This is an optimization exercise on Yosys and OpenROAD, whose aim is small area, not a production implementation. RTL that was checked went through simulation tests only; none was proved equivalent to the original. The series may have gaps, and a smaller design here may also do less where the tests do not look. Function not checked in run 3: the RTL went through the layout flow alone.

==> flow/design.v <==
module DIS (
    input CLK,  
    input RSTBAR,  
    input TOG,  
    input [15:0] IN,  
    output reg [1:0] ENBAR,  
    output reg [6:0] SEG1,  
    output reg [6:0] SEG2,
    output reg [6:0] SEG3
);
    wire [6:0] curSegs[5:0];  
    reg counter;
    wire [6:0] seglut[0:9];  
    assign seglut[0] = 7'b1000000;
    assign seglut[1] = 7'b1111001;
    assign seglut[2] = 7'b0100100;
    assign seglut[3] = 7'b0110000;
    assign seglut[4] = 7'b0011001;
    assign seglut[5] = 7'b0010010;
    assign seglut[6] = 7'b0000010;
    assign seglut[7] = 7'b1111000;
    assign seglut[8] = 7'b0000000;
    assign seglut[9] = 7'b0010000;
    wire [6:0] minus = 7'b0111111;
    wire [6:0] off = 7'b1111111;
    always @(posedge CLK, negedge RSTBAR) begin
        if (!RSTBAR) begin
            counter = 1'b0;
            ENBAR = 2'b01;
            SEG1 = 7'h7f;
            SEG2 = 7'h7f;
            SEG3 = 7'h7f;
        end
        else begin
            counter = ~counter;
            SEG1 = curSegs[counter];
            SEG2 = curSegs[counter+2];
            SEG3 = curSegs[counter+4];
            ENBAR = ENBAR << 1;
            if (ENBAR == 0)
                ENBAR = 1;
        end
    end
    wire [15:0] mag = TOG && IN[15] ? (~IN) + 1 : IN;
    wire [5:0] signPlace = mag < 10 ? 6'b000010 :
                          mag < 100 ? 6'b000100 :
                         mag < 1000 ? 6'b001000 :
                        mag < 10000 ? 6'b010000 :
                                      6'b100000 ;
    assign curSegs[0] = seglut[mag % 10];
    assign curSegs[1] = (mag/10) > 0 ? seglut[(mag/10) % 10] :
                 TOG && IN[15] && signPlace[1] ? minus : off;
    assign curSegs[2] = (mag/100) > 0 ? seglut[(mag/100) % 10] :
                 TOG && IN[15] && signPlace[2] ? minus : off;
    assign curSegs[3] = (mag/1000) > 0 ? seglut[(mag/1000) % 10] :
                 TOG && IN[15] && signPlace[3] ? minus : off;
    assign curSegs[4] = (mag/10000) > 0 ? seglut[(mag/10000) % 10] :
                 TOG && IN[15] && signPlace[4] ? minus : off;
    assign curSegs[5] = TOG && IN[15] && signPlace[5] ? minus : off;
endmodule
==> flow/run.sh <==
#!/bin/bash
# synth_recipe.tcl (not shown) runs the flow's synth.tcl, then flattens the netlist and writes it again
# the make line also repeats each setting of config.mk as NAME=value (left out here)
make -C /OpenROAD-flow-scripts/flow DESIGN_CONFIG=/design/flow/config.mk WORK_HOME=/design/flow/orfs CLKGATE_MAP_FILE= SYNTH_SCRIPT=/design/flow/synth_recipe.tcl finish
==> flow/config.mk <==
export PLATFORM = sky130hd
export DESIGN_NAME = DIS
export DESIGN_NICKNAME = DIS
export VERILOG_FILES = /design/flow/design.v
export SDC_FILE = /design/flow/constraint.sdc
export NUM_CORES = 4
export LEC_CHECK = 0
export CAP_MARGIN = 20
export CORE_MARGIN = 2
export CORE_UTILIZATION = 40
export SLEW_MARGIN = 20
==> flow/constraint.sdc <==
create_clock -name core_clock -period 20.0 [get_ports {CLK}]
set_input_delay 4.0000 -clock core_clock [delete_from_list [all_inputs] [get_ports {CLK}]]
set_output_delay 4.0000 -clock core_clock [all_outputs]
set_load 0.01 [all_outputs]
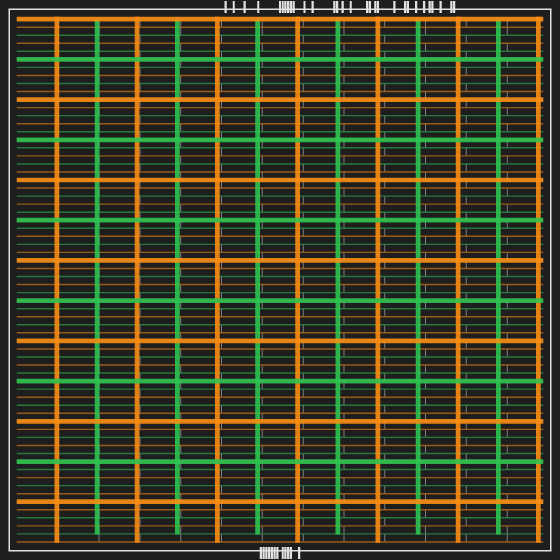
**Above:** run 1 (power grid).
Pins as bars on the die edge. Tap cells in gray.
VDD -> green
VSS -> orange
tap cells = 402
rows = 65
met5 straps = 13
met1 rails = 66

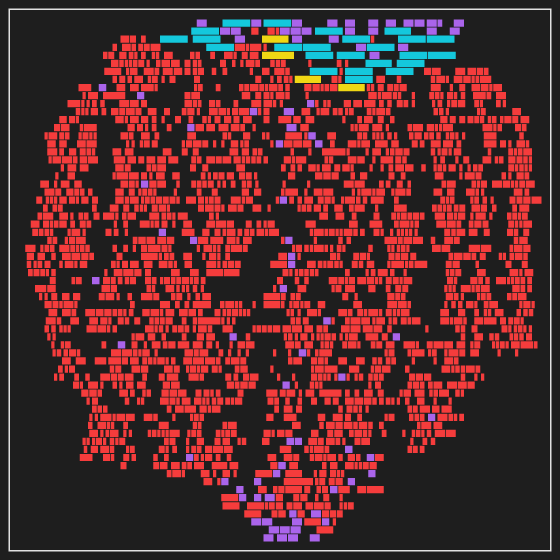
**Above:** run 1 (placement by cell class).
registers -> cyan  # cells 24, share of their area 4.8%
remaining logic cells -> red  # cells 1873, share of their area 89%
remaining buffers and delay cells -> purple  # cells 83, share of their area 5.5%
clock drivers and dummy loads -> yellow  # cells 4, share of their area 0.80%
share of the final layout cell area in sequential cells: 4.60%
number of cell rows: 65
placeable core area: 31500 sq um

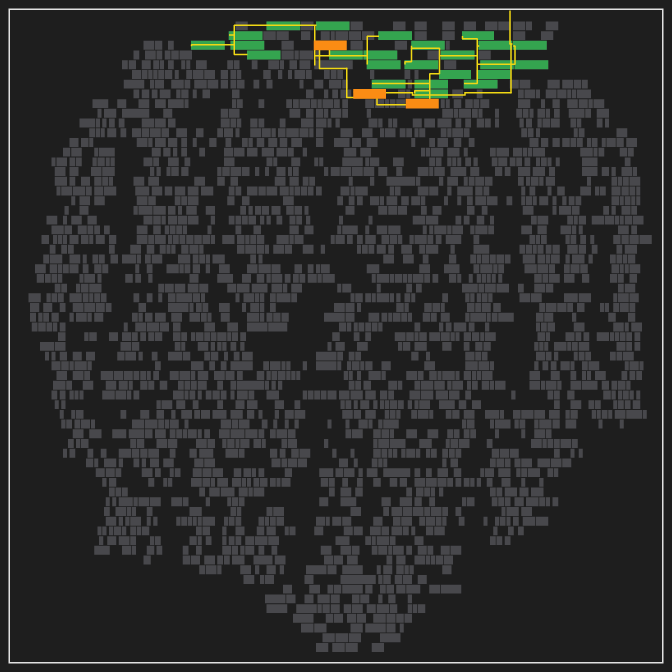
**Above:** run 1 (clock wires, drivers and flops).
flip-flops -> green  # count 24
clock-net drivers -> orange  # count 3
clock wires -> yellow  # length 304 microns
routed clock nets = 4
skew final: 0.00158 ns

==> flow_summary.yaml, run 1 <==
status:
  status: "complete, no violations"
routing:
  drt-vias-per-instance: 6.75
  metal1_wirelength_mm: 19.6
  dr.pass1.iters: 7
  wl_met2_mm: 20.9
  detail_route.iter0.violations: 1928
  sum_of_met3_wire_segment_lengths_after_detailed_routing_mm: 3.44
  routed_wire_length_per_instance_microns: 18.9
  routed_wirelength_mm: 45.1
  num_vias: 16105
  ant_nets: 0
  routed.top_layer: "met4"
cells_and_area:
  combined_area_of_the_multi_input_logic_cells_sq_um: 11500
  layout-area-overhead-vs-synth_pct: 6.89
  mostFrequentLayoutCell: "sky130_fd_sc_hd__nand2_1"
  buffer_share_of_cell_area_pct: 5.28
  layout.clock_buffers: 3
  dominant-cell-class: "multi-input gates"
  ant_diodes: 0
  final-seq-area_sq_um: 628
  inv_count: 44
  seq_cell_count: 24
  relative_area_of_clock_buffers_and_inverters_in_the_final_design_pct: 0.770
  fraction_of_area_in_multi_input_gates_pct: 84.4
  leading_cell_types_in_the_layout_fill_and_taps_excluded: "sky130_fd_sc_hd__nand2_1 (232), sky130_fd_sc_hd__nor2_1 (230), sky130_fd_sc_hd__a21oi_1 (161)"
  filler_cell_count: 3259
  finish.instance_area_sq_um: 13600
  drive_above_1_share_pct: 7.81
  multiInputCombCellCount: 1829
  count_of_plain_and_timing_repair_buffers_in_the_layout: 83
placement:
  detailedPlacementHpwl_mm: 34.7
  io_buffer_count: 41
  post_dp_cell_area_sq_um: 13500
  routabilityCongestion: 0.998
synthesis:
  synthesis.area_per_instance_sq_um: 6.30
  netlist-cell-type-count: 115
  synth_xor_area_share_pct: 7.52
  synth_compound_gate_area_share_pct: 40.9
  synth_edf_count: 0
  synth-async-reset-ratio_pct: 100
  postSynthCellCount: 2024
  synthesis.nets: 2065
  seq_area_frac_synth_pct: 4.92
  yosys_most_used_dff: "sky130_fd_sc_hd__dfstp_2"
  synth_simple_gate_area_share_pct: 33.7
  number_of_register_bits_inferred_by_synthesis: 24
  synthAdderAreaFrac_pct: 3.57
  cell_type_with_the_largest_total_area_after_synthesis: "sky130_fd_sc_hd__nand2_1"
  synthesis_warning_total: 1
  synth_top_family_by_area: "compound AO/OA/AOI/OAI gates"
  syn_area_sq_um: 12800
global_routing:
  antenna_found_initial: 0
  gr-usage-met2_pct: 44.2
  use_met3_pct: 2.04
  layer_with_the_highest_usage_after_global_routing: "met2"
  first_global_vias: 14659
  grt_pass1_wl_mm: 74.1
  met1_usage_pct: 35.8
  overall_track_demand_over_capacity_in_global_routing_pct: 26.2
cts:
  numCtsBuffers: 3
  clkTransAtPathRegs_ns: 0.06
  clkLatencyLatePin_ns: 0.26
  cts_num_sinks: 24
  post_cts_hold_buffer_count: 0
  postCtsResizedCells: 0
  htree_num_levels: 1
  post-cts-setup-buffers: 0
  clock_root_buffer_master: "sky130_fd_sc_hd__clkbuf_16"
worst_setup_path:
  critPathCaptureType: "flop"
  critPathArrivalTime_ns: 19.16
  crit_type: "in2reg"
  worstSetupStartpointType: "input pin"
  critPathSlowestCell: "sky130_fd_sc_hd__nor3b_1"
  worst_path_largest_cell_delay_ns: 0.76
  critPathRequiredTime_ns: 20.17
floorplanning:
  overall_die_area_sq_um: 33300
  die_x_microns: 183
  tap_cells: 402
  design.portCount: 42
  initial_utilization_pct: 40.5
  die_height_microns: 183
timing:
  fmax_mhz: 52.7
  totalNegativeSetupSlack_ns: 0
  final.period_utilization_pct: 94.9
  setup_viol_count_final: 0
  rsz_0062_raised_after_global_routing: "no"
  slew_headroom_pct: 28.7
  finalWorstPathRequiredPeriod_ns: 18.99
  tightest_slew_ns: 1.06
run:
  max_cap_violations: 0
min_path:
  min-delay-path-class: "reg2reg"
[run 1: worst max-delay path: cells and delay by family]
kind / cells / cell delay (ns)
buffers and inverters: 4 / 1.24
AND/OR/NAND/NOR: 19 / 7.41
adder cells (fa/ha/maj): 2 / 0.71
XOR/XNOR: 1 / 0.28
AO/OA/AOI/OAI: 19 / 5.46
[run 1: registers in the layout (all words and copies together), names as in the netlist]
register and flops:
SEG1 7, SEG2 7, SEG3 7, ENBAR 2, counter 1
[run 1: synthesized netlist by cell type, drive strengths merged (13+ instances only)]
cell and count:
nand2 234, nor2 231, a21oi 162, o21ai 161, nand3 102, clkbuf 92
xnor2 82, nor3 72, a31oi 51, mux2i 39, inv 38, a211oi 35
buf 35, o31ai 35, and2 34, nor4 28, nand4 27, o211ai 26
xor2 25, and3 24, or2 24, dfstp 22, ha 22, or3 22
a21o 21, nand2b 20, o22ai 20, a2111oi 18, maj3 18, o2111ai 15
a211o 14, a22oi 13
[run 1: final timing paths]
path                               startpoint                  to  slack (ns)  depth (start not counted)
hold / removal             ENBAR[0]$_DFF_PN1_  ENBAR[1]$_DFF_PN0_        0.41                          0
min in group asynchronous              RSTBAR  ENBAR[1]$_DFF_PN0_        3.71                          1
setup / recovery                        IN[2]   SEG1[6]$_DFF_PN1_        1.01                         45
setup reg to reg            counter$_DFF_PN0_   SEG2[5]$_DFF_PN1_       18.01                          4
hold reg to reg            ENBAR[0]$_DFF_PN1_  ENBAR[1]$_DFF_PN0_        0.41                          0
max in group asynchronous              RSTBAR   SEG1[6]$_DFF_PN1_       15.93                          1
[run 1: metrics by stage]
stage,hold slack [ns],util [%],setup WS [ns],instances
3_5_place_dp,0.404,43.0,1.17,2382
2_1_floorplan,0.420,-,4.37,2024
6_report,0.409,43.3,1.01,2386
5_1_grt,0.418,43.3,0.0321,2386
4_1_cts,0.412,43.3,1.39,2386
3_3_place_gp,0.399,43.0,1.36,2382
[run 1: cell families (layout without fill, tap and decap cells)]
logic type / Yosys count / count (layout)
adders and majority gates: 40 / 40
and+or+nand+nor: 881 / 881
muxes: 47 / 47
buffers and inverters: 171 / 131
AOI/OAI and AO/OA: 754 / 754
DFF: 24 / 24
xor gates and xnor gates: 107 / 107
**Run 1: critical path on the layout**

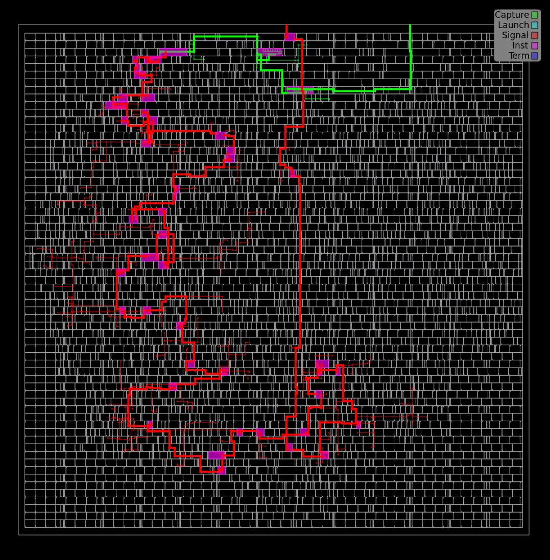

==> run 2: changes to the inputs <==
==> flow/design.v (replaced) <==
module DIS (
    input CLK,
    input RSTBAR,
    input TOG,
    input [15:0] IN,
    output [1:0] ENBAR,
    output [6:0] SEG1,
    output [6:0] SEG2,
    output [6:0] SEG3
);
    reg p;
    reg neg_r;
    reg in15_r;
    reg [14:0] in_r;
    always @(posedge CLK, negedge RSTBAR)
        if (!RSTBAR) begin
            p <= 1'b0;
            neg_r <= 1'b1;
            in15_r <= 1'b0;
        end else begin
            p <= ~p;
            neg_r <= TOG & IN[15];
            in15_r <= IN[15];
        end
    always @(posedge CLK)
        in_r <= IN[14:0];
    assign ENBAR = {p, ~p};
    wire blank = neg_r & ~in15_r;
    wire [15:0] x = {in15_r, in_r};
    wire [15:0] mag = neg_r ? -x : x;
    function [3:0] dd;
        input [3:0] d;
        case (d)
            4'd0: dd = 4'b0000;
            4'd1: dd = 4'b0001;
            4'd2: dd = 4'b0010;
            4'd3: dd = 4'b0011;
            4'd4: dd = 4'b0100;
            4'd5: dd = 4'b1000;
            4'd6: dd = 4'b1001;
            4'd7: dd = 4'b1010;
            4'd8: dd = 4'b1011;
            4'd9: dd = 4'b1100;
            default: dd = 4'bxxxx;
        endcase
    endfunction
    function [19:0] bcd;
        input [15:0] b;
        integer i, j;
        reg [19:0] r;
        reg [3:0] t;
        reg cy;
        begin
            r = 0;
            for (i = 15; i >= 0; i = i - 1) begin
                cy = b[i];
                for (j = 0; j < 5; j = j + 1) begin
                    t = dd(r[4*j +: 4]);
                    r[4*j +: 4] = {t[2:0], cy};
                    cy = t[3];
                end
            end
            bcd = r;
        end
    endfunction
    wire [19:0] d = bcd(mag);
    wire nz1 = |d[19:4];
    wire nz2 = |d[19:8];
    wire nz3 = |d[19:12];
    wire nz4 = |d[19:16];
    wire [3:0] c0 = blank ? 4'd15 : d[3:0];
    wire [3:0] c1 = nz1 ? d[7:4]   : neg_r ? 4'd10 : 4'd15;
    wire [3:0] c2 = blank ? 4'd15 : nz2 ? d[11:8]  : (neg_r & nz1) ? 4'd10 : 4'd15;
    wire [3:0] c3 = nz3 ? d[15:12] : (neg_r & nz2) ? 4'd10 : 4'd15;
    wire [3:0] c4 = blank ? 4'd15 : nz4 ? d[19:16] : (neg_r & nz3) ? 4'd10 : 4'd15;
    wire [3:0] c5 = (neg_r & nz4) ? 4'd10 : 4'd15;
    function [6:0] seg;
        input [3:0] c;
        case (c)
            4'd0: seg = 7'b1000000;
            4'd1: seg = 7'b1111001;
            4'd2: seg = 7'b0100100;
            4'd3: seg = 7'b0110000;
            4'd4: seg = 7'b0011001;
            4'd5: seg = 7'b0010010;
            4'd6: seg = 7'b0000010;
            4'd7: seg = 7'b1111000;
            4'd8: seg = 7'b0000000;
            4'd9: seg = 7'b0010000;
            4'd10: seg = 7'b0111111;
            default: seg = 7'b1111111;
        endcase
    endfunction
    assign SEG1 = seg(p ? c1 : c0);
    assign SEG2 = seg(p ? c3 : c2);
    assign SEG3 = seg(p ? c5 : c4);
endmodule
--- a/flow/config.mk
+++ b/flow/config.mk
@@ -7,2 +7,3 @@
 export LEC_CHECK = 0
+export ABC_AREA = 1
 export CAP_MARGIN = 20
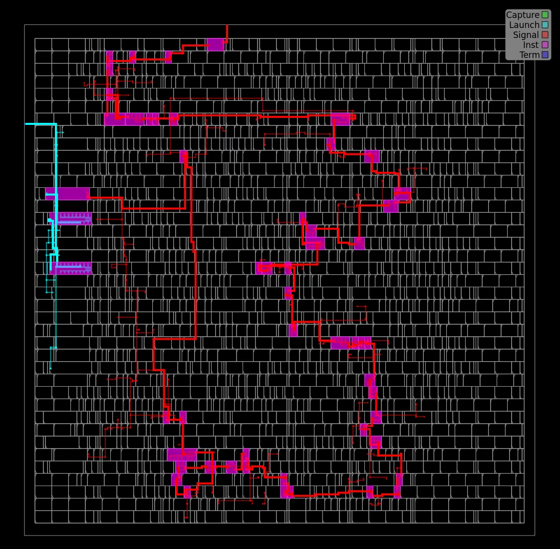
**Above:** run 2 (critical path on the layout).
post-route worst setup slack: 9.17 ns
Total Neg Setup Slack: 0 ns
final core occ: 46.5%
Period minus WS final: 10.83 ns

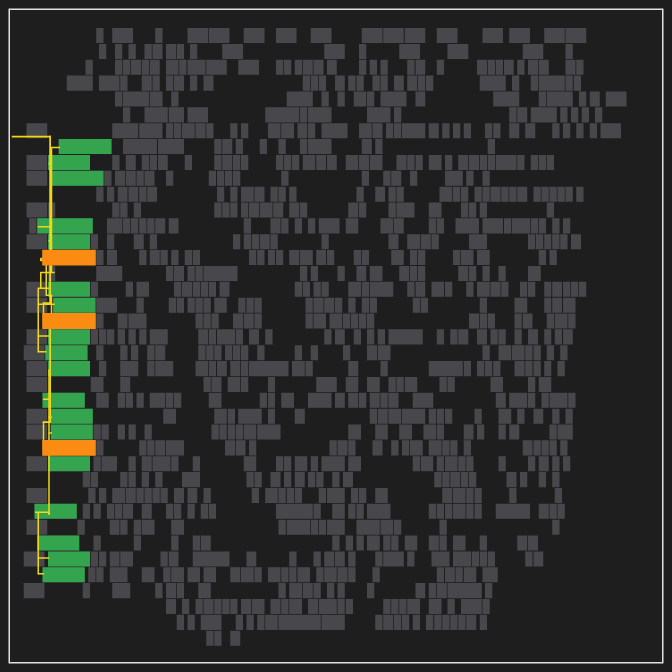
**Above:** run 2 (clock wires, drivers and flops).
flip-flops -> green  # count 18
clock wires -> yellow  # length 184 microns
clock-net drivers -> orange  # count 3
routed clock nets = 4
skew final: 0 ns

==> run 2 against run 1 <==
Effect of this change: core utilization is 3.2 points higher; cell count is 55% lower; maximum frequency grew 75%; largest cell class unchanged; sequential share of layout area rose by 2.5 points; first-iteration DRC count shrank 88%; flip-flop and latch count down 6; non-clock buffer count shrank 42.
==> flow_summary.yaml, run 2 <==
routing:
  detail_route.iter0.violations: 235
  routed_wirelength_mm: 10.0
  num_vias: 5034
  dr.pass1.iters: 4
  ant_nets: 0
  routed_wire_length_per_instance_microns: 9.40
  post_route_drc: 0
  drt-vias-per-instance: 4.72
synthesis:
  cell_type_with_the_largest_total_area_after_synthesis: "sky130_fd_sc_hd__nand2_1"
  seq_area_frac_synth_pct: 8.10
  yosys_top_cell_area_share_pct: 23.7
  synth_edf_count: 0
  postSynthCellCount: 882
  synthesis.nets: 913
  synthesis.area_per_instance_sq_um: 5.27
  number_of_register_bits_inferred_by_synthesis: 18
  syn_area_sq_um: 4650
  synth-async-reset-ratio_pct: 16.7
  yosys_most_used_dff: "sky130_fd_sc_hd__dfxtp_1"
  netlist-cell-type-count: 38
  synth.cells.most_frequent: "sky130_fd_sc_hd__nand2_1 (294), sky130_fd_sc_hd__nor2_1 (97), sky130_fd_sc_hd__nand3_1 (92), sky130_fd_sc_hd__inv_1 (91), sky130_fd_sc_hd__nand2_2 (52)"
  most_used_standard_cell_by_instance_count_after_synthesis: "sky130_fd_sc_hd__nand2_1"
  ys_top_cells_by_area: "sky130_fd_sc_hd__nand2_1 (24%), sky130_fd_sc_hd__nand3_1 (9.9%), sky130_fd_sc_hd__nor2_1 (7.8%), sky130_fd_sc_hd__inv_1 (7.3%), sky130_fd_sc_hd__nand2_2 (7.0%)"
  synthesis_warning_total: 1
cells_and_area:
  drive_above_1_share_pct: 19.2
  leading_cell_types_in_the_layout_fill_and_taps_excluded: "sky130_fd_sc_hd__nand2_1 (294), sky130_fd_sc_hd__nor2_1 (97), sky130_fd_sc_hd__nand3_1 (92)"
  largest_reg_flops: 15
  fin_nets: 955
  largest_register: "in_r"
  mostFrequentLayoutCell: "sky130_fd_sc_hd__nand2_1"
  ant_diodes: 0
  layout-area-overhead-vs-synth_pct: 13.8
worst_setup_path:
  crit_family: "simple AND/OR/NAND/NOR gates"
  critPathSlowestCell: "sky130_fd_sc_hd__dfstp_2"
  worst_path_largest_cell_delay_ns: 0.77
  crit_type: "reg2out"
  critical-path-top-cell-by-count: "sky130_fd_sc_hd__nand2_1"
  critical_path_peak_fanout: 23
  critPathRequiredTime_ns: 16.00
  worstSetupStartpointType: "flop"
  critPathArrivalTime_ns: 6.83
  worstPathBufferInverterCount: 9
  critPathCaptureType: "output pin"
cts:
  post-cts-setup-buffers: 0
  numCtsBuffers: 3
  htree_num_levels: 1
  postCtsResizedCells: 0
  clkTransAtPathRegs_ns: 0.05
  cts_num_sinks: 18
  clkLatencyLatePin_ns: 0.24
  clock_root_buffer_master: "sky130_fd_sc_hd__clkbuf_16"
  tritoncts: "done"
  clk_path_buf_depth: 2
  post_cts_hold_buffer_count: 0
timing:
  slew_headroom_pct: 55.2
  maxSlewViolCount: 0
  setup_viol_count_final: 0
  tightest_slew_ns: 0.665
  rsz_0062_raised_after_global_routing: "no"
  report.final.hold_viol_count: 0
  final.period_utilization_pct: 54.2
  fmax_mhz: 92.3
floorplanning:
  core_region_area_sq_um: 11400
  num_rows: 39
  die_height_microns: 112
  initial_utilization_pct: 40.9
  die_x_microns: 112
  design.portCount: 42
  overall_die_area_sq_um: 12500
global_routing:
  antenna_found_initial: 0
  grt_max_degree: 24
  first_global_vias: 4464
  grt_pass1_wl_mm: 18.5
  grt_overflow: 0
  overall_track_demand_over_capacity_in_global_routing_pct: 16.5
run:
  max_cap_violations: 0
min_path:
  min-delay-path-class: "reg2reg"
placement:
  routabilityCongestion: 0.850
  detailedPlacementHpwl_mm: 8.64
  io_buffer_count: 41
status:
  status: "complete, no violations"
[run 2: final timing paths]
| check | cells past startpoint | start | to | slack [ns] |
|---|---|---|---|---|
| setup / recovery | 51 | neg_r$_DFF_PN1_ | SEG1[3] | 9.17 |
| hold / removal | 1 | p$_DFF_PN0_ | p$_DFF_PN0_ | 0.81 |
| max in group asynchronous | 1 | RSTBAR | neg_r$_DFF_PN1_ | 15.84 |
| hold reg to reg | 1 | p$_DFF_PN0_ | p$_DFF_PN0_ | 0.81 |
| setup reg to reg | 1 | p$_DFF_PN0_ | p$_DFF_PN0_ | 19.08 |
| min in group asynchronous | 1 | RSTBAR | p$_DFF_PN0_ | 3.94 |
[run 2: per-stage QoR]
step | hold WS, ns | instances | instance area [sq um] | setup slack (ns) | utilization, %
after floorplan | 0.631 | 882 | 4650 | 10.73 | -
after global placement | 0.816 | 1062 | 5210 | 9.40 | 45.8
after detailed placement | 0.827 | 1062 | 5210 | 9.46 | 45.8
after CTS | 0.836 | 1066 | 5290 | 9.18 | 46.5
after global routing | 0.851 | 1066 | 5290 | 8.29 | 46.5
final | 0.814 | 1066 | 5290 | 9.17 | 46.5
[run 2: logic make-up after synthesis]
family	count (synthesis)	synth area share, %
buffers and inverters	145	12.0
AND/OR/NAND/NOR	609	61.9
adder cells (fa/ha/maj)	12	3.23
AO/OA/AOI/OAI	89	13.1
XOR/XNOR	9	1.70
flip-flops	18	8.10
[run 2: cell type report]
type	count	area (sq um)
Fill cell	1268	6080
Multi-Input combinational cell	719	3710
Inverter	141	532
Timing Repair Buffer	41	410
Sequential cell	18	377
Tap cell	143	179
Clock buffer	4	78.8
[run 2: layer usage]
layer | up-vias | share of wire (%) | global-route usage [%]
met2 | 40 | 42 | 27.2
li1 | 2866 | - | -
met1 | 2124 | 56 | 24.6
met5 | - | 0 | 0
met3 | 4 | 1.2 | 0.490
met4 | 0 | 0.46 | 2.39
==> run 3: changes to the inputs <==
==> flow/design.v (replaced) <==
module DIS (
    input CLK,
    input RSTBAR,
    input TOG,
    input [15:0] IN,
    output [1:0] ENBAR,
    output [6:0] SEG1,
    output [6:0] SEG2,
    output [6:0] SEG3
);
    reg p;
    reg neg_r;
    reg in15_r;
    reg [14:0] in_r;
    always @(posedge CLK, negedge RSTBAR)
        if (!RSTBAR) begin
            p <= 1'b0;
            neg_r <= 1'b1;
            in15_r <= 1'b0;
        end else begin
            p <= ~p;
            neg_r <= TOG & IN[15];
            in15_r <= IN[15];
        end
    always @(posedge CLK)
        in_r <= IN[14:0];
    assign ENBAR = {p, ~p};
    wire blank = neg_r & ~in15_r;
    wire [15:0] x = {in15_r, in_r};
    wire [15:0] mag = neg_r ? -x : x;
    function [3:0] dd;
        input [2:0] c;
        input b;
        begin
        dd[3] = (~c[1] & c[0]) | (c[2] & ~c[1]) | (c[2] & b);
        dd[2] = (c[1] & ~b) | (~c[1] & c[0] & b) | (c[2] & ~c[1] & b);
        dd[1] = (~c[2] & c[0] & ~b) | (~c[2] & ~c[1] & b);
        dd[0] = (~c[2] & b) | (~c[2] & c[0]) | (c[2] & ~c[1] & ~b);
        end
    endfunction
    function [19:0] bcd;
        input [15:0] v;
        integer i, j;
        reg [19:0] r;
        reg [3:0] t;
        reg cy;
        begin
            for (j = 0; j < 5; j = j + 1) r[4*j +: 4] = {3'd0, 1'b0};
            for (i = 15; i >= 0; i = i - 1) begin
                cy = v[i];
                for (j = 0; j < 5; j = j + 1) begin
                    t = dd(r[4*j+1 +: 3], r[4*j]);
                    r[4*j +: 4] = {t[2:0], cy};
                    cy = t[3];
                end
            end
            bcd = r;
        end
    endfunction
    wire [19:0] d = bcd(mag);
    wire [4:0] z;
    genvar k;
    generate for (k = 0; k < 5; k = k + 1) begin : zd
        assign z[k] = d[4*k +: 4] == {3'd0, 1'b0};
    end endgenerate
    wire nz1 = ~&z[4:1];
    wire nz2 = ~&z[4:2];
    wire nz3 = ~&z[4:3];
    wire nz4 = ~z[4];
    localparam [3:0] MINUS = 4'b0101;
    localparam [3:0] BLANK = 4'b0100;
    wire [3:0] c0 = blank ? BLANK : d[3:0];
    wire [3:0] c1 = nz1 ? d[7:4]   : neg_r ? MINUS : BLANK;
    wire [3:0] c2 = blank ? BLANK : nz2 ? d[11:8]  : (neg_r & nz1) ? MINUS : BLANK;
    wire [3:0] c3 = nz3 ? d[15:12] : (neg_r & nz2) ? MINUS : BLANK;
    wire [3:0] c4 = blank ? BLANK : nz4 ? d[19:16] : (neg_r & nz3) ? MINUS : BLANK;
    wire [3:0] c5 = (neg_r & nz4) ? MINUS : BLANK;
    function [6:0] seg;
        input [3:0] c;
        case (c)
            4'b0000: seg = 7'b1000000;
            4'b0001: seg = 7'b1111001;
            4'b0010: seg = 7'b0000010;
            4'b0011: seg = 7'b1111000;
            4'b0100: seg = 7'b1111111;
            4'b0101: seg = 7'b0111111;
            4'b0110: seg = 7'b0100100;
            4'b0111: seg = 7'b0110000;
            4'b1000: seg = 7'b0000000;
            4'b1001: seg = 7'b0010000;
            4'b1010: seg = 7'b1111111;
            4'b1011: seg = 7'b1111111;
            4'b1100: seg = 7'b1111111;
            4'b1101: seg = 7'b1111111;
            4'b1110: seg = 7'b0011001;
            4'b1111: seg = 7'b0010010;
        endcase
    endfunction
    assign SEG1 = seg(p ? c1 : c0);
    assign SEG2 = seg(p ? c3 : c2);
    assign SEG3 = seg(p ? c5 : c4);
endmodule
==> flow/flow/run.sh (new file) <==
#!/bin/bash
# Own layout flow: the standard flow (standard.sh) with two changes:
#  - synthesis runs synth_recipe.tcl unchanged, except that the final ABC
#    technology mapping uses the area-oriented script flow/abc.script;
#  - port buffers use sky130_fd_sc_hd__buf_1 (every port still gets one).
# Each tool's output goes to a log file in the work folder.
set -euo pipefail
W=$PWD
cat > "$W/my_synth.tcl" <<T
proc abc {args} {
  set i [lsearch -exact \$args -script]
  if {\$i >= 0} { lset args [expr {\$i + 1}] $W/flow/abc.script }
  yosys abc {*}\$args
}
source $W/synth_recipe.tcl
T
bash standard.sh SYNTH_SCRIPT="$W/my_synth.tcl" synth > "$W/synth.log" 2>&1
bash standard.sh SYNTH_SCRIPT="$W/my_synth.tcl" \
  BUFFER_PORTS_ARGS="-buffer_cell sky130_fd_sc_hd__buf_1" finish > "$W/layout.log" 2>&1
test -f out/final.def
==> flow/flow/abc.script (new file) <==
strash; dc2; dch -f; map -a; strash; dc2; dch -f; map -a; topo
==> flow/standard.sh (new file) <==
#!/bin/bash
# synth_recipe.tcl (not shown) runs the flow's synth.tcl, then flattens the netlist and writes it again
# the make line also repeats each setting of config.mk as NAME=value (left out here)
make -C /OpenROAD-flow-scripts/flow DESIGN_CONFIG=/design/flow/config.mk WORK_HOME=/design/flow/orfs CLKGATE_MAP_FILE= SYNTH_SCRIPT=/design/flow/synth_recipe.tcl "${@:-finish}"
removed: flow/run.sh
==> run 3 against run 2 <==
Effect of this change: still clean; count of clock-buffer cells in the layout unchanged; critical path depth up 13; worst hold slack got worse by 0.044 ns; sequential share of layout area up 2.9 points; via count fell by 21%.
==> flow_summary.yaml, run 3 <==
status:
  status: "complete, no violations"
global_routing:
  antenna_found_initial: 0
  layer_with_the_highest_usage_after_global_routing: "met2"
  use_met3_pct: 0.621
  first_global_vias: 3510
  overall_track_demand_over_capacity_in_global_routing_pct: 17.1
  grt_pass1_wl_mm: 13.4
  grt_overflow: 0
  met1_usage_pct: 21.6
  gr-usage-met2_pct: 31.9
  grt_max_degree: 14
cells_and_area:
  combined_area_of_the_multi_input_logic_cells_sq_um: 2540
  filler_cell_count: 904
  layout-area-overhead-vs-synth_pct: 9.43
  drive_above_1_share_pct: 2.68
  fin_nets: 749
  leading_cell_types_in_the_layout_fill_and_taps_excluded: "sky130_fd_sc_hd__nand2_1 (162), sky130_fd_sc_hd__clkinv_1 (132), sky130_fd_sc_hd__nor2_1 (99)"
  ant_diodes: 0
  mostFrequentLayoutCell: "sky130_fd_sc_hd__nand2_1"
  final-seq-area_sq_um: 377
  largest_reg_flops: 15
  largest_register: "in_r"
floorplanning:
  design.portCount: 42
  core_region_area_sq_um: 8260
  num_rows: 33
  die_height_microns: 96.5
  die_x_microns: 96.5
  initial_utilization_pct: 41.5
  overall_die_area_sq_um: 9310
timing:
  final.period_utilization_pct: 72.1
  finalClockSkew_ns: 0
  maxSlewViolCount: 0
  fmax_mhz: 69.4
  setup_viol_count_final: 0
  finalWorstPathRequiredPeriod_ns: 14.41
  hold-worst-slack_ns: 0.771
  slew_headroom_pct: 52.8
  tightest_slew_ns: 0.700
  setup_slack_ns: 5.59
  totalNegativeSetupSlack_ns: 0
  report.final.hold_viol_count: 0
  rsz_0062_raised_after_global_routing: "no"
worst_setup_path:
  critical-path-top-cell-by-count: "sky130_fd_sc_hd__clkinv_1"
  worstSetupStartpointType: "flop"
  worst_path_largest_cell_delay_ns: 0.43
  critPathSlowestCell: "sky130_fd_sc_hd__o21ai_0"
  critical_path_peak_fanout: 7
  critPathCaptureType: "output pin"
  critPathRequiredTime_ns: 16.00
  critPathArrivalTime_ns: 10.41
  crit_type: "reg2out"
routing:
  drt-vias-per-instance: 4.92
  num_vias: 4002
  routed_wirelength_mm: 7.64
  routed_wire_length_per_instance_microns: 9.40
  detail_route.iter0.violations: 149
  post_route_drc: 0
  dr.pass1.iters: 4
  ant_nets: 0
synthesis:
  syn_area_sq_um: 3420
  postSynthCellCount: 664
  most_used_standard_cell_by_instance_count_after_synthesis: "sky130_fd_sc_hd__nand2_1"
  number_of_register_bits_inferred_by_synthesis: 18
  yosys_most_used_dff: "sky130_fd_sc_hd__dfxtp_1"
  yosys_top_cell_area_share_pct: 17.8
  synth-async-reset-ratio_pct: 16.7
  seq_area_frac_synth_pct: 11.0
  ys_top_cells_by_area: "sky130_fd_sc_hd__nand2_1 (18%), sky130_fd_sc_hd__clkinv_1 (14%), sky130_fd_sc_hd__o21ai_0 (12%), sky130_fd_sc_hd__nor2_1 (11%), sky130_fd_sc_hd__dfxtp_1 (8.8%)"
  synth.cells.most_frequent: "sky130_fd_sc_hd__nand2_1 (162), sky130_fd_sc_hd__clkinv_1 (132), sky130_fd_sc_hd__nor2_1 (99), sky130_fd_sc_hd__o21ai_0 (84), sky130_fd_sc_hd__a21oi_1 (58)"
  synthesis_warning_total: 1
  synthesis.area_per_instance_sq_um: 5.16
  synthesis.nets: 704
  cell_type_with_the_largest_total_area_after_synthesis: "sky130_fd_sc_hd__nand2_1"
  netlist-cell-type-count: 29
  synth_edf_count: 0
cts:
  clock_root_buffer_master: "sky130_fd_sc_hd__clkbuf_8"
  cts_num_sinks: 18
  post-cts-setup-buffers: 0
  postCtsResizedCells: 0
  post_cts_hold_buffer_count: 0
  clkTransAtPathRegs_ns: 0.06
  htree_num_levels: 1
  numCtsBuffers: 3
  tritoncts: "done"
  clkLatencyLatePin_ns: 0.25
  clk_path_buf_depth: 2
placement:
  routabilityCongestion: 0.831
  detailedPlacementHpwl_mm: 6.50
  io_buffer_count: 41
  dp_worst_setup_slack_ns: 5.95
run:
  max_cap_violations: 0
min_path:
  min-delay-path-class: "reg2reg"
run 3: changes by cell type after synthesis, sizes merged, moves of 31 or more:
| cell | before | now |
|---|---|---|
| clkinv | 3 | 132 |
| inv | 138 | 0 |
| nand2 | 352 | 162 |
| nand3 | 105 | 21 |
| nor2 | 130 | 99 |
| o21ai | 39 | 84 |
run 3: worst max-delay path, delay by kind of cell (launching register included):
family	cells	cell delay, ns
AND/OR/NAND/NOR	26	3.42
XOR/XNOR	1	0.24
AO/OA/AOI/OAI	18	3.43
adder cells (fa/ha/maj)	3	0.92
flip-flops	1	0.33
buffers and inverters	16	1.81
run 3: kinds of logic (layout without fill, tap and decap cells):
logic type | Yosys count | after routing | share of synthesized area [%]
AND/OR/NAND/NOR | 304 | 304 | 35.5
XOR/XNOR | 13 | 13 | 3.33
flip-flops | 18 | 18 | 11.0
adder cells (fa/ha/maj) | 21 | 21 | 7.68
AO/OA/AOI/OAI | 174 | 174 | 27.5
multiplexers | 1 | 1 | 0.292
buffers and inverters | 133 | 177 | 14.7
run 3: area by class of cell:
cell class | count | area share, %
multi-input combinational | 513 | 67.9
tap | 105 | 3.51
sequential | 18 | 10.1
clock buffer | 4 | 1.20
timing repair buffer | 41 | 4.11
inverter | 132 | 13.2
run 3: path summary, 6_finish.rpt:
check | startpoint | end | slack (ns) | cells after the start
max | in_r[2]$_DFF_P_ | SEG1[3] | 5.59 | 64
min | p$_DFF_PN0_ | p$_DFF_PN0_ | 0.77 | 1
max reg2reg | p$_DFF_PN0_ | p$_DFF_PN0_ | 18.95 | 1
min reg2reg | p$_DFF_PN0_ | p$_DFF_PN0_ | 0.77 | 1
max in group asynchronous | RSTBAR | neg_r$_DFF_PN1_ | 16.24 | 1
min in group asynchronous | RSTBAR | in15_r$_DFF_PN0_ | 3.54 | 1
run 3: layer usage:
layer	wire [microns]	share of wire (%)	up-vias
met2	3630	48	52
met4	92	1.2	0
met3	157	2.1	9
met5	0	0	-
li1	-	-	2235
met1	3760	49	1706
run 3: per-stage QoR:
stage	area [sq um]	std cells	util [%]
finish	3750	813	45.4
floorplan	3420	664	-
detailed placement	3700	809	44.8
global route	3750	813	45.4
CTS	3750	813	45.4
global placement	3700	809	44.8
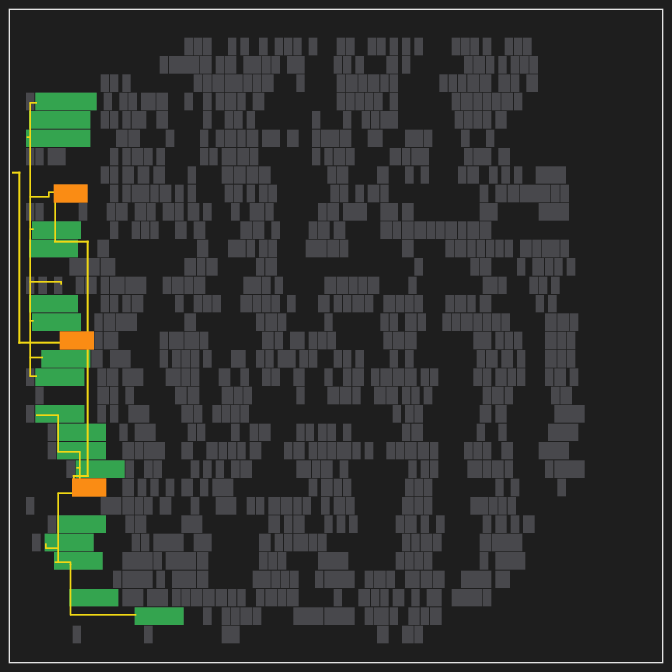
**Above:** run 3 (clock wires, drivers and flops).
clock-net drivers -> orange  # count 3
flip-flops -> green  # count 18
clock wires -> yellow  # length 199 microns
routed clock nets = 4

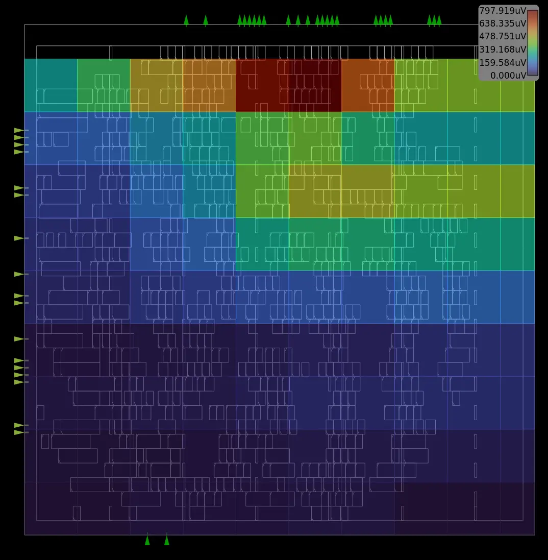
**Above:** run 3 (IR drop over the die).

==> run 4: changes to the inputs <==
--- a/flow/design.v
+++ b/flow/design.v
@@ -29,3 +29,9 @@
     wire [15:0] x = {in15_r, in_r};
-    wire [15:0] mag = neg_r ? -x : x;
+    wire [15:0] t;
+    assign t[0] = 1'b0;
+    genvar i;
+    generate for (i = 1; i < 16; i = i + 1) begin : ng
+        assign t[i] = t[i-1] | (neg_r & x[i-1]);
+    end endgenerate
+    wire [15:0] mag = x ^ t;
     function [3:0] dd;
@@ -34,6 +40,6 @@
         begin
-        dd[3] = (~c[1] & c[0]) | (c[2] & ~c[1]) | (c[2] & b);
-        dd[2] = (c[1] & ~b) | (~c[1] & c[0] & b) | (c[2] & ~c[1] & b);
-        dd[1] = (~c[2] & c[0] & ~b) | (~c[2] & ~c[1] & b);
-        dd[0] = (~c[2] & b) | (~c[2] & c[0]) | (c[2] & ~c[1] & ~b);
+        dd[3] = (c[2] & c[0]) | (c[2] & b);
+        dd[2] = (c[0] & b) | (~c[2] & c[0]) | (c[2] & ~c[1] & ~b);
+        dd[1] = (~c[2] & b) | (c[2] & c[0] & ~b);
+        dd[0] = (~c[1] & c[0]) | (~c[2] & b) | (c[2] & ~b);
         end
@@ -69,4 +75,4 @@
     wire nz4 = ~z[4];
-    localparam [3:0] MINUS = 4'b0101;
-    localparam [3:0] BLANK = 4'b0100;
+    localparam [3:0] MINUS = 4'b0011;
+    localparam [3:0] BLANK = 4'b0010;
     wire [3:0] c0 = blank ? BLANK : d[3:0];
@@ -82,16 +88,16 @@
             4'b0001: seg = 7'b1111001;
-            4'b0010: seg = 7'b0000010;
-            4'b0011: seg = 7'b1111000;
+            4'b0010: seg = 7'b1111111;
+            4'b0011: seg = 7'b0111111;
             4'b0100: seg = 7'b1111111;
-            4'b0101: seg = 7'b0111111;
+            4'b0101: seg = 7'b1111111;
             4'b0110: seg = 7'b0100100;
             4'b0111: seg = 7'b0110000;
-            4'b1000: seg = 7'b0000000;
-            4'b1001: seg = 7'b0010000;
-            4'b1010: seg = 7'b1111111;
-            4'b1011: seg = 7'b1111111;
+            4'b1000: seg = 7'b0011001;
+            4'b1001: seg = 7'b0010010;
+            4'b1010: seg = 7'b0000000;
+            4'b1011: seg = 7'b0010000;
             4'b1100: seg = 7'b1111111;
             4'b1101: seg = 7'b1111111;
-            4'b1110: seg = 7'b0011001;
-            4'b1111: seg = 7'b0010010;
+            4'b1110: seg = 7'b0000010;
+            4'b1111: seg = 7'b1111000;
         endcase
--- a/flow/flow/run.sh
+++ b/flow/flow/run.sh
@@ -2,4 +2,5 @@
 # Own layout flow: the standard flow (standard.sh) with two changes:
-#  - synthesis runs synth_recipe.tcl unchanged, except that the final ABC
-#    technology mapping uses the area-oriented script flow/abc.script;
+#  - synthesis runs synth_recipe.tcl unchanged, except that adders are not
+#    extracted into ha/fa cells and the final ABC technology mapping uses
+#    the area-oriented script flow/abc.script;
 #  - port buffers use sky130_fd_sc_hd__buf_1 (every port still gets one).
@@ -9,2 +10,3 @@
 cat > "$W/my_synth.tcl" <<T
+proc extract_fa {args} {}
 proc abc {args} {
==> flow/flow/abc.script (replaced) <==
strash; &get -n; &deepsyn -T 120; &put; dch -f; amap; topo
--- a/flow/config.mk
+++ b/flow/config.mk
@@ -11,2 +11,5 @@
 export CORE_UTILIZATION = 40
+export CTS_BUF_LIST = sky130_fd_sc_hd__clkbuf_4
+export CTS_CLUSTER_DIAMETER = 100
+export CTS_CLUSTER_SIZE = 20
 export SLEW_MARGIN = 20
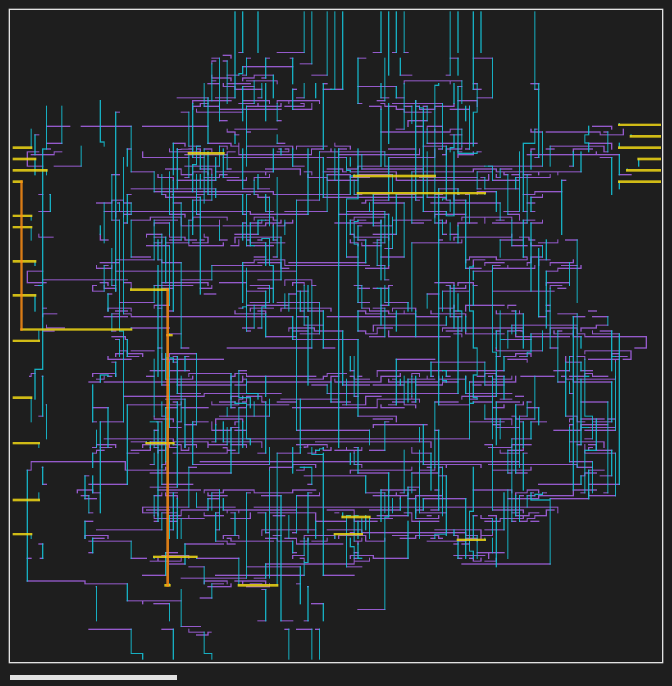
**Above:** run 4 (signal wires by layer).
The bar under the picture is 20 microns long.
M2 -> cyan  # wire length 2260 microns
M3 -> yellow  # wire length 126 microns
M1 -> purple  # wire length 2750 microns
M4 -> orange  # wire length 53.0 microns

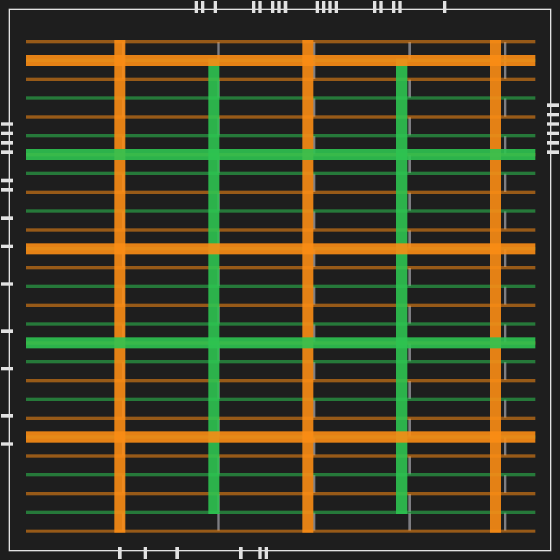
**Above:** run 4 (power grid).
Pins as bars on the die edge. Tap cells in gray.
VDD -> green
VSS -> orange
met4 straps = 5
rows = 26
met5 straps = 5
met1 rails = 27

==> run 4 against run 3 <==
Effect of this change: first-iteration DRC count grew 13%; flip-flop and latch count is the same; global-route usage grew 0.19 points; still clean; area after synthesis shrank 36%; worst setup slack lost 1.5 ns; design area shrank 34%; synthesized cell count shrank 40%; sequential share of layout area grew 5.3 points; die area shrank 35%; critical path depth grew 5; count of clock-buffer cells in the layout shrank 1; critical endpoint is now SEG1[0].
==> flow_summary.yaml, run 4 <==
cells_and_area:
  drive_above_1_share_pct: 1.13
  mostFrequentLayoutCell: "sky130_fd_sc_hd__nor2_1"
  filler_cell_count: 584
  finish.instance_area_sq_um: 2450
  combined_area_of_the_multi_input_logic_cells_sq_um: 1630
  fin_cells: 514
  final-seq-area_sq_um: 377
  layout-area-overhead-vs-synth_pct: 12.1
  fin_util_pct: 47.2
  largest_reg_flops: 15
  leading_cell_types_in_the_layout_fill_and_taps_excluded: "sky130_fd_sc_hd__nor2_1 (120), sky130_fd_sc_hd__o21ai_0 (50), sky130_fd_sc_hd__a21oi_1 (49)"
  fin_nets: 464
  ant_diodes: 0
  largest_register: "in_r"
timing:
  setup_slack_ns: 4.07
  finalWorstPathRequiredPeriod_ns: 15.93
  maxSlewViolCount: 0
  report.final.hold_viol_count: 0
  slew_headroom_pct: 58.2
  totalNegativeSetupSlack_ns: 0
  setup_viol_count_final: 0
  final.period_utilization_pct: 79.6
  fmax_mhz: 62.8
  hold-worst-slack_ns: 0.689
  rsz_0062_raised_after_global_routing: "no"
  tightest_slew_ns: 0.624
  finalClockSkew_ns: 0
synthesis:
  netlist-cell-type-count: 31
  postSynthCellCount: 400
  syn_area_sq_um: 2190
  ys_top_cells_by_area: "sky130_fd_sc_hd__nor2_1 (21%), sky130_fd_sc_hd__dfxtp_1 (14%), sky130_fd_sc_hd__o21ai_0 (11%), sky130_fd_sc_hd__a21oi_1 (11%), sky130_fd_sc_hd__clkinv_1 (7.9%)"
  number_of_register_bits_inferred_by_synthesis: 18
  cell_type_with_the_largest_total_area_after_synthesis: "sky130_fd_sc_hd__nor2_1"
  synth-async-reset-ratio_pct: 16.7
  yosys_top_cell_area_share_pct: 20.6
  synthesis.area_per_instance_sq_um: 5.48
  synthesis_warning_total: 1
  synth_edf_count: 0
  seq_area_frac_synth_pct: 17.2
  synthesis.nets: 419
  synth.cells.most_frequent: "sky130_fd_sc_hd__nor2_1 (120), sky130_fd_sc_hd__o21ai_0 (50), sky130_fd_sc_hd__a21oi_1 (49), sky130_fd_sc_hd__clkinv_1 (46), sky130_fd_sc_hd__nand2_1 (27)"
  most_used_standard_cell_by_instance_count_after_synthesis: "sky130_fd_sc_hd__nor2_1"
  yosys_most_used_dff: "sky130_fd_sc_hd__dfxtp_1"
placement:
  post_dp_cell_area_sq_um: 2430
  detailedPlacementHpwl_mm: 4.35
  place.detailed.instances: 510
  dp_worst_setup_slack_ns: 4.47
  io_buffer_count: 41
  routabilityCongestion: 0.798
global_routing:
  first_global_vias: 2173
  grt_max_degree: 16
  met1_usage_pct: 24.5
  grt_pass1_wl_mm: 8.90
  antenna_found_initial: 0
  overall_track_demand_over_capacity_in_global_routing_pct: 17.3
  grt_overflow: 0
  use_met3_pct: 1.05
  layer_with_the_highest_usage_after_global_routing: "met2"
  gr-usage-met2_pct: 28.6
cts:
  tritoncts: "done"
  post-cts-setup-buffers: 0
  postCtsResizedCells: 0
  post_cts_hold_buffer_count: 0
  htree_num_levels: 1
  clkTransAtPathRegs_ns: 0.09
  numCtsBuffers: 3
  clkLatencyLatePin_ns: 0.29
  cts_num_sinks: 18
  clock_root_buffer_master: "sky130_fd_sc_hd__clkbuf_4"
  clk_path_buf_depth: 2
routing:
  routed_wire_length_per_instance_microns: 10.1
  ant_nets: 0
  routed_wirelength_mm: 5.19
  dr.pass1.iters: 4
  post_route_drc: 0
  detail_route.iter0.violations: 169
  drt-vias-per-instance: 5.15
  num_vias: 2648
worst_setup_path:
  r2r_cells: 1
  critPathCaptureType: "output pin"
  critPathArrivalTime_ns: 11.93
  critPathRequiredTime_ns: 16.00
  critical_path_peak_fanout: 15
  critPathSlowestCell: "sky130_fd_sc_hd__dfstp_2"
  setup_slack_of_the_worst_register_to_register_path_ns: 19.09
  endpoint: "SEG1[0]"
  worstSetupStartpointType: "flop"
  rr_startpoint: "p$_DFF_PN0_"
  crit_type: "reg2out"
  worstReg2RegEnd: "p$_DFF_PN0_"
  critical-path-top-cell-by-count: "sky130_fd_sc_hd__nor2_1"
  worst_path_largest_cell_delay_ns: 0.64
  worstSetupStartpoint: "neg_r$_DFF_PN1_"
floorplanning:
  die_x_microns: 78.0
  num_rows: 26
  die_height_microns: 78.0
  design.portCount: 42
  core_region_area_sq_um: 5200
  overall_die_area_sq_um: 6080
  initial_utilization_pct: 42.1
run:
  max_cap_violations: 0
min_path:
  min-delay-path-class: "reg2reg"
status:
  status: "complete, no violations"
[run 4: cell count changes in the layout (fill, tap and decap cells not counted), sizes merged, moves of 12 or more]
cell / before / now
nand3: 21 / 1
xor2: 12 / 0
nor2: 99 / 120
nand2: 162 / 27
o21ai: 84 / 50
ha: 21 / 0
clkinv: 132 / 47
[run 4: critical path: cells and delay by family, from the launching register on]
kind,cells,cell delay [ns]
AOI/OAI and AO/OA,24,5.04
DFF,1,0.64
buffers and inverters,10,1.67
and+or+nand+nor,35,4.27
[run 4: final cells by class]
type                            count  area share [%]
Clock buffer                        3           0.917
Clock inverter                      1           0.153
Inverter                           46            7.03
Multi-Input combinational cell    334            66.4
Sequential cell                    18            15.3
Tap cell                           70            3.57
Timing Repair Buffer               42            6.57
[run 4: worst min path at each step]
stage / startpoint / endpoint / cells past startpoint
final: p$_DFF_PN0_ / p$_DFF_PN0_ / 1
after CTS: p$_DFF_PN0_ / p$_DFF_PN0_ / 1
after global routing: p$_DFF_PN0_ / p$_DFF_PN0_ / 1
after detailed placement: p$_DFF_PN0_ / p$_DFF_PN0_ / 1
after global placement: p$_DFF_PN0_ / p$_DFF_PN0_ / 1
after floorplan: p$_DFF_PN0_ / p$_DFF_PN0_ / 1
[run 4: kinds of logic after synthesis]
| logic type | share of synthesized area [%] |
|---|---|
| buffers and inverters | 8.40 |
| DFF | 17.2 |
| AOI/OAI and AO/OA | 38.6 |
| and+or+nand+nor | 35.8 |
[run 4: metal layers]
layer | share of wire (%) | routed length, microns
met2 | 43 | 2260
met3 | 2.4 | 125
met1 | 53 | 2750
met5 | 0 | 0
met4 | 1.0 | 53
==> run 5: changes to the inputs <==
--- a/flow/config.mk
+++ b/flow/config.mk
@@ -12,4 +12,2 @@
 export CTS_BUF_LIST = sky130_fd_sc_hd__clkbuf_4
-export CTS_CLUSTER_DIAMETER = 100
-export CTS_CLUSTER_SIZE = 20
 export SLEW_MARGIN = 20
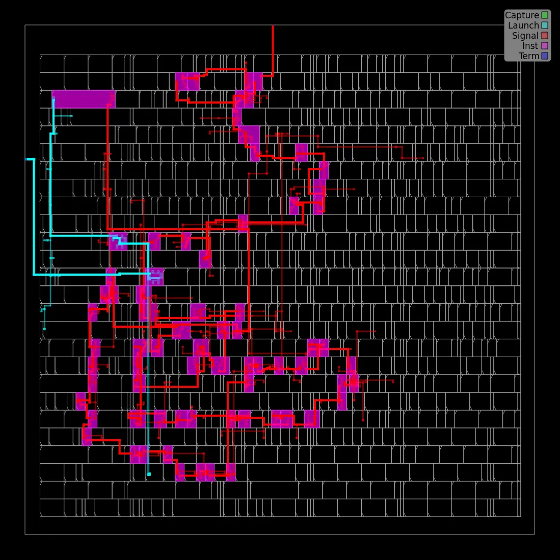
**Above:** run 5 (critical path on the layout).
non-filler instance count after layout: 514
post-route worst setup slack: 4.07 ns

==> run 5 against run 4 <==
Effect of this change: still clean; clock skew unchanged; sequential share of layout area unchanged; routed wire length did not move; flip-flop and latch count unchanged; via count stayed put; critical endpoint unchanged.
==> flow_summary.yaml, run 5 <==
status:
  status: "complete, no violations"
cts:
  htree_num_levels: 1
  postCtsResizedCells: 0
  clkLatencyLatePin_ns: 0.29
  clock_root_buffer_master: "sky130_fd_sc_hd__clkbuf_4"
  numCtsBuffers: 3
  post_cts_hold_buffer_count: 0
  tritoncts: "done"
  post-cts-setup-buffers: 0
  clk_path_buf_depth: 2
  cts_num_sinks: 18
  clkTransAtPathRegs_ns: 0.09
floorplanning:
  die_height_microns: 78.0
  design.portCount: 42
  overall_die_area_sq_um: 6080
  die_x_microns: 78.0
  initial_utilization_pct: 42.1
cells_and_area:
  drive_above_1_share_pct: 1.13
  layout-area-overhead-vs-synth_pct: 12.1
  fin_nets: 464
  ant_diodes: 0
  filler_cell_count: 584
  leading_cell_types_in_the_layout_fill_and_taps_excluded: "sky130_fd_sc_hd__nor2_1 (120), sky130_fd_sc_hd__o21ai_0 (50), sky130_fd_sc_hd__a21oi_1 (49)"
  finish.instance_area_sq_um: 2450
  largest_register: "in_r"
  mostFrequentLayoutCell: "sky130_fd_sc_hd__nor2_1"
  largest_reg_flops: 15
worst_setup_path:
  critical_path_peak_fanout: 15
  critical-path-top-cell-by-count: "sky130_fd_sc_hd__nor2_1"
  critPathRequiredTime_ns: 16.00
  crit_type: "reg2out"
  critPathArrivalTime_ns: 11.93
  critPathSlowestCell: "sky130_fd_sc_hd__dfstp_2"
  setup_slack_of_the_worst_register_to_register_path_ns: 19.09
  worst_path_largest_cell_delay_ns: 0.64
  worstSetupStartpointType: "flop"
  critPathCaptureType: "output pin"
routing:
  detail_route.iter0.violations: 169
  ant_nets: 0
  dr.pass1.iters: 4
  routed_wirelength_mm: 5.19
  routed_wire_length_per_instance_microns: 10.1
  post_route_drc: 0
  num_vias: 2648
  drt-vias-per-instance: 5.15
placement:
  post_dp_cell_area_sq_um: 2430
  routabilityCongestion: 0.798
  dp_worst_setup_slack_ns: 4.47
  io_buffer_count: 41
  detailedPlacementHpwl_mm: 4.35
synthesis:
  seq_area_frac_synth_pct: 17.2
  yosys_top_cell_area_share_pct: 20.6
  synthesis.nets: 419
  netlist-cell-type-count: 31
  synthesis.area_per_instance_sq_um: 5.48
  synth-async-reset-ratio_pct: 16.7
  cell_type_with_the_largest_total_area_after_synthesis: "sky130_fd_sc_hd__nor2_1"
  yosys_most_used_dff: "sky130_fd_sc_hd__dfxtp_1"
  synth.cells.most_frequent: "sky130_fd_sc_hd__nor2_1 (120), sky130_fd_sc_hd__o21ai_0 (50), sky130_fd_sc_hd__a21oi_1 (49), sky130_fd_sc_hd__clkinv_1 (46), sky130_fd_sc_hd__nand2_1 (27)"
  synthesis_warning_total: 1
  most_used_standard_cell_by_instance_count_after_synthesis: "sky130_fd_sc_hd__nor2_1"
  ys_top_cells_by_area: "sky130_fd_sc_hd__nor2_1 (21%), sky130_fd_sc_hd__dfxtp_1 (14%), sky130_fd_sc_hd__o21ai_0 (11%), sky130_fd_sc_hd__a21oi_1 (11%), sky130_fd_sc_hd__clkinv_1 (7.9%)"
  synth_edf_count: 0
  postSynthCellCount: 400
  syn_area_sq_um: 2190
  number_of_register_bits_inferred_by_synthesis: 18
global_routing:
  layer_with_the_highest_usage_after_global_routing: "met2"
  grt_overflow: 0
  met1_usage_pct: 24.5
  first_global_vias: 2173
  gr-usage-met2_pct: 28.6
  overall_track_demand_over_capacity_in_global_routing_pct: 17.3
  use_met3_pct: 1.05
  grt_pass1_wl_mm: 8.90
  antenna_found_initial: 0
  grt_max_degree: 16
timing:
  tightest_slew_ns: 0.624
  fmax_mhz: 62.8
  finalWorstPathRequiredPeriod_ns: 15.93
  slew_headroom_pct: 58.2
  report.final.hold_viol_count: 0
  totalNegativeSetupSlack_ns: 0
  final.period_utilization_pct: 79.6
  setup_viol_count_final: 0
  finalClockSkew_ns: 0
  rsz_0062_raised_after_global_routing: "no"
  maxSlewViolCount: 0
min_path:
  min-delay-path-class: "reg2reg"
run:
  max_cap_violations: 0
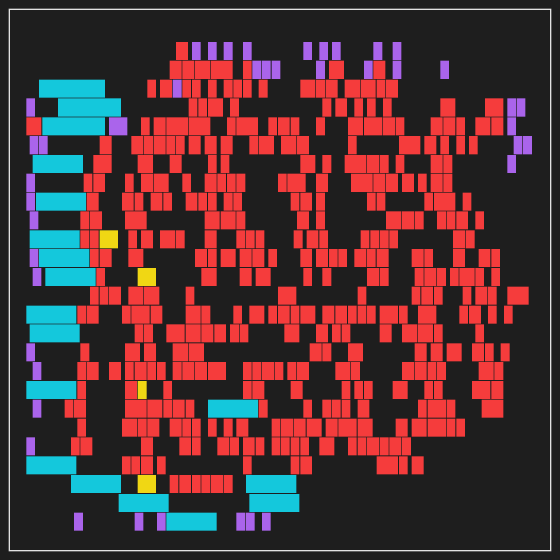
**Above:** run 5 (placement by cell class).
remaining logic cells -> red  # cells 380, share of their area 76%
remaining buffers and delay cells -> purple  # cells 42, share of their area 6.8%
registers -> cyan  # cells 18, share of their area 16%
clock drivers and dummy loads -> yellow  # cells 4, share of their area 1.1%
final core occ: 47.2%
number of cell rows: 26
share of the final layout cell area in sequential cells: 15.3%
placeable core area: 5200 sq um

## run 5: cell counts after synthesis
Identical to the previous run, type by type.
## run 5: layout make-up
cell class / count / area [sq um] / area share [%]
multi-input cells: 334 / 1630 / 66.4
flip-flops and latches: 18 / 377 / 15.3
repair buffers: 42 / 161 / 6.57
clock buffers: 3 / 22.5 / 0.917
clock inverters: 1 / 3.75 / 0.153
inverters: 46 / 173 / 7.03
well taps: 70 / 87.6 / 3.57
## run 5: kinds of logic (layout without fill, tap and decap cells)
kind of cell	count (synthesis)	after routing	synth area share, %
AND/OR/NAND/NOR	187	187	35.8
flip-flops	18	18	17.2
buffers and inverters	48	92	8.40
AO/OA/AOI/OAI	147	147	38.6
## run 5: path summary, 6_finish.rpt
check | to | depth (start not counted) | start
min in group asynchronous | in15_r$_DFF_PN0_ | 1 | RSTBAR
max reg2reg | p$_DFF_PN0_ | 1 | p$_DFF_PN0_
min reg2reg | p$_DFF_PN0_ | 1 | p$_DFF_PN0_
max | SEG1[0] | 69 | neg_r$_DFF_PN1_
min | p$_DFF_PN0_ | 1 | p$_DFF_PN0_
max in group asynchronous | neg_r$_DFF_PN1_ | 1 | RSTBAR
## run 5: worst max-delay path: cells and delay by family (launching register included)
| family | cells | cell delay (ns) |
|---|---|---|
| AO/OA/AOI/OAI | 24 | 5.04 |
| flip-flops | 1 | 0.64 |
| AND/OR/NAND/NOR | 35 | 4.27 |
| buffers and inverters | 10 | 1.67 |
## run 5: metal layers
layer	up-vias	routed length, microns
met5	-	0
met4	0	53
met3	5	125
met2	40	2260
met1	1121	2750
li1	1482	-
## run 5: stage by stage
stage / hold WS (ns) / instances
after global placement: 0.669 / 510
after global routing: 0.731 / 514
after detailed placement: 0.665 / 510
after floorplan: 0.604 / 400
final: 0.689 / 514
after CTS: 0.689 / 514
==> run 6: changes to the inputs <==
--- a/flow/config.mk
+++ b/flow/config.mk
@@ -11,3 +11,2 @@
 export CORE_UTILIZATION = 40
-export CTS_BUF_LIST = sky130_fd_sc_hd__clkbuf_4
 export SLEW_MARGIN = 20
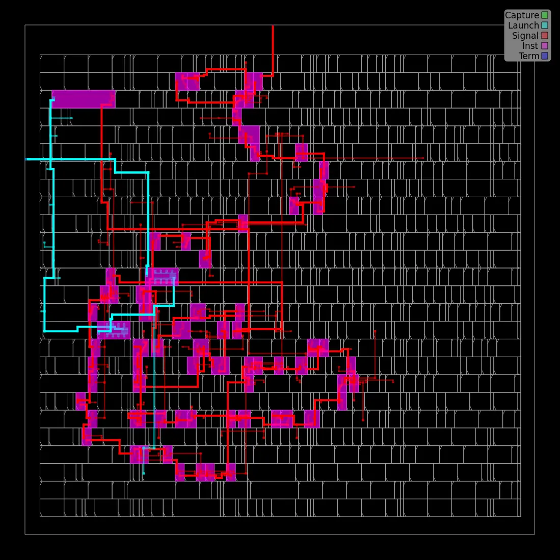
**Above:** run 6 (critical path on the layout).
post-route worst setup slack: 4.07 ns
final core occ: 47.7%
Period minus WS final: 15.93 ns

==> run 6 against run 5 <==
Effect of this change: count of clock-buffer cells in the layout grew 1; first-iteration DRC count down 10%; critical path depth stayed put; design area increased by 1.2%; non-clock buffer count is the same; clock skew unchanged; global-route usage is essentially flat; area after synthesis did not move; worst setup slack got worse by 0.0075 ns; largest cell class unchanged; highest routed layer unchanged.
==> flow_summary.yaml, run 6 <==
status:
  status: "complete, no violations"
cells_and_area:
  drive_above_1_share_pct: 1.35
  layout-area-overhead-vs-synth_pct: 13.4
  filler_cell_count: 578
  fin_nets: 464
  mostFrequentLayoutCell: "sky130_fd_sc_hd__nor2_1"
  largest_register: "in_r"
  ant_diodes: 0
  largest_reg_flops: 15
  leading_cell_types_in_the_layout_fill_and_taps_excluded: "sky130_fd_sc_hd__nor2_1 (120), sky130_fd_sc_hd__o21ai_0 (50), sky130_fd_sc_hd__a21oi_1 (49)"
timing:
  maxSlewViolCount: 0
  finalClockSkew_ns: 0
  setup_viol_count_final: 0
  fmax_mhz: 62.8
  tightest_slew_ns: 0.599
  report.final.hold_viol_count: 0
  final.period_utilization_pct: 79.7
  slew_headroom_pct: 59.9
synthesis:
  synth_edf_count: 0
  cell_type_with_the_largest_total_area_after_synthesis: "sky130_fd_sc_hd__nor2_1"
  ys_top_cells_by_area: "sky130_fd_sc_hd__nor2_1 (21%), sky130_fd_sc_hd__dfxtp_1 (14%), sky130_fd_sc_hd__o21ai_0 (11%), sky130_fd_sc_hd__a21oi_1 (11%), sky130_fd_sc_hd__clkinv_1 (7.9%)"
  most_used_standard_cell_by_instance_count_after_synthesis: "sky130_fd_sc_hd__nor2_1"
  yosys_top_cell_area_share_pct: 20.6
  synth-async-reset-ratio_pct: 16.7
  number_of_register_bits_inferred_by_synthesis: 18
  syn_area_sq_um: 2190
  netlist-cell-type-count: 31
  synth.cells.most_frequent: "sky130_fd_sc_hd__nor2_1 (120), sky130_fd_sc_hd__o21ai_0 (50), sky130_fd_sc_hd__a21oi_1 (49), sky130_fd_sc_hd__clkinv_1 (46), sky130_fd_sc_hd__nand2_1 (27)"
  seq_area_frac_synth_pct: 17.2
  synthesis.nets: 419
  yosys_most_used_dff: "sky130_fd_sc_hd__dfxtp_1"
  synthesis_warning_total: 1
  postSynthCellCount: 400
worst_setup_path:
  worstPathBufferInverterCount: 10
  critical_path_depth: 69
  setup_slack_of_the_worst_register_to_register_path_ns: 19.10
  critPathRequiredTime_ns: 16.00
  crit_family: "compound AO/OA/AOI/OAI gates"
  crit_type: "reg2out"
  worstSetupStartpointType: "flop"
  worst_path_largest_cell_delay_ns: 0.63
  critPathCaptureType: "output pin"
  r2r_cells: 1
  critPathArrivalTime_ns: 11.93
  critPathSlowestCell: "sky130_fd_sc_hd__dfstp_2"
  critical_path_peak_fanout: 15
routing:
  post_route_drc: 0
  drt-vias-per-instance: 5.15
  num_vias: 2645
  dr.pass1.iters: 4
  routed_wirelength_mm: 5.23
  ant_nets: 0
  routed_wire_length_per_instance_microns: 10.2
floorplanning:
  num_rows: 26
  design.portCount: 42
  overall_die_area_sq_um: 6080
  die_height_microns: 78.0
  die_x_microns: 78.0
  initial_utilization_pct: 42.1
  core_region_area_sq_um: 5200
global_routing:
  grt_max_degree: 16
  antenna_found_initial: 0
  first_global_vias: 2171
  overall_track_demand_over_capacity_in_global_routing_pct: 17.3
  grt_pass1_wl_mm: 8.91
  grt_overflow: 0
placement:
  place.detailed.instances: 510
  detailedPlacementHpwl_mm: 4.35
  io_buffer_count: 41
  routabilityCongestion: 0.798
cts:
  clk_path_buf_depth: 2
  numCtsBuffers: 3
  cts_num_sinks: 18
  tritoncts: "done"
  post-cts-setup-buffers: 0
  htree_num_levels: 1
  clkTransAtPathRegs_ns: 0.06
  clkLatencyLatePin_ns: 0.25
  post_cts_hold_buffer_count: 0
  postCtsResizedCells: 0
run:
  max_cap_violations: 0
min_path:
  min-delay-path-class: "reg2reg"
  hold_depth: 1
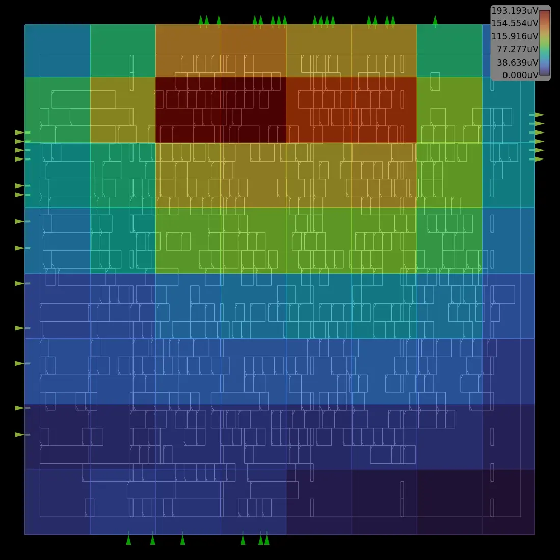
**Above:** run 6 (IR drop over the die).

## run 6: cell counts after synthesis
No cell type changed its count.
## run 6: metrics by stage
stage	util, %	hold WS, ns	instance area (sq um)	worst slack (ns)
global placement	46.7	0.669	2430	4.80
CTS	47.7	0.681	2480	4.11
global route	47.7	0.723	2480	2.34
floorplan	-	0.604	2190	6.20
finish	47.7	0.678	2480	4.07
detailed placement	46.7	0.665	2430	4.47
## run 6: kinds of logic after synthesis
| family | share of synthesized area (%) |
|---|---|
| compound gates | 38.6 |
| buf+inv | 8.40 |
| flops | 17.2 |
| simple gates | 35.8 |
## run 6: final timing paths
| kind | startpoint | end |
|---|---|---|
| max in group asynchronous | RSTBAR | neg_r$_DFF_PN1_ |
| worst max-delay path | neg_r$_DFF_PN1_ | SEG1[0] |
| min in group asynchronous | RSTBAR | in15_r$_DFF_PN0_ |
| worst min-delay path | p$_DFF_PN0_ | p$_DFF_PN0_ |
| worst max register to register | p$_DFF_PN0_ | p$_DFF_PN0_ |
| worst min register to register | p$_DFF_PN0_ | p$_DFF_PN0_ |
## run 6: cell type report
class                   count  area (sq um)  area share [%]
clock buffers               4          55.1            2.22
inverters                  46           173            6.95
multi-input cells         334          1630            65.6
flip-flops and latches     18           377            15.2
well taps                  70          87.6            3.53
repair buffers             42           161            6.50
## run 6: metal layers
layer	global-route usage, %	part of all wire [%]
met2	28.9	44
met3	1.40	2.6
met1	24.4	53
met4	3.68	0.65
met5	0	0
--- run 7 (changed files replaced; the others as in run 6) ---
removed: flow/flow/abc.script
==> flow/design.v <==
module DIS (
    input CLK,
    input RSTBAR,
    input TOG,
    input [15:0] IN,
    output [1:0] ENBAR,
    output [6:0] SEG1,
    output [6:0] SEG2,
    output [6:0] SEG3
);
    reg p;
    reg pos_r;
    reg in15_r;
    reg [14:0] in_r;
    always @(posedge CLK, negedge RSTBAR)
        if (!RSTBAR) begin
            p <= 1'b0;
            pos_r <= 1'b0;
            in15_r <= 1'b0;
        end else begin
            p <= ~p;
            pos_r <= ~(TOG & IN[15]);
            in15_r <= IN[15];
        end
    always @(posedge CLK)
        in_r <= IN[14:0];
    assign ENBAR = {p, ~p};
    wire neg_r = ~pos_r;
    wire blank = neg_r & ~in15_r;
    wire [15:0] x = {in15_r, in_r};
    wire [15:0] t;
    assign t[0] = 1'b0;
    genvar i;
    generate for (i = 1; i < 16; i = i + 1) begin : ng
        assign t[i] = t[i-1] | (neg_r & x[i-1]);
    end endgenerate
    wire [15:0] mag = x ^ t;
    function [3:0] dstep;
        input [2:0] r;
        input [0:0] b;
        begin
            dstep[3] = (r[2] & r[0]) | (r[2] & b[0]);
            dstep[2] = (r[0] & b[0]) | (~r[2] & r[0]) | (r[2] & ~r[1] & ~b[0]);
            dstep[1] = (~r[2] & b[0]) | (r[2] & r[0] & ~b[0]);
            dstep[0] = (~r[1] & r[0]) | (~r[2] & b[0]) | (r[2] & ~b[0]);
        end
    endfunction
    function [3:0] dstepF;
        input [2:0] r;
        input [0:0] b;
        begin
            dstepF[3] = (r[2] & r[0]) | (r[2] & b[0]);
            dstepF[2] = (~r[2] & b[0]) | (r[2] & r[0] & ~b[0]);
            dstepF[1] = (r[2] & r[1]) | (r[1] & ~b[0]) | (~r[2] & ~r[1] & b[0]);
            dstepF[0] = (r[0]) | (~r[2] & b[0]) | (r[2] & ~b[0]);
        end
    endfunction
    wire [14:0] qq0;
    reg [2:0] r0_0;
    always @* case (mag[15:14])
        2'd0: r0_0 = 3'd0;
        2'd1: r0_0 = 3'd3;
        2'd2: r0_0 = 3'd4;
        2'd3: r0_0 = 3'd7;
        default: r0_0 = 3'd0;
    endcase
    assign qq0[14] = 1'b0;
    assign qq0[13] = 1'b0;
    wire [2:0] r0_1;
    assign {qq0[12], r0_1} = dstep(r0_0, mag[13]);
    wire [2:0] r0_2;
    assign {qq0[11], r0_2} = dstep(r0_1, mag[12]);
    wire [2:0] r0_3;
    assign {qq0[10], r0_3} = dstep(r0_2, mag[11]);
    wire [2:0] r0_4;
    assign {qq0[9], r0_4} = dstep(r0_3, mag[10]);
    wire [2:0] r0_5;
    assign {qq0[8], r0_5} = dstep(r0_4, mag[9]);
    wire [2:0] r0_6;
    assign {qq0[7], r0_6} = dstep(r0_5, mag[8]);
    wire [2:0] r0_7;
    assign {qq0[6], r0_7} = dstep(r0_6, mag[7]);
    wire [2:0] r0_8;
    assign {qq0[5], r0_8} = dstep(r0_7, mag[6]);
    wire [2:0] r0_9;
    assign {qq0[4], r0_9} = dstep(r0_8, mag[5]);
    wire [2:0] r0_10;
    assign {qq0[3], r0_10} = dstep(r0_9, mag[4]);
    wire [2:0] r0_11;
    assign {qq0[2], r0_11} = dstep(r0_10, mag[3]);
    wire [2:0] r0_12;
    assign {qq0[1], r0_12} = dstep(r0_11, mag[2]);
    wire [2:0] r0_13;
    assign {qq0[0], r0_13} = dstepF(r0_12, mag[1]);
    wire [3:0] d0 = {r0_13, mag[0]};
    wire [12:0] q1 = qq0[12:0];
    wire [11:0] qq1;
    reg [2:0] r1_0;
    always @* case (q1[12:11])
        2'd0: r1_0 = 3'd0;
        2'd1: r1_0 = 3'd3;
        2'd2: r1_0 = 3'd4;
        2'd3: r1_0 = 3'd7;
        default: r1_0 = 3'd0;
    endcase
    assign qq1[11] = 1'b0;
    assign qq1[10] = 1'b0;
    wire [2:0] r1_1;
    assign {qq1[9], r1_1} = dstep(r1_0, q1[10]);
    wire [2:0] r1_2;
    assign {qq1[8], r1_2} = dstep(r1_1, q1[9]);
    wire [2:0] r1_3;
    assign {qq1[7], r1_3} = dstep(r1_2, q1[8]);
    wire [2:0] r1_4;
    assign {qq1[6], r1_4} = dstep(r1_3, q1[7]);
    wire [2:0] r1_5;
    assign {qq1[5], r1_5} = dstep(r1_4, q1[6]);
    wire [2:0] r1_6;
    assign {qq1[4], r1_6} = dstep(r1_5, q1[5]);
    wire [2:0] r1_7;
    assign {qq1[3], r1_7} = dstep(r1_6, q1[4]);
    wire [2:0] r1_8;
    assign {qq1[2], r1_8} = dstep(r1_7, q1[3]);
    wire [2:0] r1_9;
    assign {qq1[1], r1_9} = dstep(r1_8, q1[2]);
    wire [2:0] r1_10;
    assign {qq1[0], r1_10} = dstepF(r1_9, q1[1]);
    wire [3:0] d1 = {r1_10, q1[0]};
    wire [9:0] q2 = qq1[9:0];
    wire [8:0] qq2;
    reg [2:0] r2_0;
    always @* case (q2[9:8])
        2'd0: r2_0 = 3'd0;
        2'd1: r2_0 = 3'd3;
        2'd2: r2_0 = 3'd4;
        2'd3: r2_0 = 3'd7;
        default: r2_0 = 3'd0;
    endcase
    assign qq2[8] = 1'b0;
    assign qq2[7] = 1'b0;
    wire [2:0] r2_1;
    assign {qq2[6], r2_1} = dstep(r2_0, q2[7]);
    wire [2:0] r2_2;
    assign {qq2[5], r2_2} = dstep(r2_1, q2[6]);
    wire [2:0] r2_3;
    assign {qq2[4], r2_3} = dstep(r2_2, q2[5]);
    wire [2:0] r2_4;
    assign {qq2[3], r2_4} = dstep(r2_3, q2[4]);
    wire [2:0] r2_5;
    assign {qq2[2], r2_5} = dstep(r2_4, q2[3]);
    wire [2:0] r2_6;
    assign {qq2[1], r2_6} = dstep(r2_5, q2[2]);
    wire [2:0] r2_7;
    assign {qq2[0], r2_7} = dstepF(r2_6, q2[1]);
    wire [3:0] d2 = {r2_7, q2[0]};
    wire [6:0] q3 = qq2[6:0];
    wire [5:0] qq3;
    reg [2:0] r3_0;
    always @* case (q3[6:4])
        3'd0: r3_0 = 3'd0;
        3'd1: r3_0 = 3'd3;
        3'd2: r3_0 = 3'd4;
        3'd3: r3_0 = 3'd7;
        3'd4: r3_0 = 3'd5;
        default: r3_0 = 3'd0;
    endcase
    assign qq3[5] = 1'b0;
    assign qq3[4] = 1'b0;
    assign qq3[3] = 1'b0;
    wire [2:0] r3_1;
    assign {qq3[2], r3_1} = dstep(r3_0, q3[3]);
    wire [2:0] r3_2;
    assign {qq3[1], r3_2} = dstep(r3_1, q3[2]);
    wire [2:0] r3_3;
    assign {qq3[0], r3_3} = dstepF(r3_2, q3[1]);
    wire [3:0] d3 = {r3_3, q3[0]};
    wire [2:0] q4 = qq3[2:0];
    reg [2:0] r4;
    always @* case (q4[2:1])
        2'd0: r4 = 3'd0;
        2'd1: r4 = 3'd7;
        2'd2: r4 = 3'd3;
        2'd3: r4 = 3'd5;
        default: r4 = 3'd0;
    endcase
    wire [3:0] d4 = {r4, q4[0]};
    wire [4:0] z = {d4 == 4'b0000, d3 == 4'b0000, d2 == 4'b0000, d1 == 4'b0000, d0 == 4'b0000};
    wire nz1 = ~&z[4:1];
    wire nz2 = ~&z[4:2];
    wire nz3 = ~&z[4:3];
    wire nz4 = ~z[4];
    localparam [3:0] MINUS = 4'b0101;
    localparam [3:0] BLANK = 4'b0100;
    wire [3:0] c0 = blank ? BLANK : d0;
    wire [3:0] c1 = nz1 ? d1 : neg_r ? MINUS : BLANK;
    wire [3:0] c2 = blank ? BLANK : nz2 ? d2 : (neg_r & nz1) ? MINUS : BLANK;
    wire [3:0] c3 = nz3 ? d3 : (neg_r & nz2) ? MINUS : BLANK;
    wire [3:0] c4 = blank ? BLANK : nz4 ? d4 : (neg_r & nz3) ? MINUS : BLANK;
    wire [3:0] c5 = (neg_r & nz4) ? MINUS : BLANK;
    function [6:0] seg;
        input [3:0] c;
        case (c)
            4'b0000: seg = 7'b1000000;
            4'b0001: seg = 7'b1111001;
            4'b0010: seg = 7'b0000000;
            4'b0011: seg = 7'b0010000;
            4'b0100: seg = 7'b1111111;
            4'b0101: seg = 7'b0111111;
            4'b0110: seg = 7'b0011001;
            4'b0111: seg = 7'b0010010;
            4'b1000: seg = 7'b1111111;
            4'b1001: seg = 7'b1111111;
            4'b1010: seg = 7'b0000010;
            4'b1011: seg = 7'b1111000;
            4'b1100: seg = 7'b1111111;
            4'b1101: seg = 7'b1111111;
            4'b1110: seg = 7'b0100100;
            4'b1111: seg = 7'b0110000;
        endcase
    endfunction
    assign SEG1 = seg(p ? c1 : c0);
    assign SEG2 = seg(p ? c3 : c2);
    assign SEG3 = seg(p ? c5 : c4);
endmodule
==> flow/flow/run.sh <==
#!/bin/bash
# Own layout flow: the standard flow (standard.sh) with these changes:
#  - synthesis runs synth_recipe.tcl unchanged, except that adders are not
#    extracted into ha/fa cells and the final ABC technology mapping is run
#    once per script in flow/abc*.script, keeping the smallest result;
#  - port buffers use sky130_fd_sc_hd__buf_1 (every port still gets one).
# Each tool's output goes to a log file in the work folder.
set -euo pipefail
W=$PWD
cat > "$W/my_synth.tcl" <<T
proc extract_fa {args} {}
proc abc {args} {
  set i [lsearch -exact \$args -script]
  design -save pre_abc
  set best_area 1e18
  foreach s [lsort [glob $W/flow/abc*.script]] {
    design -load pre_abc
    lset args [expr {\$i + 1}] \$s
    yosys abc {*}\$args
    tee -q -o $W/abc_stat.txt stat {*}\$::lib_args
    set f [open $W/abc_stat.txt r]
    set txt [read \$f]
    close \$f
    regexp {Chip area for module \S+: ([0-9.]+)} \$txt -> area
    puts "ABC script \$s: area \$area"
    if {\$area < \$best_area} {
      set best_area \$area
      design -save best_abc
    }
  }
  design -load best_abc
  puts "ABC best area \$best_area"
}
source $W/synth_recipe.tcl
T
bash standard.sh SYNTH_SCRIPT="$W/my_synth.tcl" synth > "$W/synth.log" 2>&1
bash standard.sh SYNTH_SCRIPT="$W/my_synth.tcl" \
  BUFFER_PORTS_ARGS="-buffer_cell sky130_fd_sc_hd__buf_1" finish > "$W/layout.log" 2>&1
test -f out/final.def
==> flow/flow/abc0.script <==
strash; dc2; dch -f; amap; strash; dc2; dch -f; amap; topo
==> flow/flow/abc1.script <==
strash; &get -n; &deepsyn -T 100 -S 1; &put; dch -f; amap; topo
==> flow/flow/abc2.script <==
strash; &get -n; &deepsyn -T 100 -S 2; &put; dch -f; amap; topo
==> flow/flow/abc3.script <==
strash; &get -n; &deepsyn -T 100 -S 3; &put; dch -f; amap; topo
==> flow/flow/abc4.script <==
strash; &get -n; &deepsyn -T 100 -S 4; &put; dch -f; amap; topo
==> flow/config.mk <==
export PLATFORM = sky130hd
export DESIGN_NAME = DIS
export DESIGN_NICKNAME = DIS
export VERILOG_FILES = /design/flow/design.v
export SDC_FILE = /design/flow/constraint.sdc
export NUM_CORES = 4
export LEC_CHECK = 0
export ABC_AREA = 1
export CAP_MARGIN = 20
export CORE_MARGIN = 2
export CORE_UTILIZATION = 40
export CTS_BUF_LIST = sky130_fd_sc_hd__clkbuf_4
export SLEW_MARGIN = 20
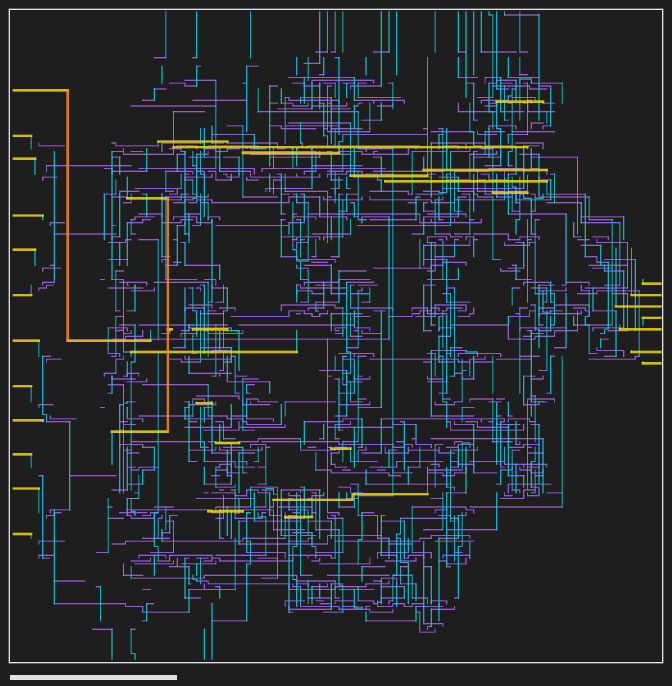
**Above:** run 7 (signal wires by layer).
The bar under the picture is 20 microns long.
M4 -> orange  # wire length 57.8 microns
M1 -> purple  # wire length 2570 microns
M3 -> yellow  # wire length 252 microns
M2 -> cyan  # wire length 2210 microns

==> run 7 against run 6 <==
Effect of this change: worst setup slack gained 1.4 ns; via count grew 2.6%; flip-flop and latch count is the same; clock skew is the same; non-clock buffer count is the same; maximum frequency grew 9.4%; routed wire length shrank 2.7%; count of clock-buffer cells in the layout shrank 1; sequential share of layout area grew 0.15 points; critical path type unchanged; largest cell class unchanged.
==> flow_summary.yaml, run 7 <==
global_routing:
  gr-usage-met2_pct: 29.0
  overall_track_demand_over_capacity_in_global_routing_pct: 17.1
  antenna_found_initial: 0
  grt_overflow: 0
  grt_max_degree: 15
  met1_usage_pct: 23.3
synthesis:
  ys_top_cells_by_area: "sky130_fd_sc_hd__nor2_1 (23%), sky130_fd_sc_hd__o21ai_0 (15%), sky130_fd_sc_hd__dfxtp_1 (14%), sky130_fd_sc_hd__a21oi_1 (8.9%), sky130_fd_sc_hd__clkinv_1 (7.7%)"
  synth_top_family_by_area: "compound AO/OA/AOI/OAI gates"
  synth_xor_area_share_pct: 0.400
  synth_edf_count: 0
  synth_compound_gate_area_share_pct: 38.3
  synth-async-reset-ratio_pct: 16.7
  netlist-cell-type-count: 31
  cell_type_with_the_largest_total_area_after_synthesis: "sky130_fd_sc_hd__nor2_1"
  portion_of_netlist_area_occupied_by_mux_cells_pct: 0
  syn_area_sq_um: 2190
  synthesis.area_per_instance_sq_um: 5.32
  synthesis_warning_total: 1
  synth_simple_gate_area_share_pct: 35.9
  number_of_register_bits_inferred_by_synthesis: 18
min_path:
  hold-path-endpoint: "p$_DFF_PN0_"
  hold_depth: 1
floorplanning:
  overall_die_area_sq_um: 6080
  design.portCount: 42
  die_height_microns: 77.9
  num_rows: 26
  initial_utilization_pct: 42.0
  core_region_area_sq_um: 5200
worst_setup_path:
  crit_family: "compound AO/OA/AOI/OAI gates"
  worst_path_largest_cell_delay_ns: 0.66
  worstReg2RegEnd: "p$_DFF_PN0_"
  rr_startpoint: "p$_DFF_PN0_"
  worstPathBufferInverterCount: 10
  critical_path_peak_fanout: 14
  worstSetupStartpointType: "flop"
  critical_path_depth: 59
  critical-path-top-cell-by-count: "sky130_fd_sc_hd__nor2_1"
  critPathCaptureType: "output pin"
cells_and_area:
  largest_reg_flops: 15
  filler_cell_count: 567
  layout-area-overhead-vs-synth_pct: 12.1
  leading_cell_types_in_the_layout_fill_and_taps_excluded: "sky130_fd_sc_hd__nor2_1 (134), sky130_fd_sc_hd__o21ai_0 (65), sky130_fd_sc_hd__clkinv_1 (46)"
  mostFrequentLayoutCell: "sky130_fd_sc_hd__nor2_1"
timing:
  totalNegativeSetupSlack_ns: 0
  slew_headroom_pct: 59.6
  finalClockSkew_ns: 0
  tightest_slew_ns: 0.600
  maxSlewViolCount: 0
  report.final.hold_viol_count: 0
  final.period_utilization_pct: 72.8
  setup_viol_count_final: 0
  rsz_0062_raised_after_global_routing: "no"
cts:
  tritoncts: "done"
  clk_path_buf_depth: 2
  cts_num_sinks: 18
  post-cts-setup-buffers: 0
  numCtsBuffers: 3
  post_cts_hold_buffer_count: 0
  postCtsResizedCells: 0
  clkLatencyLatePin_ns: 0.30
routing:
  num_vias: 2715
  drt-vias-per-instance: 5.17
  routed_wirelength_mm: 5.09
  dr.pass1.iters: 4
  ant_nets: 0
  detail_route.iter0.violations: 123
  post_route_drc: 0
status:
  status: "complete, no violations"
placement:
  detailedPlacementHpwl_mm: 4.25
  place.detailed.instances: 521
  routabilityCongestion: 0.834
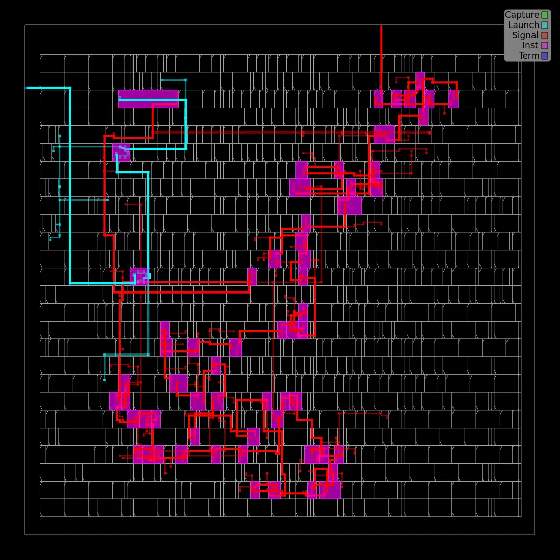
**Above:** run 7 (critical path on the layout).
Period minus WS final: 14.57 ns
non-filler instance count after layout: 525
final core occ: 47.1%
post-route worst setup slack: 5.43 ns

==> run 7: layout make-up <==
class | count | area, sq um | area share, %
multi-input combinational | 346 | 1630 | 66.6
sequential | 18 | 375 | 15.3
inverter | 45 | 169 | 6.89
timing repair buffer | 42 | 161 | 6.59
tap | 70 | 87.6 | 3.57
clock buffer | 3 | 22.5 | 0.919
clock inverter | 1 | 3.75 | 0.153
==> run 7: worst max-delay path by stage <==
| stage | endpoint | slack [ns] |
|---|---|---|
| final | SEG2[1] | 5.43 |
| after global routing | SEG2[1] | 3.78 |
| after CTS | SEG2[1] | 5.52 |
| after detailed placement | SEG2[1] | 5.95 |
| after global placement | SEG2[1] | 6.09 |
| after floorplan | SEG2[1] | 7.39 |
==> run 7: logic make-up after synthesis <==
kind of cell | Yosys count
simple gates | 198
compound gates | 147
buf+inv | 47
flops | 18
xor+xnor | 1
==> run 7: metal layers <==
metal | vias to the layer above | share of wire (%)
met1 | 1144 | 51
met4 | 0 | 1.1
met2 | 59 | 43
li1 | 1507 | -
met3 | 5 | 4.9
met5 | - | 0
==> run 7: through the flow <==
step | setup WS [ns] | hold WS, ns
after global placement | 6.09 | 0.673
final | 5.43 | 0.686
after floorplan | 7.39 | 0.602
after CTS | 5.52 | 0.670
after global routing | 3.78 | 0.721
after detailed placement | 5.95 | 0.648
==> run 8: changes to the inputs <==
==> flow/flow/abc_s14.script (new file) <==
strash; &get -n; &deepsyn -T 90 -S 14; &put; dch -f; amap; topo
==> flow/flow/abc_s26.script (new file) <==
strash; &get -n; &deepsyn -T 90 -S 26; &put; dch -f; amap; topo
--- a/flow/config.mk
+++ b/flow/config.mk
@@ -12,2 +12,3 @@
 export CTS_BUF_LIST = sky130_fd_sc_hd__clkbuf_4
+export GPL_TIMING_DRIVEN = 0
 export SLEW_MARGIN = 20
removed: flow/flow/abc0.script
removed: flow/flow/abc1.script
removed: flow/flow/abc2.script
removed: flow/flow/abc3.script
removed: flow/flow/abc4.script
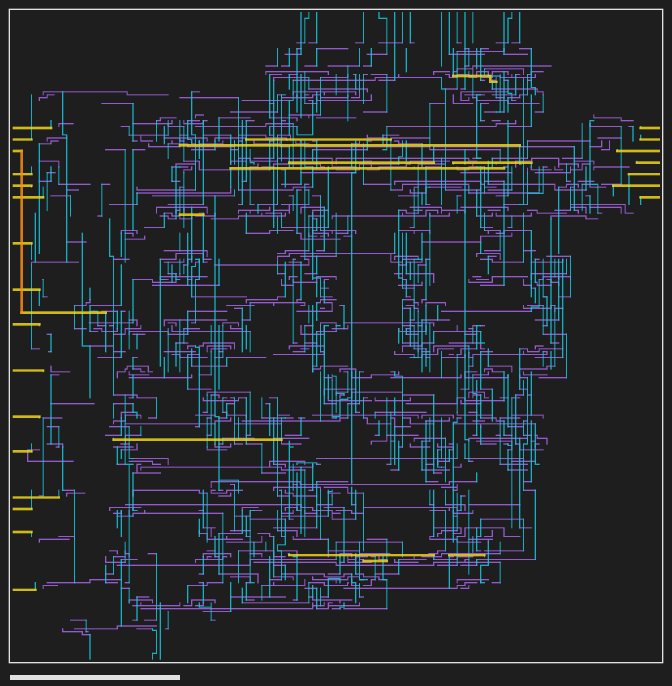
**Above:** run 8 (signal wires by layer).
The bar under the picture is 20 microns long.
M3 -> yellow  # wire length 244 microns
M1 -> purple  # wire length 2520 microns
M4 -> orange  # wire length 19.0 microns
M2 -> cyan  # wire length 2110 microns
Routed wire per std cell: 9.72 microns
overall track demand over capacity in global routing: 17.0%
Vias: 2589
total wire length after detailed routing: 4.90 mm

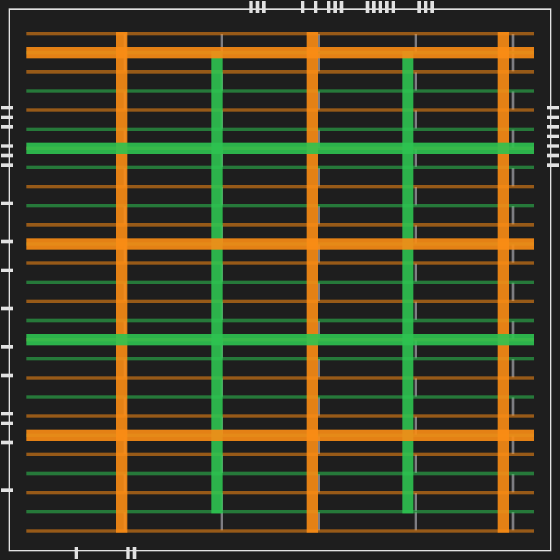
**Above:** run 8 (power grid).
Pins as bars on the die edge. Tap cells in gray.
VSS -> orange
VDD -> green
met1 rails = 27
rows = 26
overall die width: 76.8 microns
DIE HEIGHT: 76.8 microns
placeable core area: 5110 sq um

==> run 8 against run 7 <==
Effect of this change: maximum frequency fell by 15%; area after synthesis fell by 3.1%; worst hold slack improved by 0.041 ns; routed wire length fell by 3.7%.
==> flow_summary.yaml, run 8 <==
cts:
  clk_path_buf_depth: 2
  post-cts-setup-buffers: 0
  clkLatencyLatePin_ns: 0.27
  htree_num_levels: 1
  cts_num_sinks: 18
  post_cts_hold_buffer_count: 0
  numCtsBuffers: 3
  clkTransAtPathRegs_ns: 0.09
  tritoncts: "done"
  clock_root_buffer_master: "sky130_fd_sc_hd__clkbuf_4"
  postCtsResizedCells: 0
global_routing:
  use_met3_pct: 0.471
  grt_max_degree: 18
  gr-usage-met2_pct: 27.5
  first_global_vias: 2205
  grt_pass1_wl_mm: 8.75
  layer_with_the_highest_usage_after_global_routing: "met2"
  met1_usage_pct: 25.1
  grt_overflow: 0
  antenna_found_initial: 0
placement:
  routabilityCongestion: 0.864
  dp_worst_setup_slack_ns: 3.20
  detailedPlacementHpwl_mm: 4.08
  io_buffer_count: 41
synthesis:
  synthesis.nets: 408
  synthesis.area_per_instance_sq_um: 5.45
  yosys_most_used_dff: "sky130_fd_sc_hd__dfxtp_1"
  synth-async-reset-ratio_pct: 16.7
  most_used_standard_cell_by_instance_count_after_synthesis: "sky130_fd_sc_hd__nor2_1"
  netlist-cell-type-count: 30
  seq_area_frac_synth_pct: 17.7
  synth.cells.most_frequent: "sky130_fd_sc_hd__nor2_1 (130), sky130_fd_sc_hd__o21ai_0 (56), sky130_fd_sc_hd__a21oi_1 (40), sky130_fd_sc_hd__clkinv_1 (40), sky130_fd_sc_hd__nand2_1 (31)"
  ys_top_cells_by_area: "sky130_fd_sc_hd__nor2_1 (23%), sky130_fd_sc_hd__dfxtp_1 (14%), sky130_fd_sc_hd__o21ai_0 (13%), sky130_fd_sc_hd__a21oi_1 (9.4%), sky130_fd_sc_hd__clkinv_1 (7.1%)"
  synthesis_warning_total: 1
  synth_edf_count: 0
  cell_type_with_the_largest_total_area_after_synthesis: "sky130_fd_sc_hd__nor2_1"
  number_of_register_bits_inferred_by_synthesis: 18
  syn_area_sq_um: 2120
  postSynthCellCount: 389
  yosys_top_cell_area_share_pct: 23.0
routing:
  drt-vias-per-instance: 5.14
  detail_route.iter0.violations: 126
  post_route_drc: 0
  dr.pass1.iters: 5
  ant_nets: 0
timing:
  fmax_mhz: 58.3
  setup_slack_ns: 2.84
  setup_viol_count_final: 0
  slew_headroom_pct: 36.8
  final.period_utilization_pct: 85.8
  totalNegativeSetupSlack_ns: 0
  tightest_slew_ns: 0.938
  maxSlewViolCount: 0
  rsz_0062_raised_after_global_routing: "no"
  report.final.hold_viol_count: 0
  finalWorstPathRequiredPeriod_ns: 17.16
  finalClockSkew_ns: 0
min_path:
  hold-path-endpoint: "p$_DFF_PN0_"
  min-delay-path-class: "reg2reg"
  hold_depth: 1
  timing.hold.worst.start: "p$_DFF_PN0_"
worst_setup_path:
  rr_startpoint: "p$_DFF_PN0_"
  critPathCaptureType: "output pin"
  worstSetupStartpointType: "flop"
  worst_path_largest_cell_delay_ns: 0.72
  critical-path-top-cell-by-count: "sky130_fd_sc_hd__nor2_1"
  critPathRequiredTime_ns: 16.00
  critical_path_peak_fanout: 17
  worstSetupStartpoint: "pos_r$_DFF_PN0_"
  r2r_cells: 1
  crit_type: "reg2out"
  worstReg2RegEnd: "p$_DFF_PN0_"
  critPathSlowestCell: "sky130_fd_sc_hd__dfrtp_1"
  critPathArrivalTime_ns: 13.16
  setup_slack_of_the_worst_register_to_register_path_ns: 19.03
cells_and_area:
  mostFrequentLayoutCell: "sky130_fd_sc_hd__nor2_1"
  leading_cell_types_in_the_layout_fill_and_taps_excluded: "sky130_fd_sc_hd__nor2_1 (130), sky130_fd_sc_hd__o21ai_0 (56), sky130_fd_sc_hd__buf_1 (42)"
  layout-area-overhead-vs-synth_pct: 12.6
  drive_above_1_share_pct: 0.922
  largest_reg_flops: 15
  fin_util_pct: 46.7
  largest_register: "in_r"
  ant_diodes: 0
  fin_nets: 454
floorplanning:
  overall_die_area_sq_um: 5900
  initial_utilization_pct: 41.5
  design.portCount: 42
  num_rows: 26
run:
  max_cap_violations: 0
status:
  status: "complete, no violations"
run 8: area by class of cell:
| cell class | instances | area [sq um] |
|---|---|---|
| flip-flops and latches | 18 | 375 |
| multi-input cells | 329 | 1580 |
| well taps | 70 | 87.6 |
| inverters | 40 | 150 |
| clock inverters | 1 | 3.75 |
| clock buffers | 3 | 22.5 |
| plain buffers | 2 | 11.3 |
| fillers | 560 | 2720 |
| repair buffers | 41 | 154 |
run 8: worst max path at each step:
| stage | endpoint | slack, ns | cells past startpoint |
|---|---|---|---|
| finish | SEG1[4] | 2.84 | 76 |
| global route | SEG1[4] | 0.75 | 76 |
| CTS | SEG1[4] | 2.84 | 76 |
| detailed placement | SEG1[4] | 3.20 | 76 |
| global placement | SEG1[4] | 3.46 | 76 |
| floorplan | SEG1[4] | 5.17 | 75 |
run 8: cell families (layout without fill, tap and decap cells):
kind of cell	Yosys count	in the layout	share of synthesized area [%]
DFF	18	18	17.7
buffers and inverters	42	87	7.61
and+or+nand+nor	182	182	34.1
AOI/OAI and AO/OA	147	147	40.6
run 8: critical path, delay by kind of cell (launching register included):
family | cells | cell delay, ns
buffers and inverters | 9 | 1.51
flip-flops | 1 | 0.72
AND/OR/NAND/NOR | 38 | 4.54
AO/OA/AOI/OAI | 29 | 6.13
run 8: stage by stage:
step | cell area, sq um | hold slack [ns] | cells
after floorplan | 2120 | 0.616 | 389
after global placement | 2360 | 0.711 | 500
after detailed placement | 2360 | 0.704 | 500
after CTS | 2390 | 0.728 | 504
after global routing | 2390 | 0.776 | 504
final | 2390 | 0.726 | 504
run 8: metal layers:
metal,part of all wire [%],up-vias
met5,0,-
met4,0.39,0
met3,5.0,2
met2,43,50
met1,52,1093
li1,-,1444
==> run 9: changes to the inputs <==
==> flow/flow/abc_s36.script (new file) <==
strash; &get -n; &deepsyn -T 90 -S 36; &put; dch -f; amap; topo
==> flow/flow/abc_s44.script (new file) <==
strash; &get -n; &deepsyn -T 90 -S 44; &put; dch -f; amap; topo
==> flow/flow/abc_s8.script (new file) <==
strash; &get -n; &deepsyn -T 90 -S 8; &put; dch -f; amap; topo
--- a/flow/config.mk
+++ b/flow/config.mk
@@ -12,3 +12,2 @@
 export CTS_BUF_LIST = sky130_fd_sc_hd__clkbuf_4
-export GPL_TIMING_DRIVEN = 0
 export SLEW_MARGIN = 20
==> run 9 against run 8 <==
Effect of this change: non-clock buffer count fell by 1; via count up 0.77%; cell count fell by 0.20%; area after synthesis stayed put; clock skew is the same; register-to-register slack is essentially flat; die area unchanged; synthesized cell count did not move; core utilization decreased by 0.073 points; worst setup slack got worse by 0.041 ns; still clean; maximum frequency decreased by 0.24%.
==> flow_summary.yaml, run 9 <==
timing:
  report.final.hold_viol_count: 0
  maxSlewViolCount: 0
  rsz_0062_raised_after_global_routing: "no"
  totalNegativeSetupSlack_ns: 0
  setup_viol_count_final: 0
  slew_headroom_pct: 61.1
  tightest_slew_ns: 0.577
  hold-worst-slack_ns: 0.726
  fmax_mhz: 58.1
  finalClockSkew_ns: 0
  final.period_utilization_pct: 86.0
worst_setup_path:
  critical_path_peak_fanout: 17
  critPathRequiredTime_ns: 16.00
  worstSetupStartpoint: "pos_r$_DFF_PN0_"
  critPathCaptureType: "output pin"
  worstSetupStartpointType: "flop"
  crit_family: "compound AO/OA/AOI/OAI gates"
  crit_type: "reg2out"
  critPathArrivalTime_ns: 13.20
  critPathSlowestCell: "sky130_fd_sc_hd__dfrtp_1"
  critical-path-top-cell-by-count: "sky130_fd_sc_hd__nor2_1"
  worstPathBufferInverterCount: 9
  worst_path_largest_cell_delay_ns: 0.72
  rr_startpoint: "p$_DFF_PN0_"
cells_and_area:
  ant_diodes: 0
  leading_cell_types_in_the_layout_fill_and_taps_excluded: "sky130_fd_sc_hd__nor2_1 (130), sky130_fd_sc_hd__o21ai_0 (56), sky130_fd_sc_hd__clkinv_1 (41), sky130_fd_sc_hd__buf_1 (41), sky130_fd_sc_hd__a21oi_1 (40)"
  layout-area-overhead-vs-synth_pct: 12.5
  drive_above_1_share_pct: 0.924
  largest_register: "in_r"
  mostFrequentLayoutCell: "sky130_fd_sc_hd__nor2_1"
  largest_reg_flops: 15
  fin_nets: 453
  finish.instance_area_sq_um: 2380
synthesis:
  seq_area_frac_synth_pct: 17.7
  number_of_register_bits_inferred_by_synthesis: 18
  portion_of_netlist_area_occupied_by_mux_cells_pct: 0
  synth_compound_gate_area_share_pct: 40.6
  cell_type_with_the_largest_total_area_after_synthesis: "sky130_fd_sc_hd__nor2_1"
  postSynthCellCount: 389
  synth_simple_gate_area_share_pct: 34.1
  ys_top_cells_by_area: "sky130_fd_sc_hd__nor2_1 (23%), sky130_fd_sc_hd__dfxtp_1 (14%), sky130_fd_sc_hd__o21ai_0 (13%), sky130_fd_sc_hd__a21oi_1 (9.4%), sky130_fd_sc_hd__clkinv_1 (7.1%)"
  synthAdderAreaFrac_pct: 0
  syn_area_sq_um: 2120
  synth-async-reset-ratio_pct: 16.7
  yosys_top_cell_area_share_pct: 23.0
  yosys_most_used_dff: "sky130_fd_sc_hd__dfxtp_1"
  most_used_standard_cell_by_instance_count_after_synthesis: "sky130_fd_sc_hd__nor2_1"
  synth_edf_count: 0
  synthesis.nets: 408
  synthesis.area_per_instance_sq_um: 5.45
  netlist-cell-type-count: 30
  synth.cells.most_frequent: "sky130_fd_sc_hd__nor2_1 (130), sky130_fd_sc_hd__o21ai_0 (56), sky130_fd_sc_hd__a21oi_1 (40), sky130_fd_sc_hd__clkinv_1 (40), sky130_fd_sc_hd__nand2_1 (31)"
  synth_xor_area_share_pct: 0
  synth_top_family_by_area: "compound AO/OA/AOI/OAI gates"
  synthesis_warning_total: 1
cts:
  tritoncts: "done"
  htree_num_levels: 1
  post-cts-setup-buffers: 0
  cts_num_sinks: 18
  clkLatencyLatePin_ns: 0.27
  post_cts_hold_buffer_count: 0
  postCtsResizedCells: 0
  numCtsBuffers: 3
  clk_path_buf_depth: 2
  clock_root_buffer_master: "sky130_fd_sc_hd__clkbuf_4"
  clkTransAtPathRegs_ns: 0.09
floorplanning:
  overall_die_area_sq_um: 5900
  die_x_microns: 76.8
  die_height_microns: 76.8
  num_rows: 26
  initial_utilization_pct: 41.5
  core_region_area_sq_um: 5110
  design.portCount: 42
routing:
  dr.pass1.iters: 4
  num_vias: 2609
  routed_wirelength_mm: 4.89
  sum_of_met3_wire_segment_lengths_after_detailed_routing_microns: 178
  metal1_wirelength_mm: 2.58
  post_route_drc: 0
  drt-vias-per-instance: 5.19
  routed_wire_length_per_instance_microns: 9.72
  detail_route.iter0.violations: 180
  wl_met2_mm: 2.11
  ant_nets: 0
  routed.top_layer: "met4"
min_path:
  min-delay-path-class: "reg2reg"
  timing.hold.worst.start: "p$_DFF_PN0_"
global_routing:
  grt_overflow: 0
  overall_track_demand_over_capacity_in_global_routing_pct: 17.4
  antenna_found_initial: 0
  grt_pass1_wl_mm: 9.04
  first_global_vias: 2276
  grt_max_degree: 18
run:
  max_cap_violations: 0
placement:
  routabilityCongestion: 0.829
  post_dp_cell_area_sq_um: 2360
  io_buffer_count: 41
  detailedPlacementHpwl_mm: 4.07
status:
  status: "complete, no violations"
run 9: cell counts after synthesis:
No cell type changed its count.
run 9: cells by family after synthesis:
| family | after synthesis |
|---|---|
| AOI/OAI and AO/OA | 147 |
| buffers and inverters | 42 |
| and+or+nand+nor | 182 |
| DFF | 18 |
run 9: path summary, 6_finish.rpt:
kind                              endpoint  slack [ns]  cells after the start
setup / recovery                   SEG1[4]        2.80                     76
setup reg to reg               p$_DFF_PN0_       19.03                      1
hold / removal                 p$_DFF_PN0_        0.73                      1
max in group asynchronous  pos_r$_DFF_PN0_       16.33                      1
min in group asynchronous      p$_DFF_PN0_        3.51                      1
hold reg to reg                p$_DFF_PN0_        0.73                      1
run 9: metrics by stage:
step                      setup slack [ns]  util, %  std cells
after global routing                 0.386     46.7        503
after floorplan                       5.17        -        389
after global placement                3.57     46.2        499
after detailed placement              3.22     46.2        499
after CTS                             2.85     46.7        503
final                                 2.80     46.7        503
run 9: cell type report:
type | instances | area, sq um
fillers | 584 | 2720
flip-flops and latches | 18 | 375
repair buffers | 42 | 161
clock buffers | 3 | 22.5
well taps | 70 | 87.6
inverters | 40 | 150
clock inverters | 1 | 3.75
multi-input cells | 329 | 1580
run 9: metal layers:
layer / vias up / global-route usage, %
li1: 1451 / -
met1: 1106 / 24.1
met2: 50 / 29.5
met3: 2 / 0.941
met4: 0 / 4.18
met5: - / 0
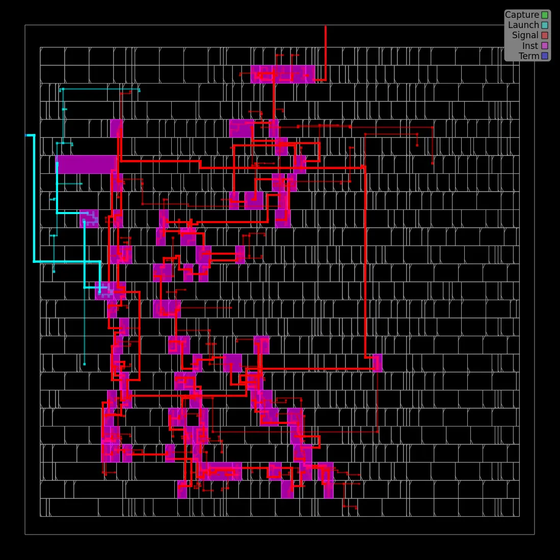
**Above:** run 9 (critical path on the layout).
final core occ: 46.7%
post-route worst setup slack: 2.80 ns
Period minus WS final: 17.20 ns
non-filler instance count after layout: 503

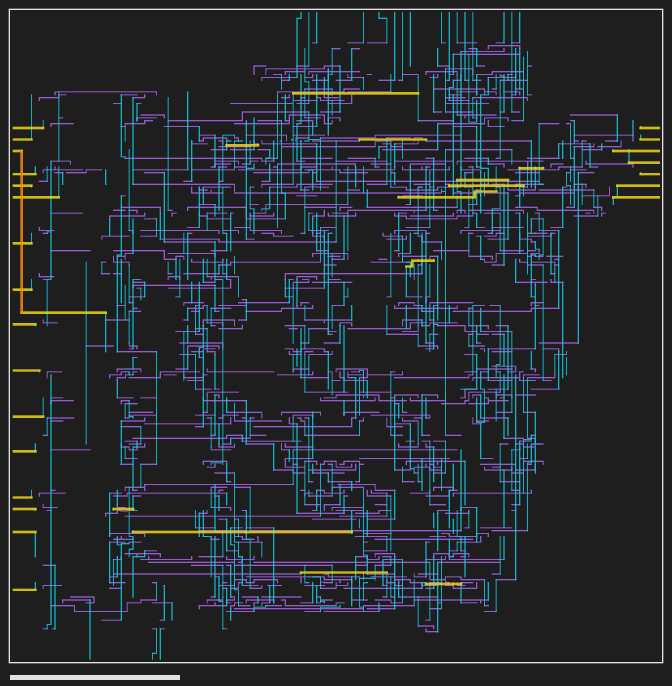
**Above:** run 9 (signal wires by layer).
The bar under the picture is 20 microns long.
M4 -> orange  # wire length 19.0 microns
M2 -> cyan  # wire length 2110 microns
M3 -> yellow  # wire length 179 microns
M1 -> purple  # wire length 2580 microns

==> run 10: changes to the inputs <==
==> flow/flow/abc1.script (new file) <==
strash; &get -n; &deepsyn -T 90 -S 1; &put; dch -f; amap; topo
==> flow/flow/abc2.script (new file) <==
strash; &get -n; &deepsyn -T 90 -S 2; &put; dch -f; amap; topo
==> flow/flow/abc3.script (new file) <==
strash; &get -n; &deepsyn -T 90 -S 3; &put; dch -f; amap; topo
==> flow/flow/abc4.script (new file) <==
strash; &get -n; &deepsyn -T 90 -S 4; &put; dch -f; amap; topo
==> flow/flow/abc5.script (new file) <==
strash; &get -n; &deepsyn -T 90 -S 5; &put; dch -f; amap; topo
==> flow/flow/abc6.script (new file) <==
strash; &get -n; &deepsyn -T 90 -S 6; &put; dch -f; amap; topo
==> flow/flow/abc7.script (new file) <==
strash; &get -n; &deepsyn -T 90 -S 7; &put; dch -f; amap; topo
==> flow/flow/abc8.script (new file) <==
strash; &get -n; &deepsyn -T 90 -S 8; &put; dch -f; amap; topo
removed: flow/flow/abc_s14.script
removed: flow/flow/abc_s26.script
removed: flow/flow/abc_s36.script
removed: flow/flow/abc_s44.script
removed: flow/flow/abc_s8.script
==> run 10 against run 9 <==
Effect of this change: clock skew unchanged; routed wire length increased by 4.0%; flip-flop and latch count unchanged; register-to-register slack improved by 0.11 ns; global-route usage decreased by 0.38 points; worst hold slack got worse by 0.076 ns; core utilization increased by 0.39 points; area after synthesis increased by 1.7%; critical path depth decreased by 3; first-iteration DRC count decreased by 50%; critical endpoint unchanged; highest routed layer unchanged.
==> flow_summary.yaml, run 10 <==
cells_and_area:
  leading_cell_types_in_the_layout_fill_and_taps_excluded: "sky130_fd_sc_hd__nor2_1 (141), sky130_fd_sc_hd__o21ai_0 (58), sky130_fd_sc_hd__buf_1 (41)"
  fin_nets: 462
  ant_diodes: 0
  largest_register: "in_r"
  mostFrequentLayoutCell: "sky130_fd_sc_hd__nor2_1"
  largest_reg_flops: 15
  layout-area-overhead-vs-synth_pct: 12.3
  drive_above_1_share_pct: 0.905
cts:
  numCtsBuffers: 3
  post-cts-setup-buffers: 0
  tritoncts: "done"
  clkTransAtPathRegs_ns: 0.09
  cts_num_sinks: 18
  htree_num_levels: 1
  clkLatencyLatePin_ns: 0.28
  clk_path_buf_depth: 2
  post_cts_hold_buffer_count: 0
  postCtsResizedCells: 0
  clock_root_buffer_master: "sky130_fd_sc_hd__clkbuf_4"
timing:
  final.period_utilization_pct: 80.1
  tightest_slew_ns: 0.516
  rsz_0062_raised_after_global_routing: "no"
  setup_viol_count_final: 0
  maxSlewViolCount: 0
  finalClockSkew_ns: 0
  finalWorstPathRequiredPeriod_ns: 16.02
  report.final.hold_viol_count: 0
  fmax_mhz: 62.4
  slew_headroom_pct: 65.6
  totalNegativeSetupSlack_ns: 0
synthesis:
  synthesis.nets: 417
  netlist-cell-type-count: 27
  ys_top_cells_by_area: "sky130_fd_sc_hd__nor2_1 (25%), sky130_fd_sc_hd__dfxtp_1 (14%), sky130_fd_sc_hd__o21ai_0 (13%), sky130_fd_sc_hd__a21oi_1 (7.9%), sky130_fd_sc_hd__clkinv_1 (6.4%)"
  seq_area_frac_synth_pct: 17.4
  most_used_standard_cell_by_instance_count_after_synthesis: "sky130_fd_sc_hd__nor2_1"
  yosys_most_used_dff: "sky130_fd_sc_hd__dfxtp_1"
  synth_edf_count: 0
  cell_type_with_the_largest_total_area_after_synthesis: "sky130_fd_sc_hd__nor2_1"
  syn_area_sq_um: 2150
  synth-async-reset-ratio_pct: 16.7
  postSynthCellCount: 398
  number_of_register_bits_inferred_by_synthesis: 18
  synthesis_warning_total: 1
  yosys_top_cell_area_share_pct: 24.6
  synth.cells.most_frequent: "sky130_fd_sc_hd__nor2_1 (141), sky130_fd_sc_hd__o21ai_0 (58), sky130_fd_sc_hd__clkinv_1 (37), sky130_fd_sc_hd__a21oi_1 (34), sky130_fd_sc_hd__nand2_1 (33)"
  synthesis.area_per_instance_sq_um: 5.41
worst_setup_path:
  critPathCaptureType: "output pin"
  worst_path_largest_cell_delay_ns: 0.68
  critical_path_peak_fanout: 16
  worstReg2RegEnd: "p$_DFF_PN0_"
  critPathRequiredTime_ns: 16.00
  critical-path-top-cell-by-count: "sky130_fd_sc_hd__nor2_1"
  r2r_cells: 1
  worstSetupStartpointType: "flop"
  rr_startpoint: "p$_DFF_PN0_"
  critPathArrivalTime_ns: 12.02
  worstPathBufferInverterCount: 9
  critPathSlowestCell: "sky130_fd_sc_hd__dfrtp_1"
  setup_slack_of_the_worst_register_to_register_path_ns: 19.14
  critical_path_depth: 73
  crit_type: "reg2out"
placement:
  io_buffer_count: 41
  routabilityCongestion: 0.838
  detailedPlacementHpwl_mm: 4.33
  post_dp_cell_area_sq_um: 2390
min_path:
  hold-path-endpoint: "p$_DFF_PN0_"
  min-delay-path-class: "reg2reg"
  hold_depth: 1
  timing.hold.worst.start: "p$_DFF_PN0_"
routing:
  dr.pass1.iters: 4
  ant_nets: 0
  post_route_drc: 0
  detail_route.iter0.violations: 90
  drt-vias-per-instance: 5.07
  routed_wirelength_mm: 5.09
global_routing:
  grt_overflow: 0
  met1_usage_pct: 20.0
  layer_with_the_highest_usage_after_global_routing: "met2"
  grt_max_degree: 17
  first_global_vias: 2302
  gr-usage-met2_pct: 31.8
  use_met3_pct: 3.49
  antenna_found_initial: 0
  grt_pass1_wl_mm: 8.82
floorplanning:
  die_x_microns: 77.4
  initial_utilization_pct: 41.9
  die_height_microns: 77.4
  design.portCount: 42
  num_rows: 26
status:
  status: "complete, no violations"
run:
  max_cap_violations: 0
run 10: cell count changes after synthesis, sizes merged, moves of 3 or more:
cell,previous run,this run
clkinv,40,37
nor2,130,141
a21oi,40,34
o32a,2,5
o21bai,4,1
nor2b,4,10
run 10: layout make-up:
| type | instances | area [sq um] |
|---|---|---|
| clock inverters | 1 | 3.75 |
| clock buffers | 3 | 22.5 |
| inverters | 37 | 139 |
| flip-flops and latches | 18 | 375 |
| well taps | 70 | 87.6 |
| multi-input cells | 341 | 1630 |
| fillers | 578 | 2720 |
| repair buffers | 42 | 161 |
run 10: per-layer routing:
layer	vias up	routed length, microns
met1	1069	2440
met2	48	2380
li1	1474	-
met3	4	224
met5	-	0
met4	0	38
run 10: worst max path at each step:
stage | start | to
final | pos_r$_DFF_PN0_ | SEG1[4]
after detailed placement | pos_r$_DFF_PN0_ | SEG1[4]
after global routing | pos_r$_DFF_PN0_ | SEG1[4]
after CTS | pos_r$_DFF_PN0_ | SEG1[4]
after global placement | pos_r$_DFF_PN0_ | SEG1[4]
after floorplan | pos_r$_DFF_PN0_ | SEG1[4]
run 10: cells by family (layout without fill, tap and decap cells):
kind of cell / after synthesis / after routing / synth area share [%]
compound gates: 140 / 140 / 38.1
simple gates: 201 / 201 / 37.5
buf+inv: 39 / 83 / 6.97
flops: 18 / 18 / 17.4
run 10: stage by stage:
step	setup WS [ns]	hold slack [ns]	instances
after detailed placement	4.33	0.639	508
after floorplan	5.88	0.591	398
final	3.98	0.651	512
after CTS	3.96	0.664	512
after global placement	4.61	0.643	508
after global routing	1.75	0.724	512
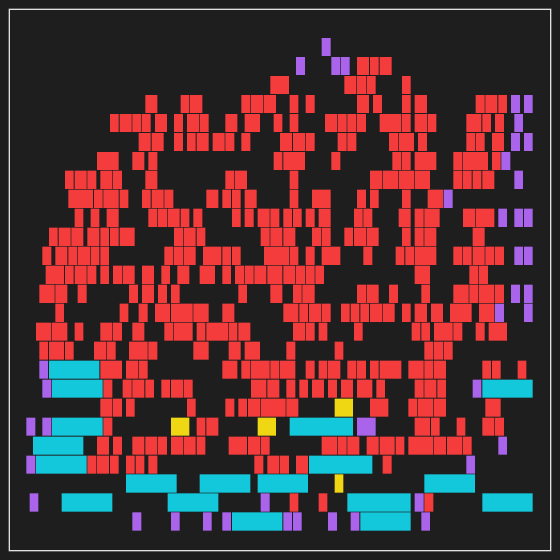
**Above:** run 10 (placement by cell class).
clock drivers and dummy loads -> yellow  # cells 4, share of their area 1.1%
remaining buffers and delay cells -> purple  # cells 42, share of their area 6.9%
registers -> cyan  # cells 18, share of their area 16%
remaining logic cells -> red  # cells 378, share of their area 76%
placeable core area: 5140 sq um
final non-filler cell area: 2420 sq um
share of the final layout cell area in sequential cells: 15.5%
final core occ: 47.1%

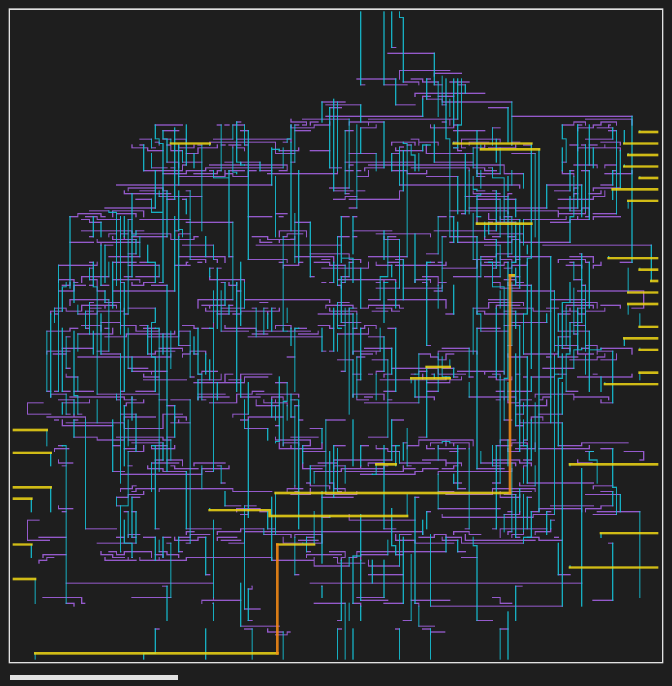
**Above:** run 10 (signal wires by layer).
The bar under the picture is 20 microns long.
M3 -> yellow  # wire length 225 microns
M2 -> cyan  # wire length 2380 microns
M4 -> orange  # wire length 38.8 microns
M1 -> purple  # wire length 2440 microns
Vias: 2595
overall track demand over capacity in global routing: 17.0%
Routed wire per std cell: 9.94 microns

[re-timing with driven ports]
How much do the figures lean on ideal ports? The routed layouts below were timed once more, with nothing changed but the port constraints. Step 1: set_driving_cell puts a clkbuf_16 on CLK and a buf_2 on each other input, an assumption about the parent block. Step 2 moves the port delays by t, midway between the first and last clock arrival at a register: inputs arrive t later, outputs are due t later. That takes back most of the time a late clock gives input paths. Slacks: ideal / step 1 / step 2; pairs: ideal / step 1.
run | shift t [ns] | setup slack, ns | hold WS [ns] | worst setup path after step 2 | clock arrival spread, ns
run 1 | 0.289 | 1.013 / 1.026 / 0.737 | 0.409 / 0.409 / 0.409 | input to register | 0.002 / 0.002
run 2 | 0.268 | 9.166 / 9.139 / 9.406 | 0.814 / 0.814 / 0.814 | register to output | 0.003 / 0.003
run 3 | 0.269 | 5.586 / 5.565 / 5.834 | 0.771 / 0.771 / 0.771 | register to output | 0.003 / 0.003
run 4 | 0.316 | 4.074 / 4.055 / 4.371 | 0.689 / 0.689 / 0.689 | register to output | 0.010 / 0.010
run 5 | 0.316 | 4.074 / 4.055 / 4.371 | 0.689 / 0.689 / 0.689 | register to output | 0.010 / 0.010
run 6 | 0.278 | 4.066 / 4.043 / 4.320 | 0.678 / 0.678 / 0.678 | register to output | 0.006 / 0.007
run 7 | 0.319 | 5.435 / 5.413 / 5.732 | 0.686 / 0.686 / 0.686 | register to output | 0.003 / 0.003
run 8 | 0.295 | 2.842 / 2.823 / 3.118 | 0.726 / 0.726 / 0.726 | register to output | 0.003 / 0.003
run 9 | 0.292 | 2.801 / 2.782 / 3.075 | 0.726 / 0.726 / 0.726 | register to output | 0.004 / 0.003
run 10 | 0.304 | 3.983 / 3.962 / 4.266 | 0.651 / 0.651 / 0.651 | register to output | 0.002 / 0.002
After both steps every run listed still meets setup and hold. For run 1, which loses most, drivers alone change the setup slack by +0.013 ns; drivers and shift together by -0.276 ns.
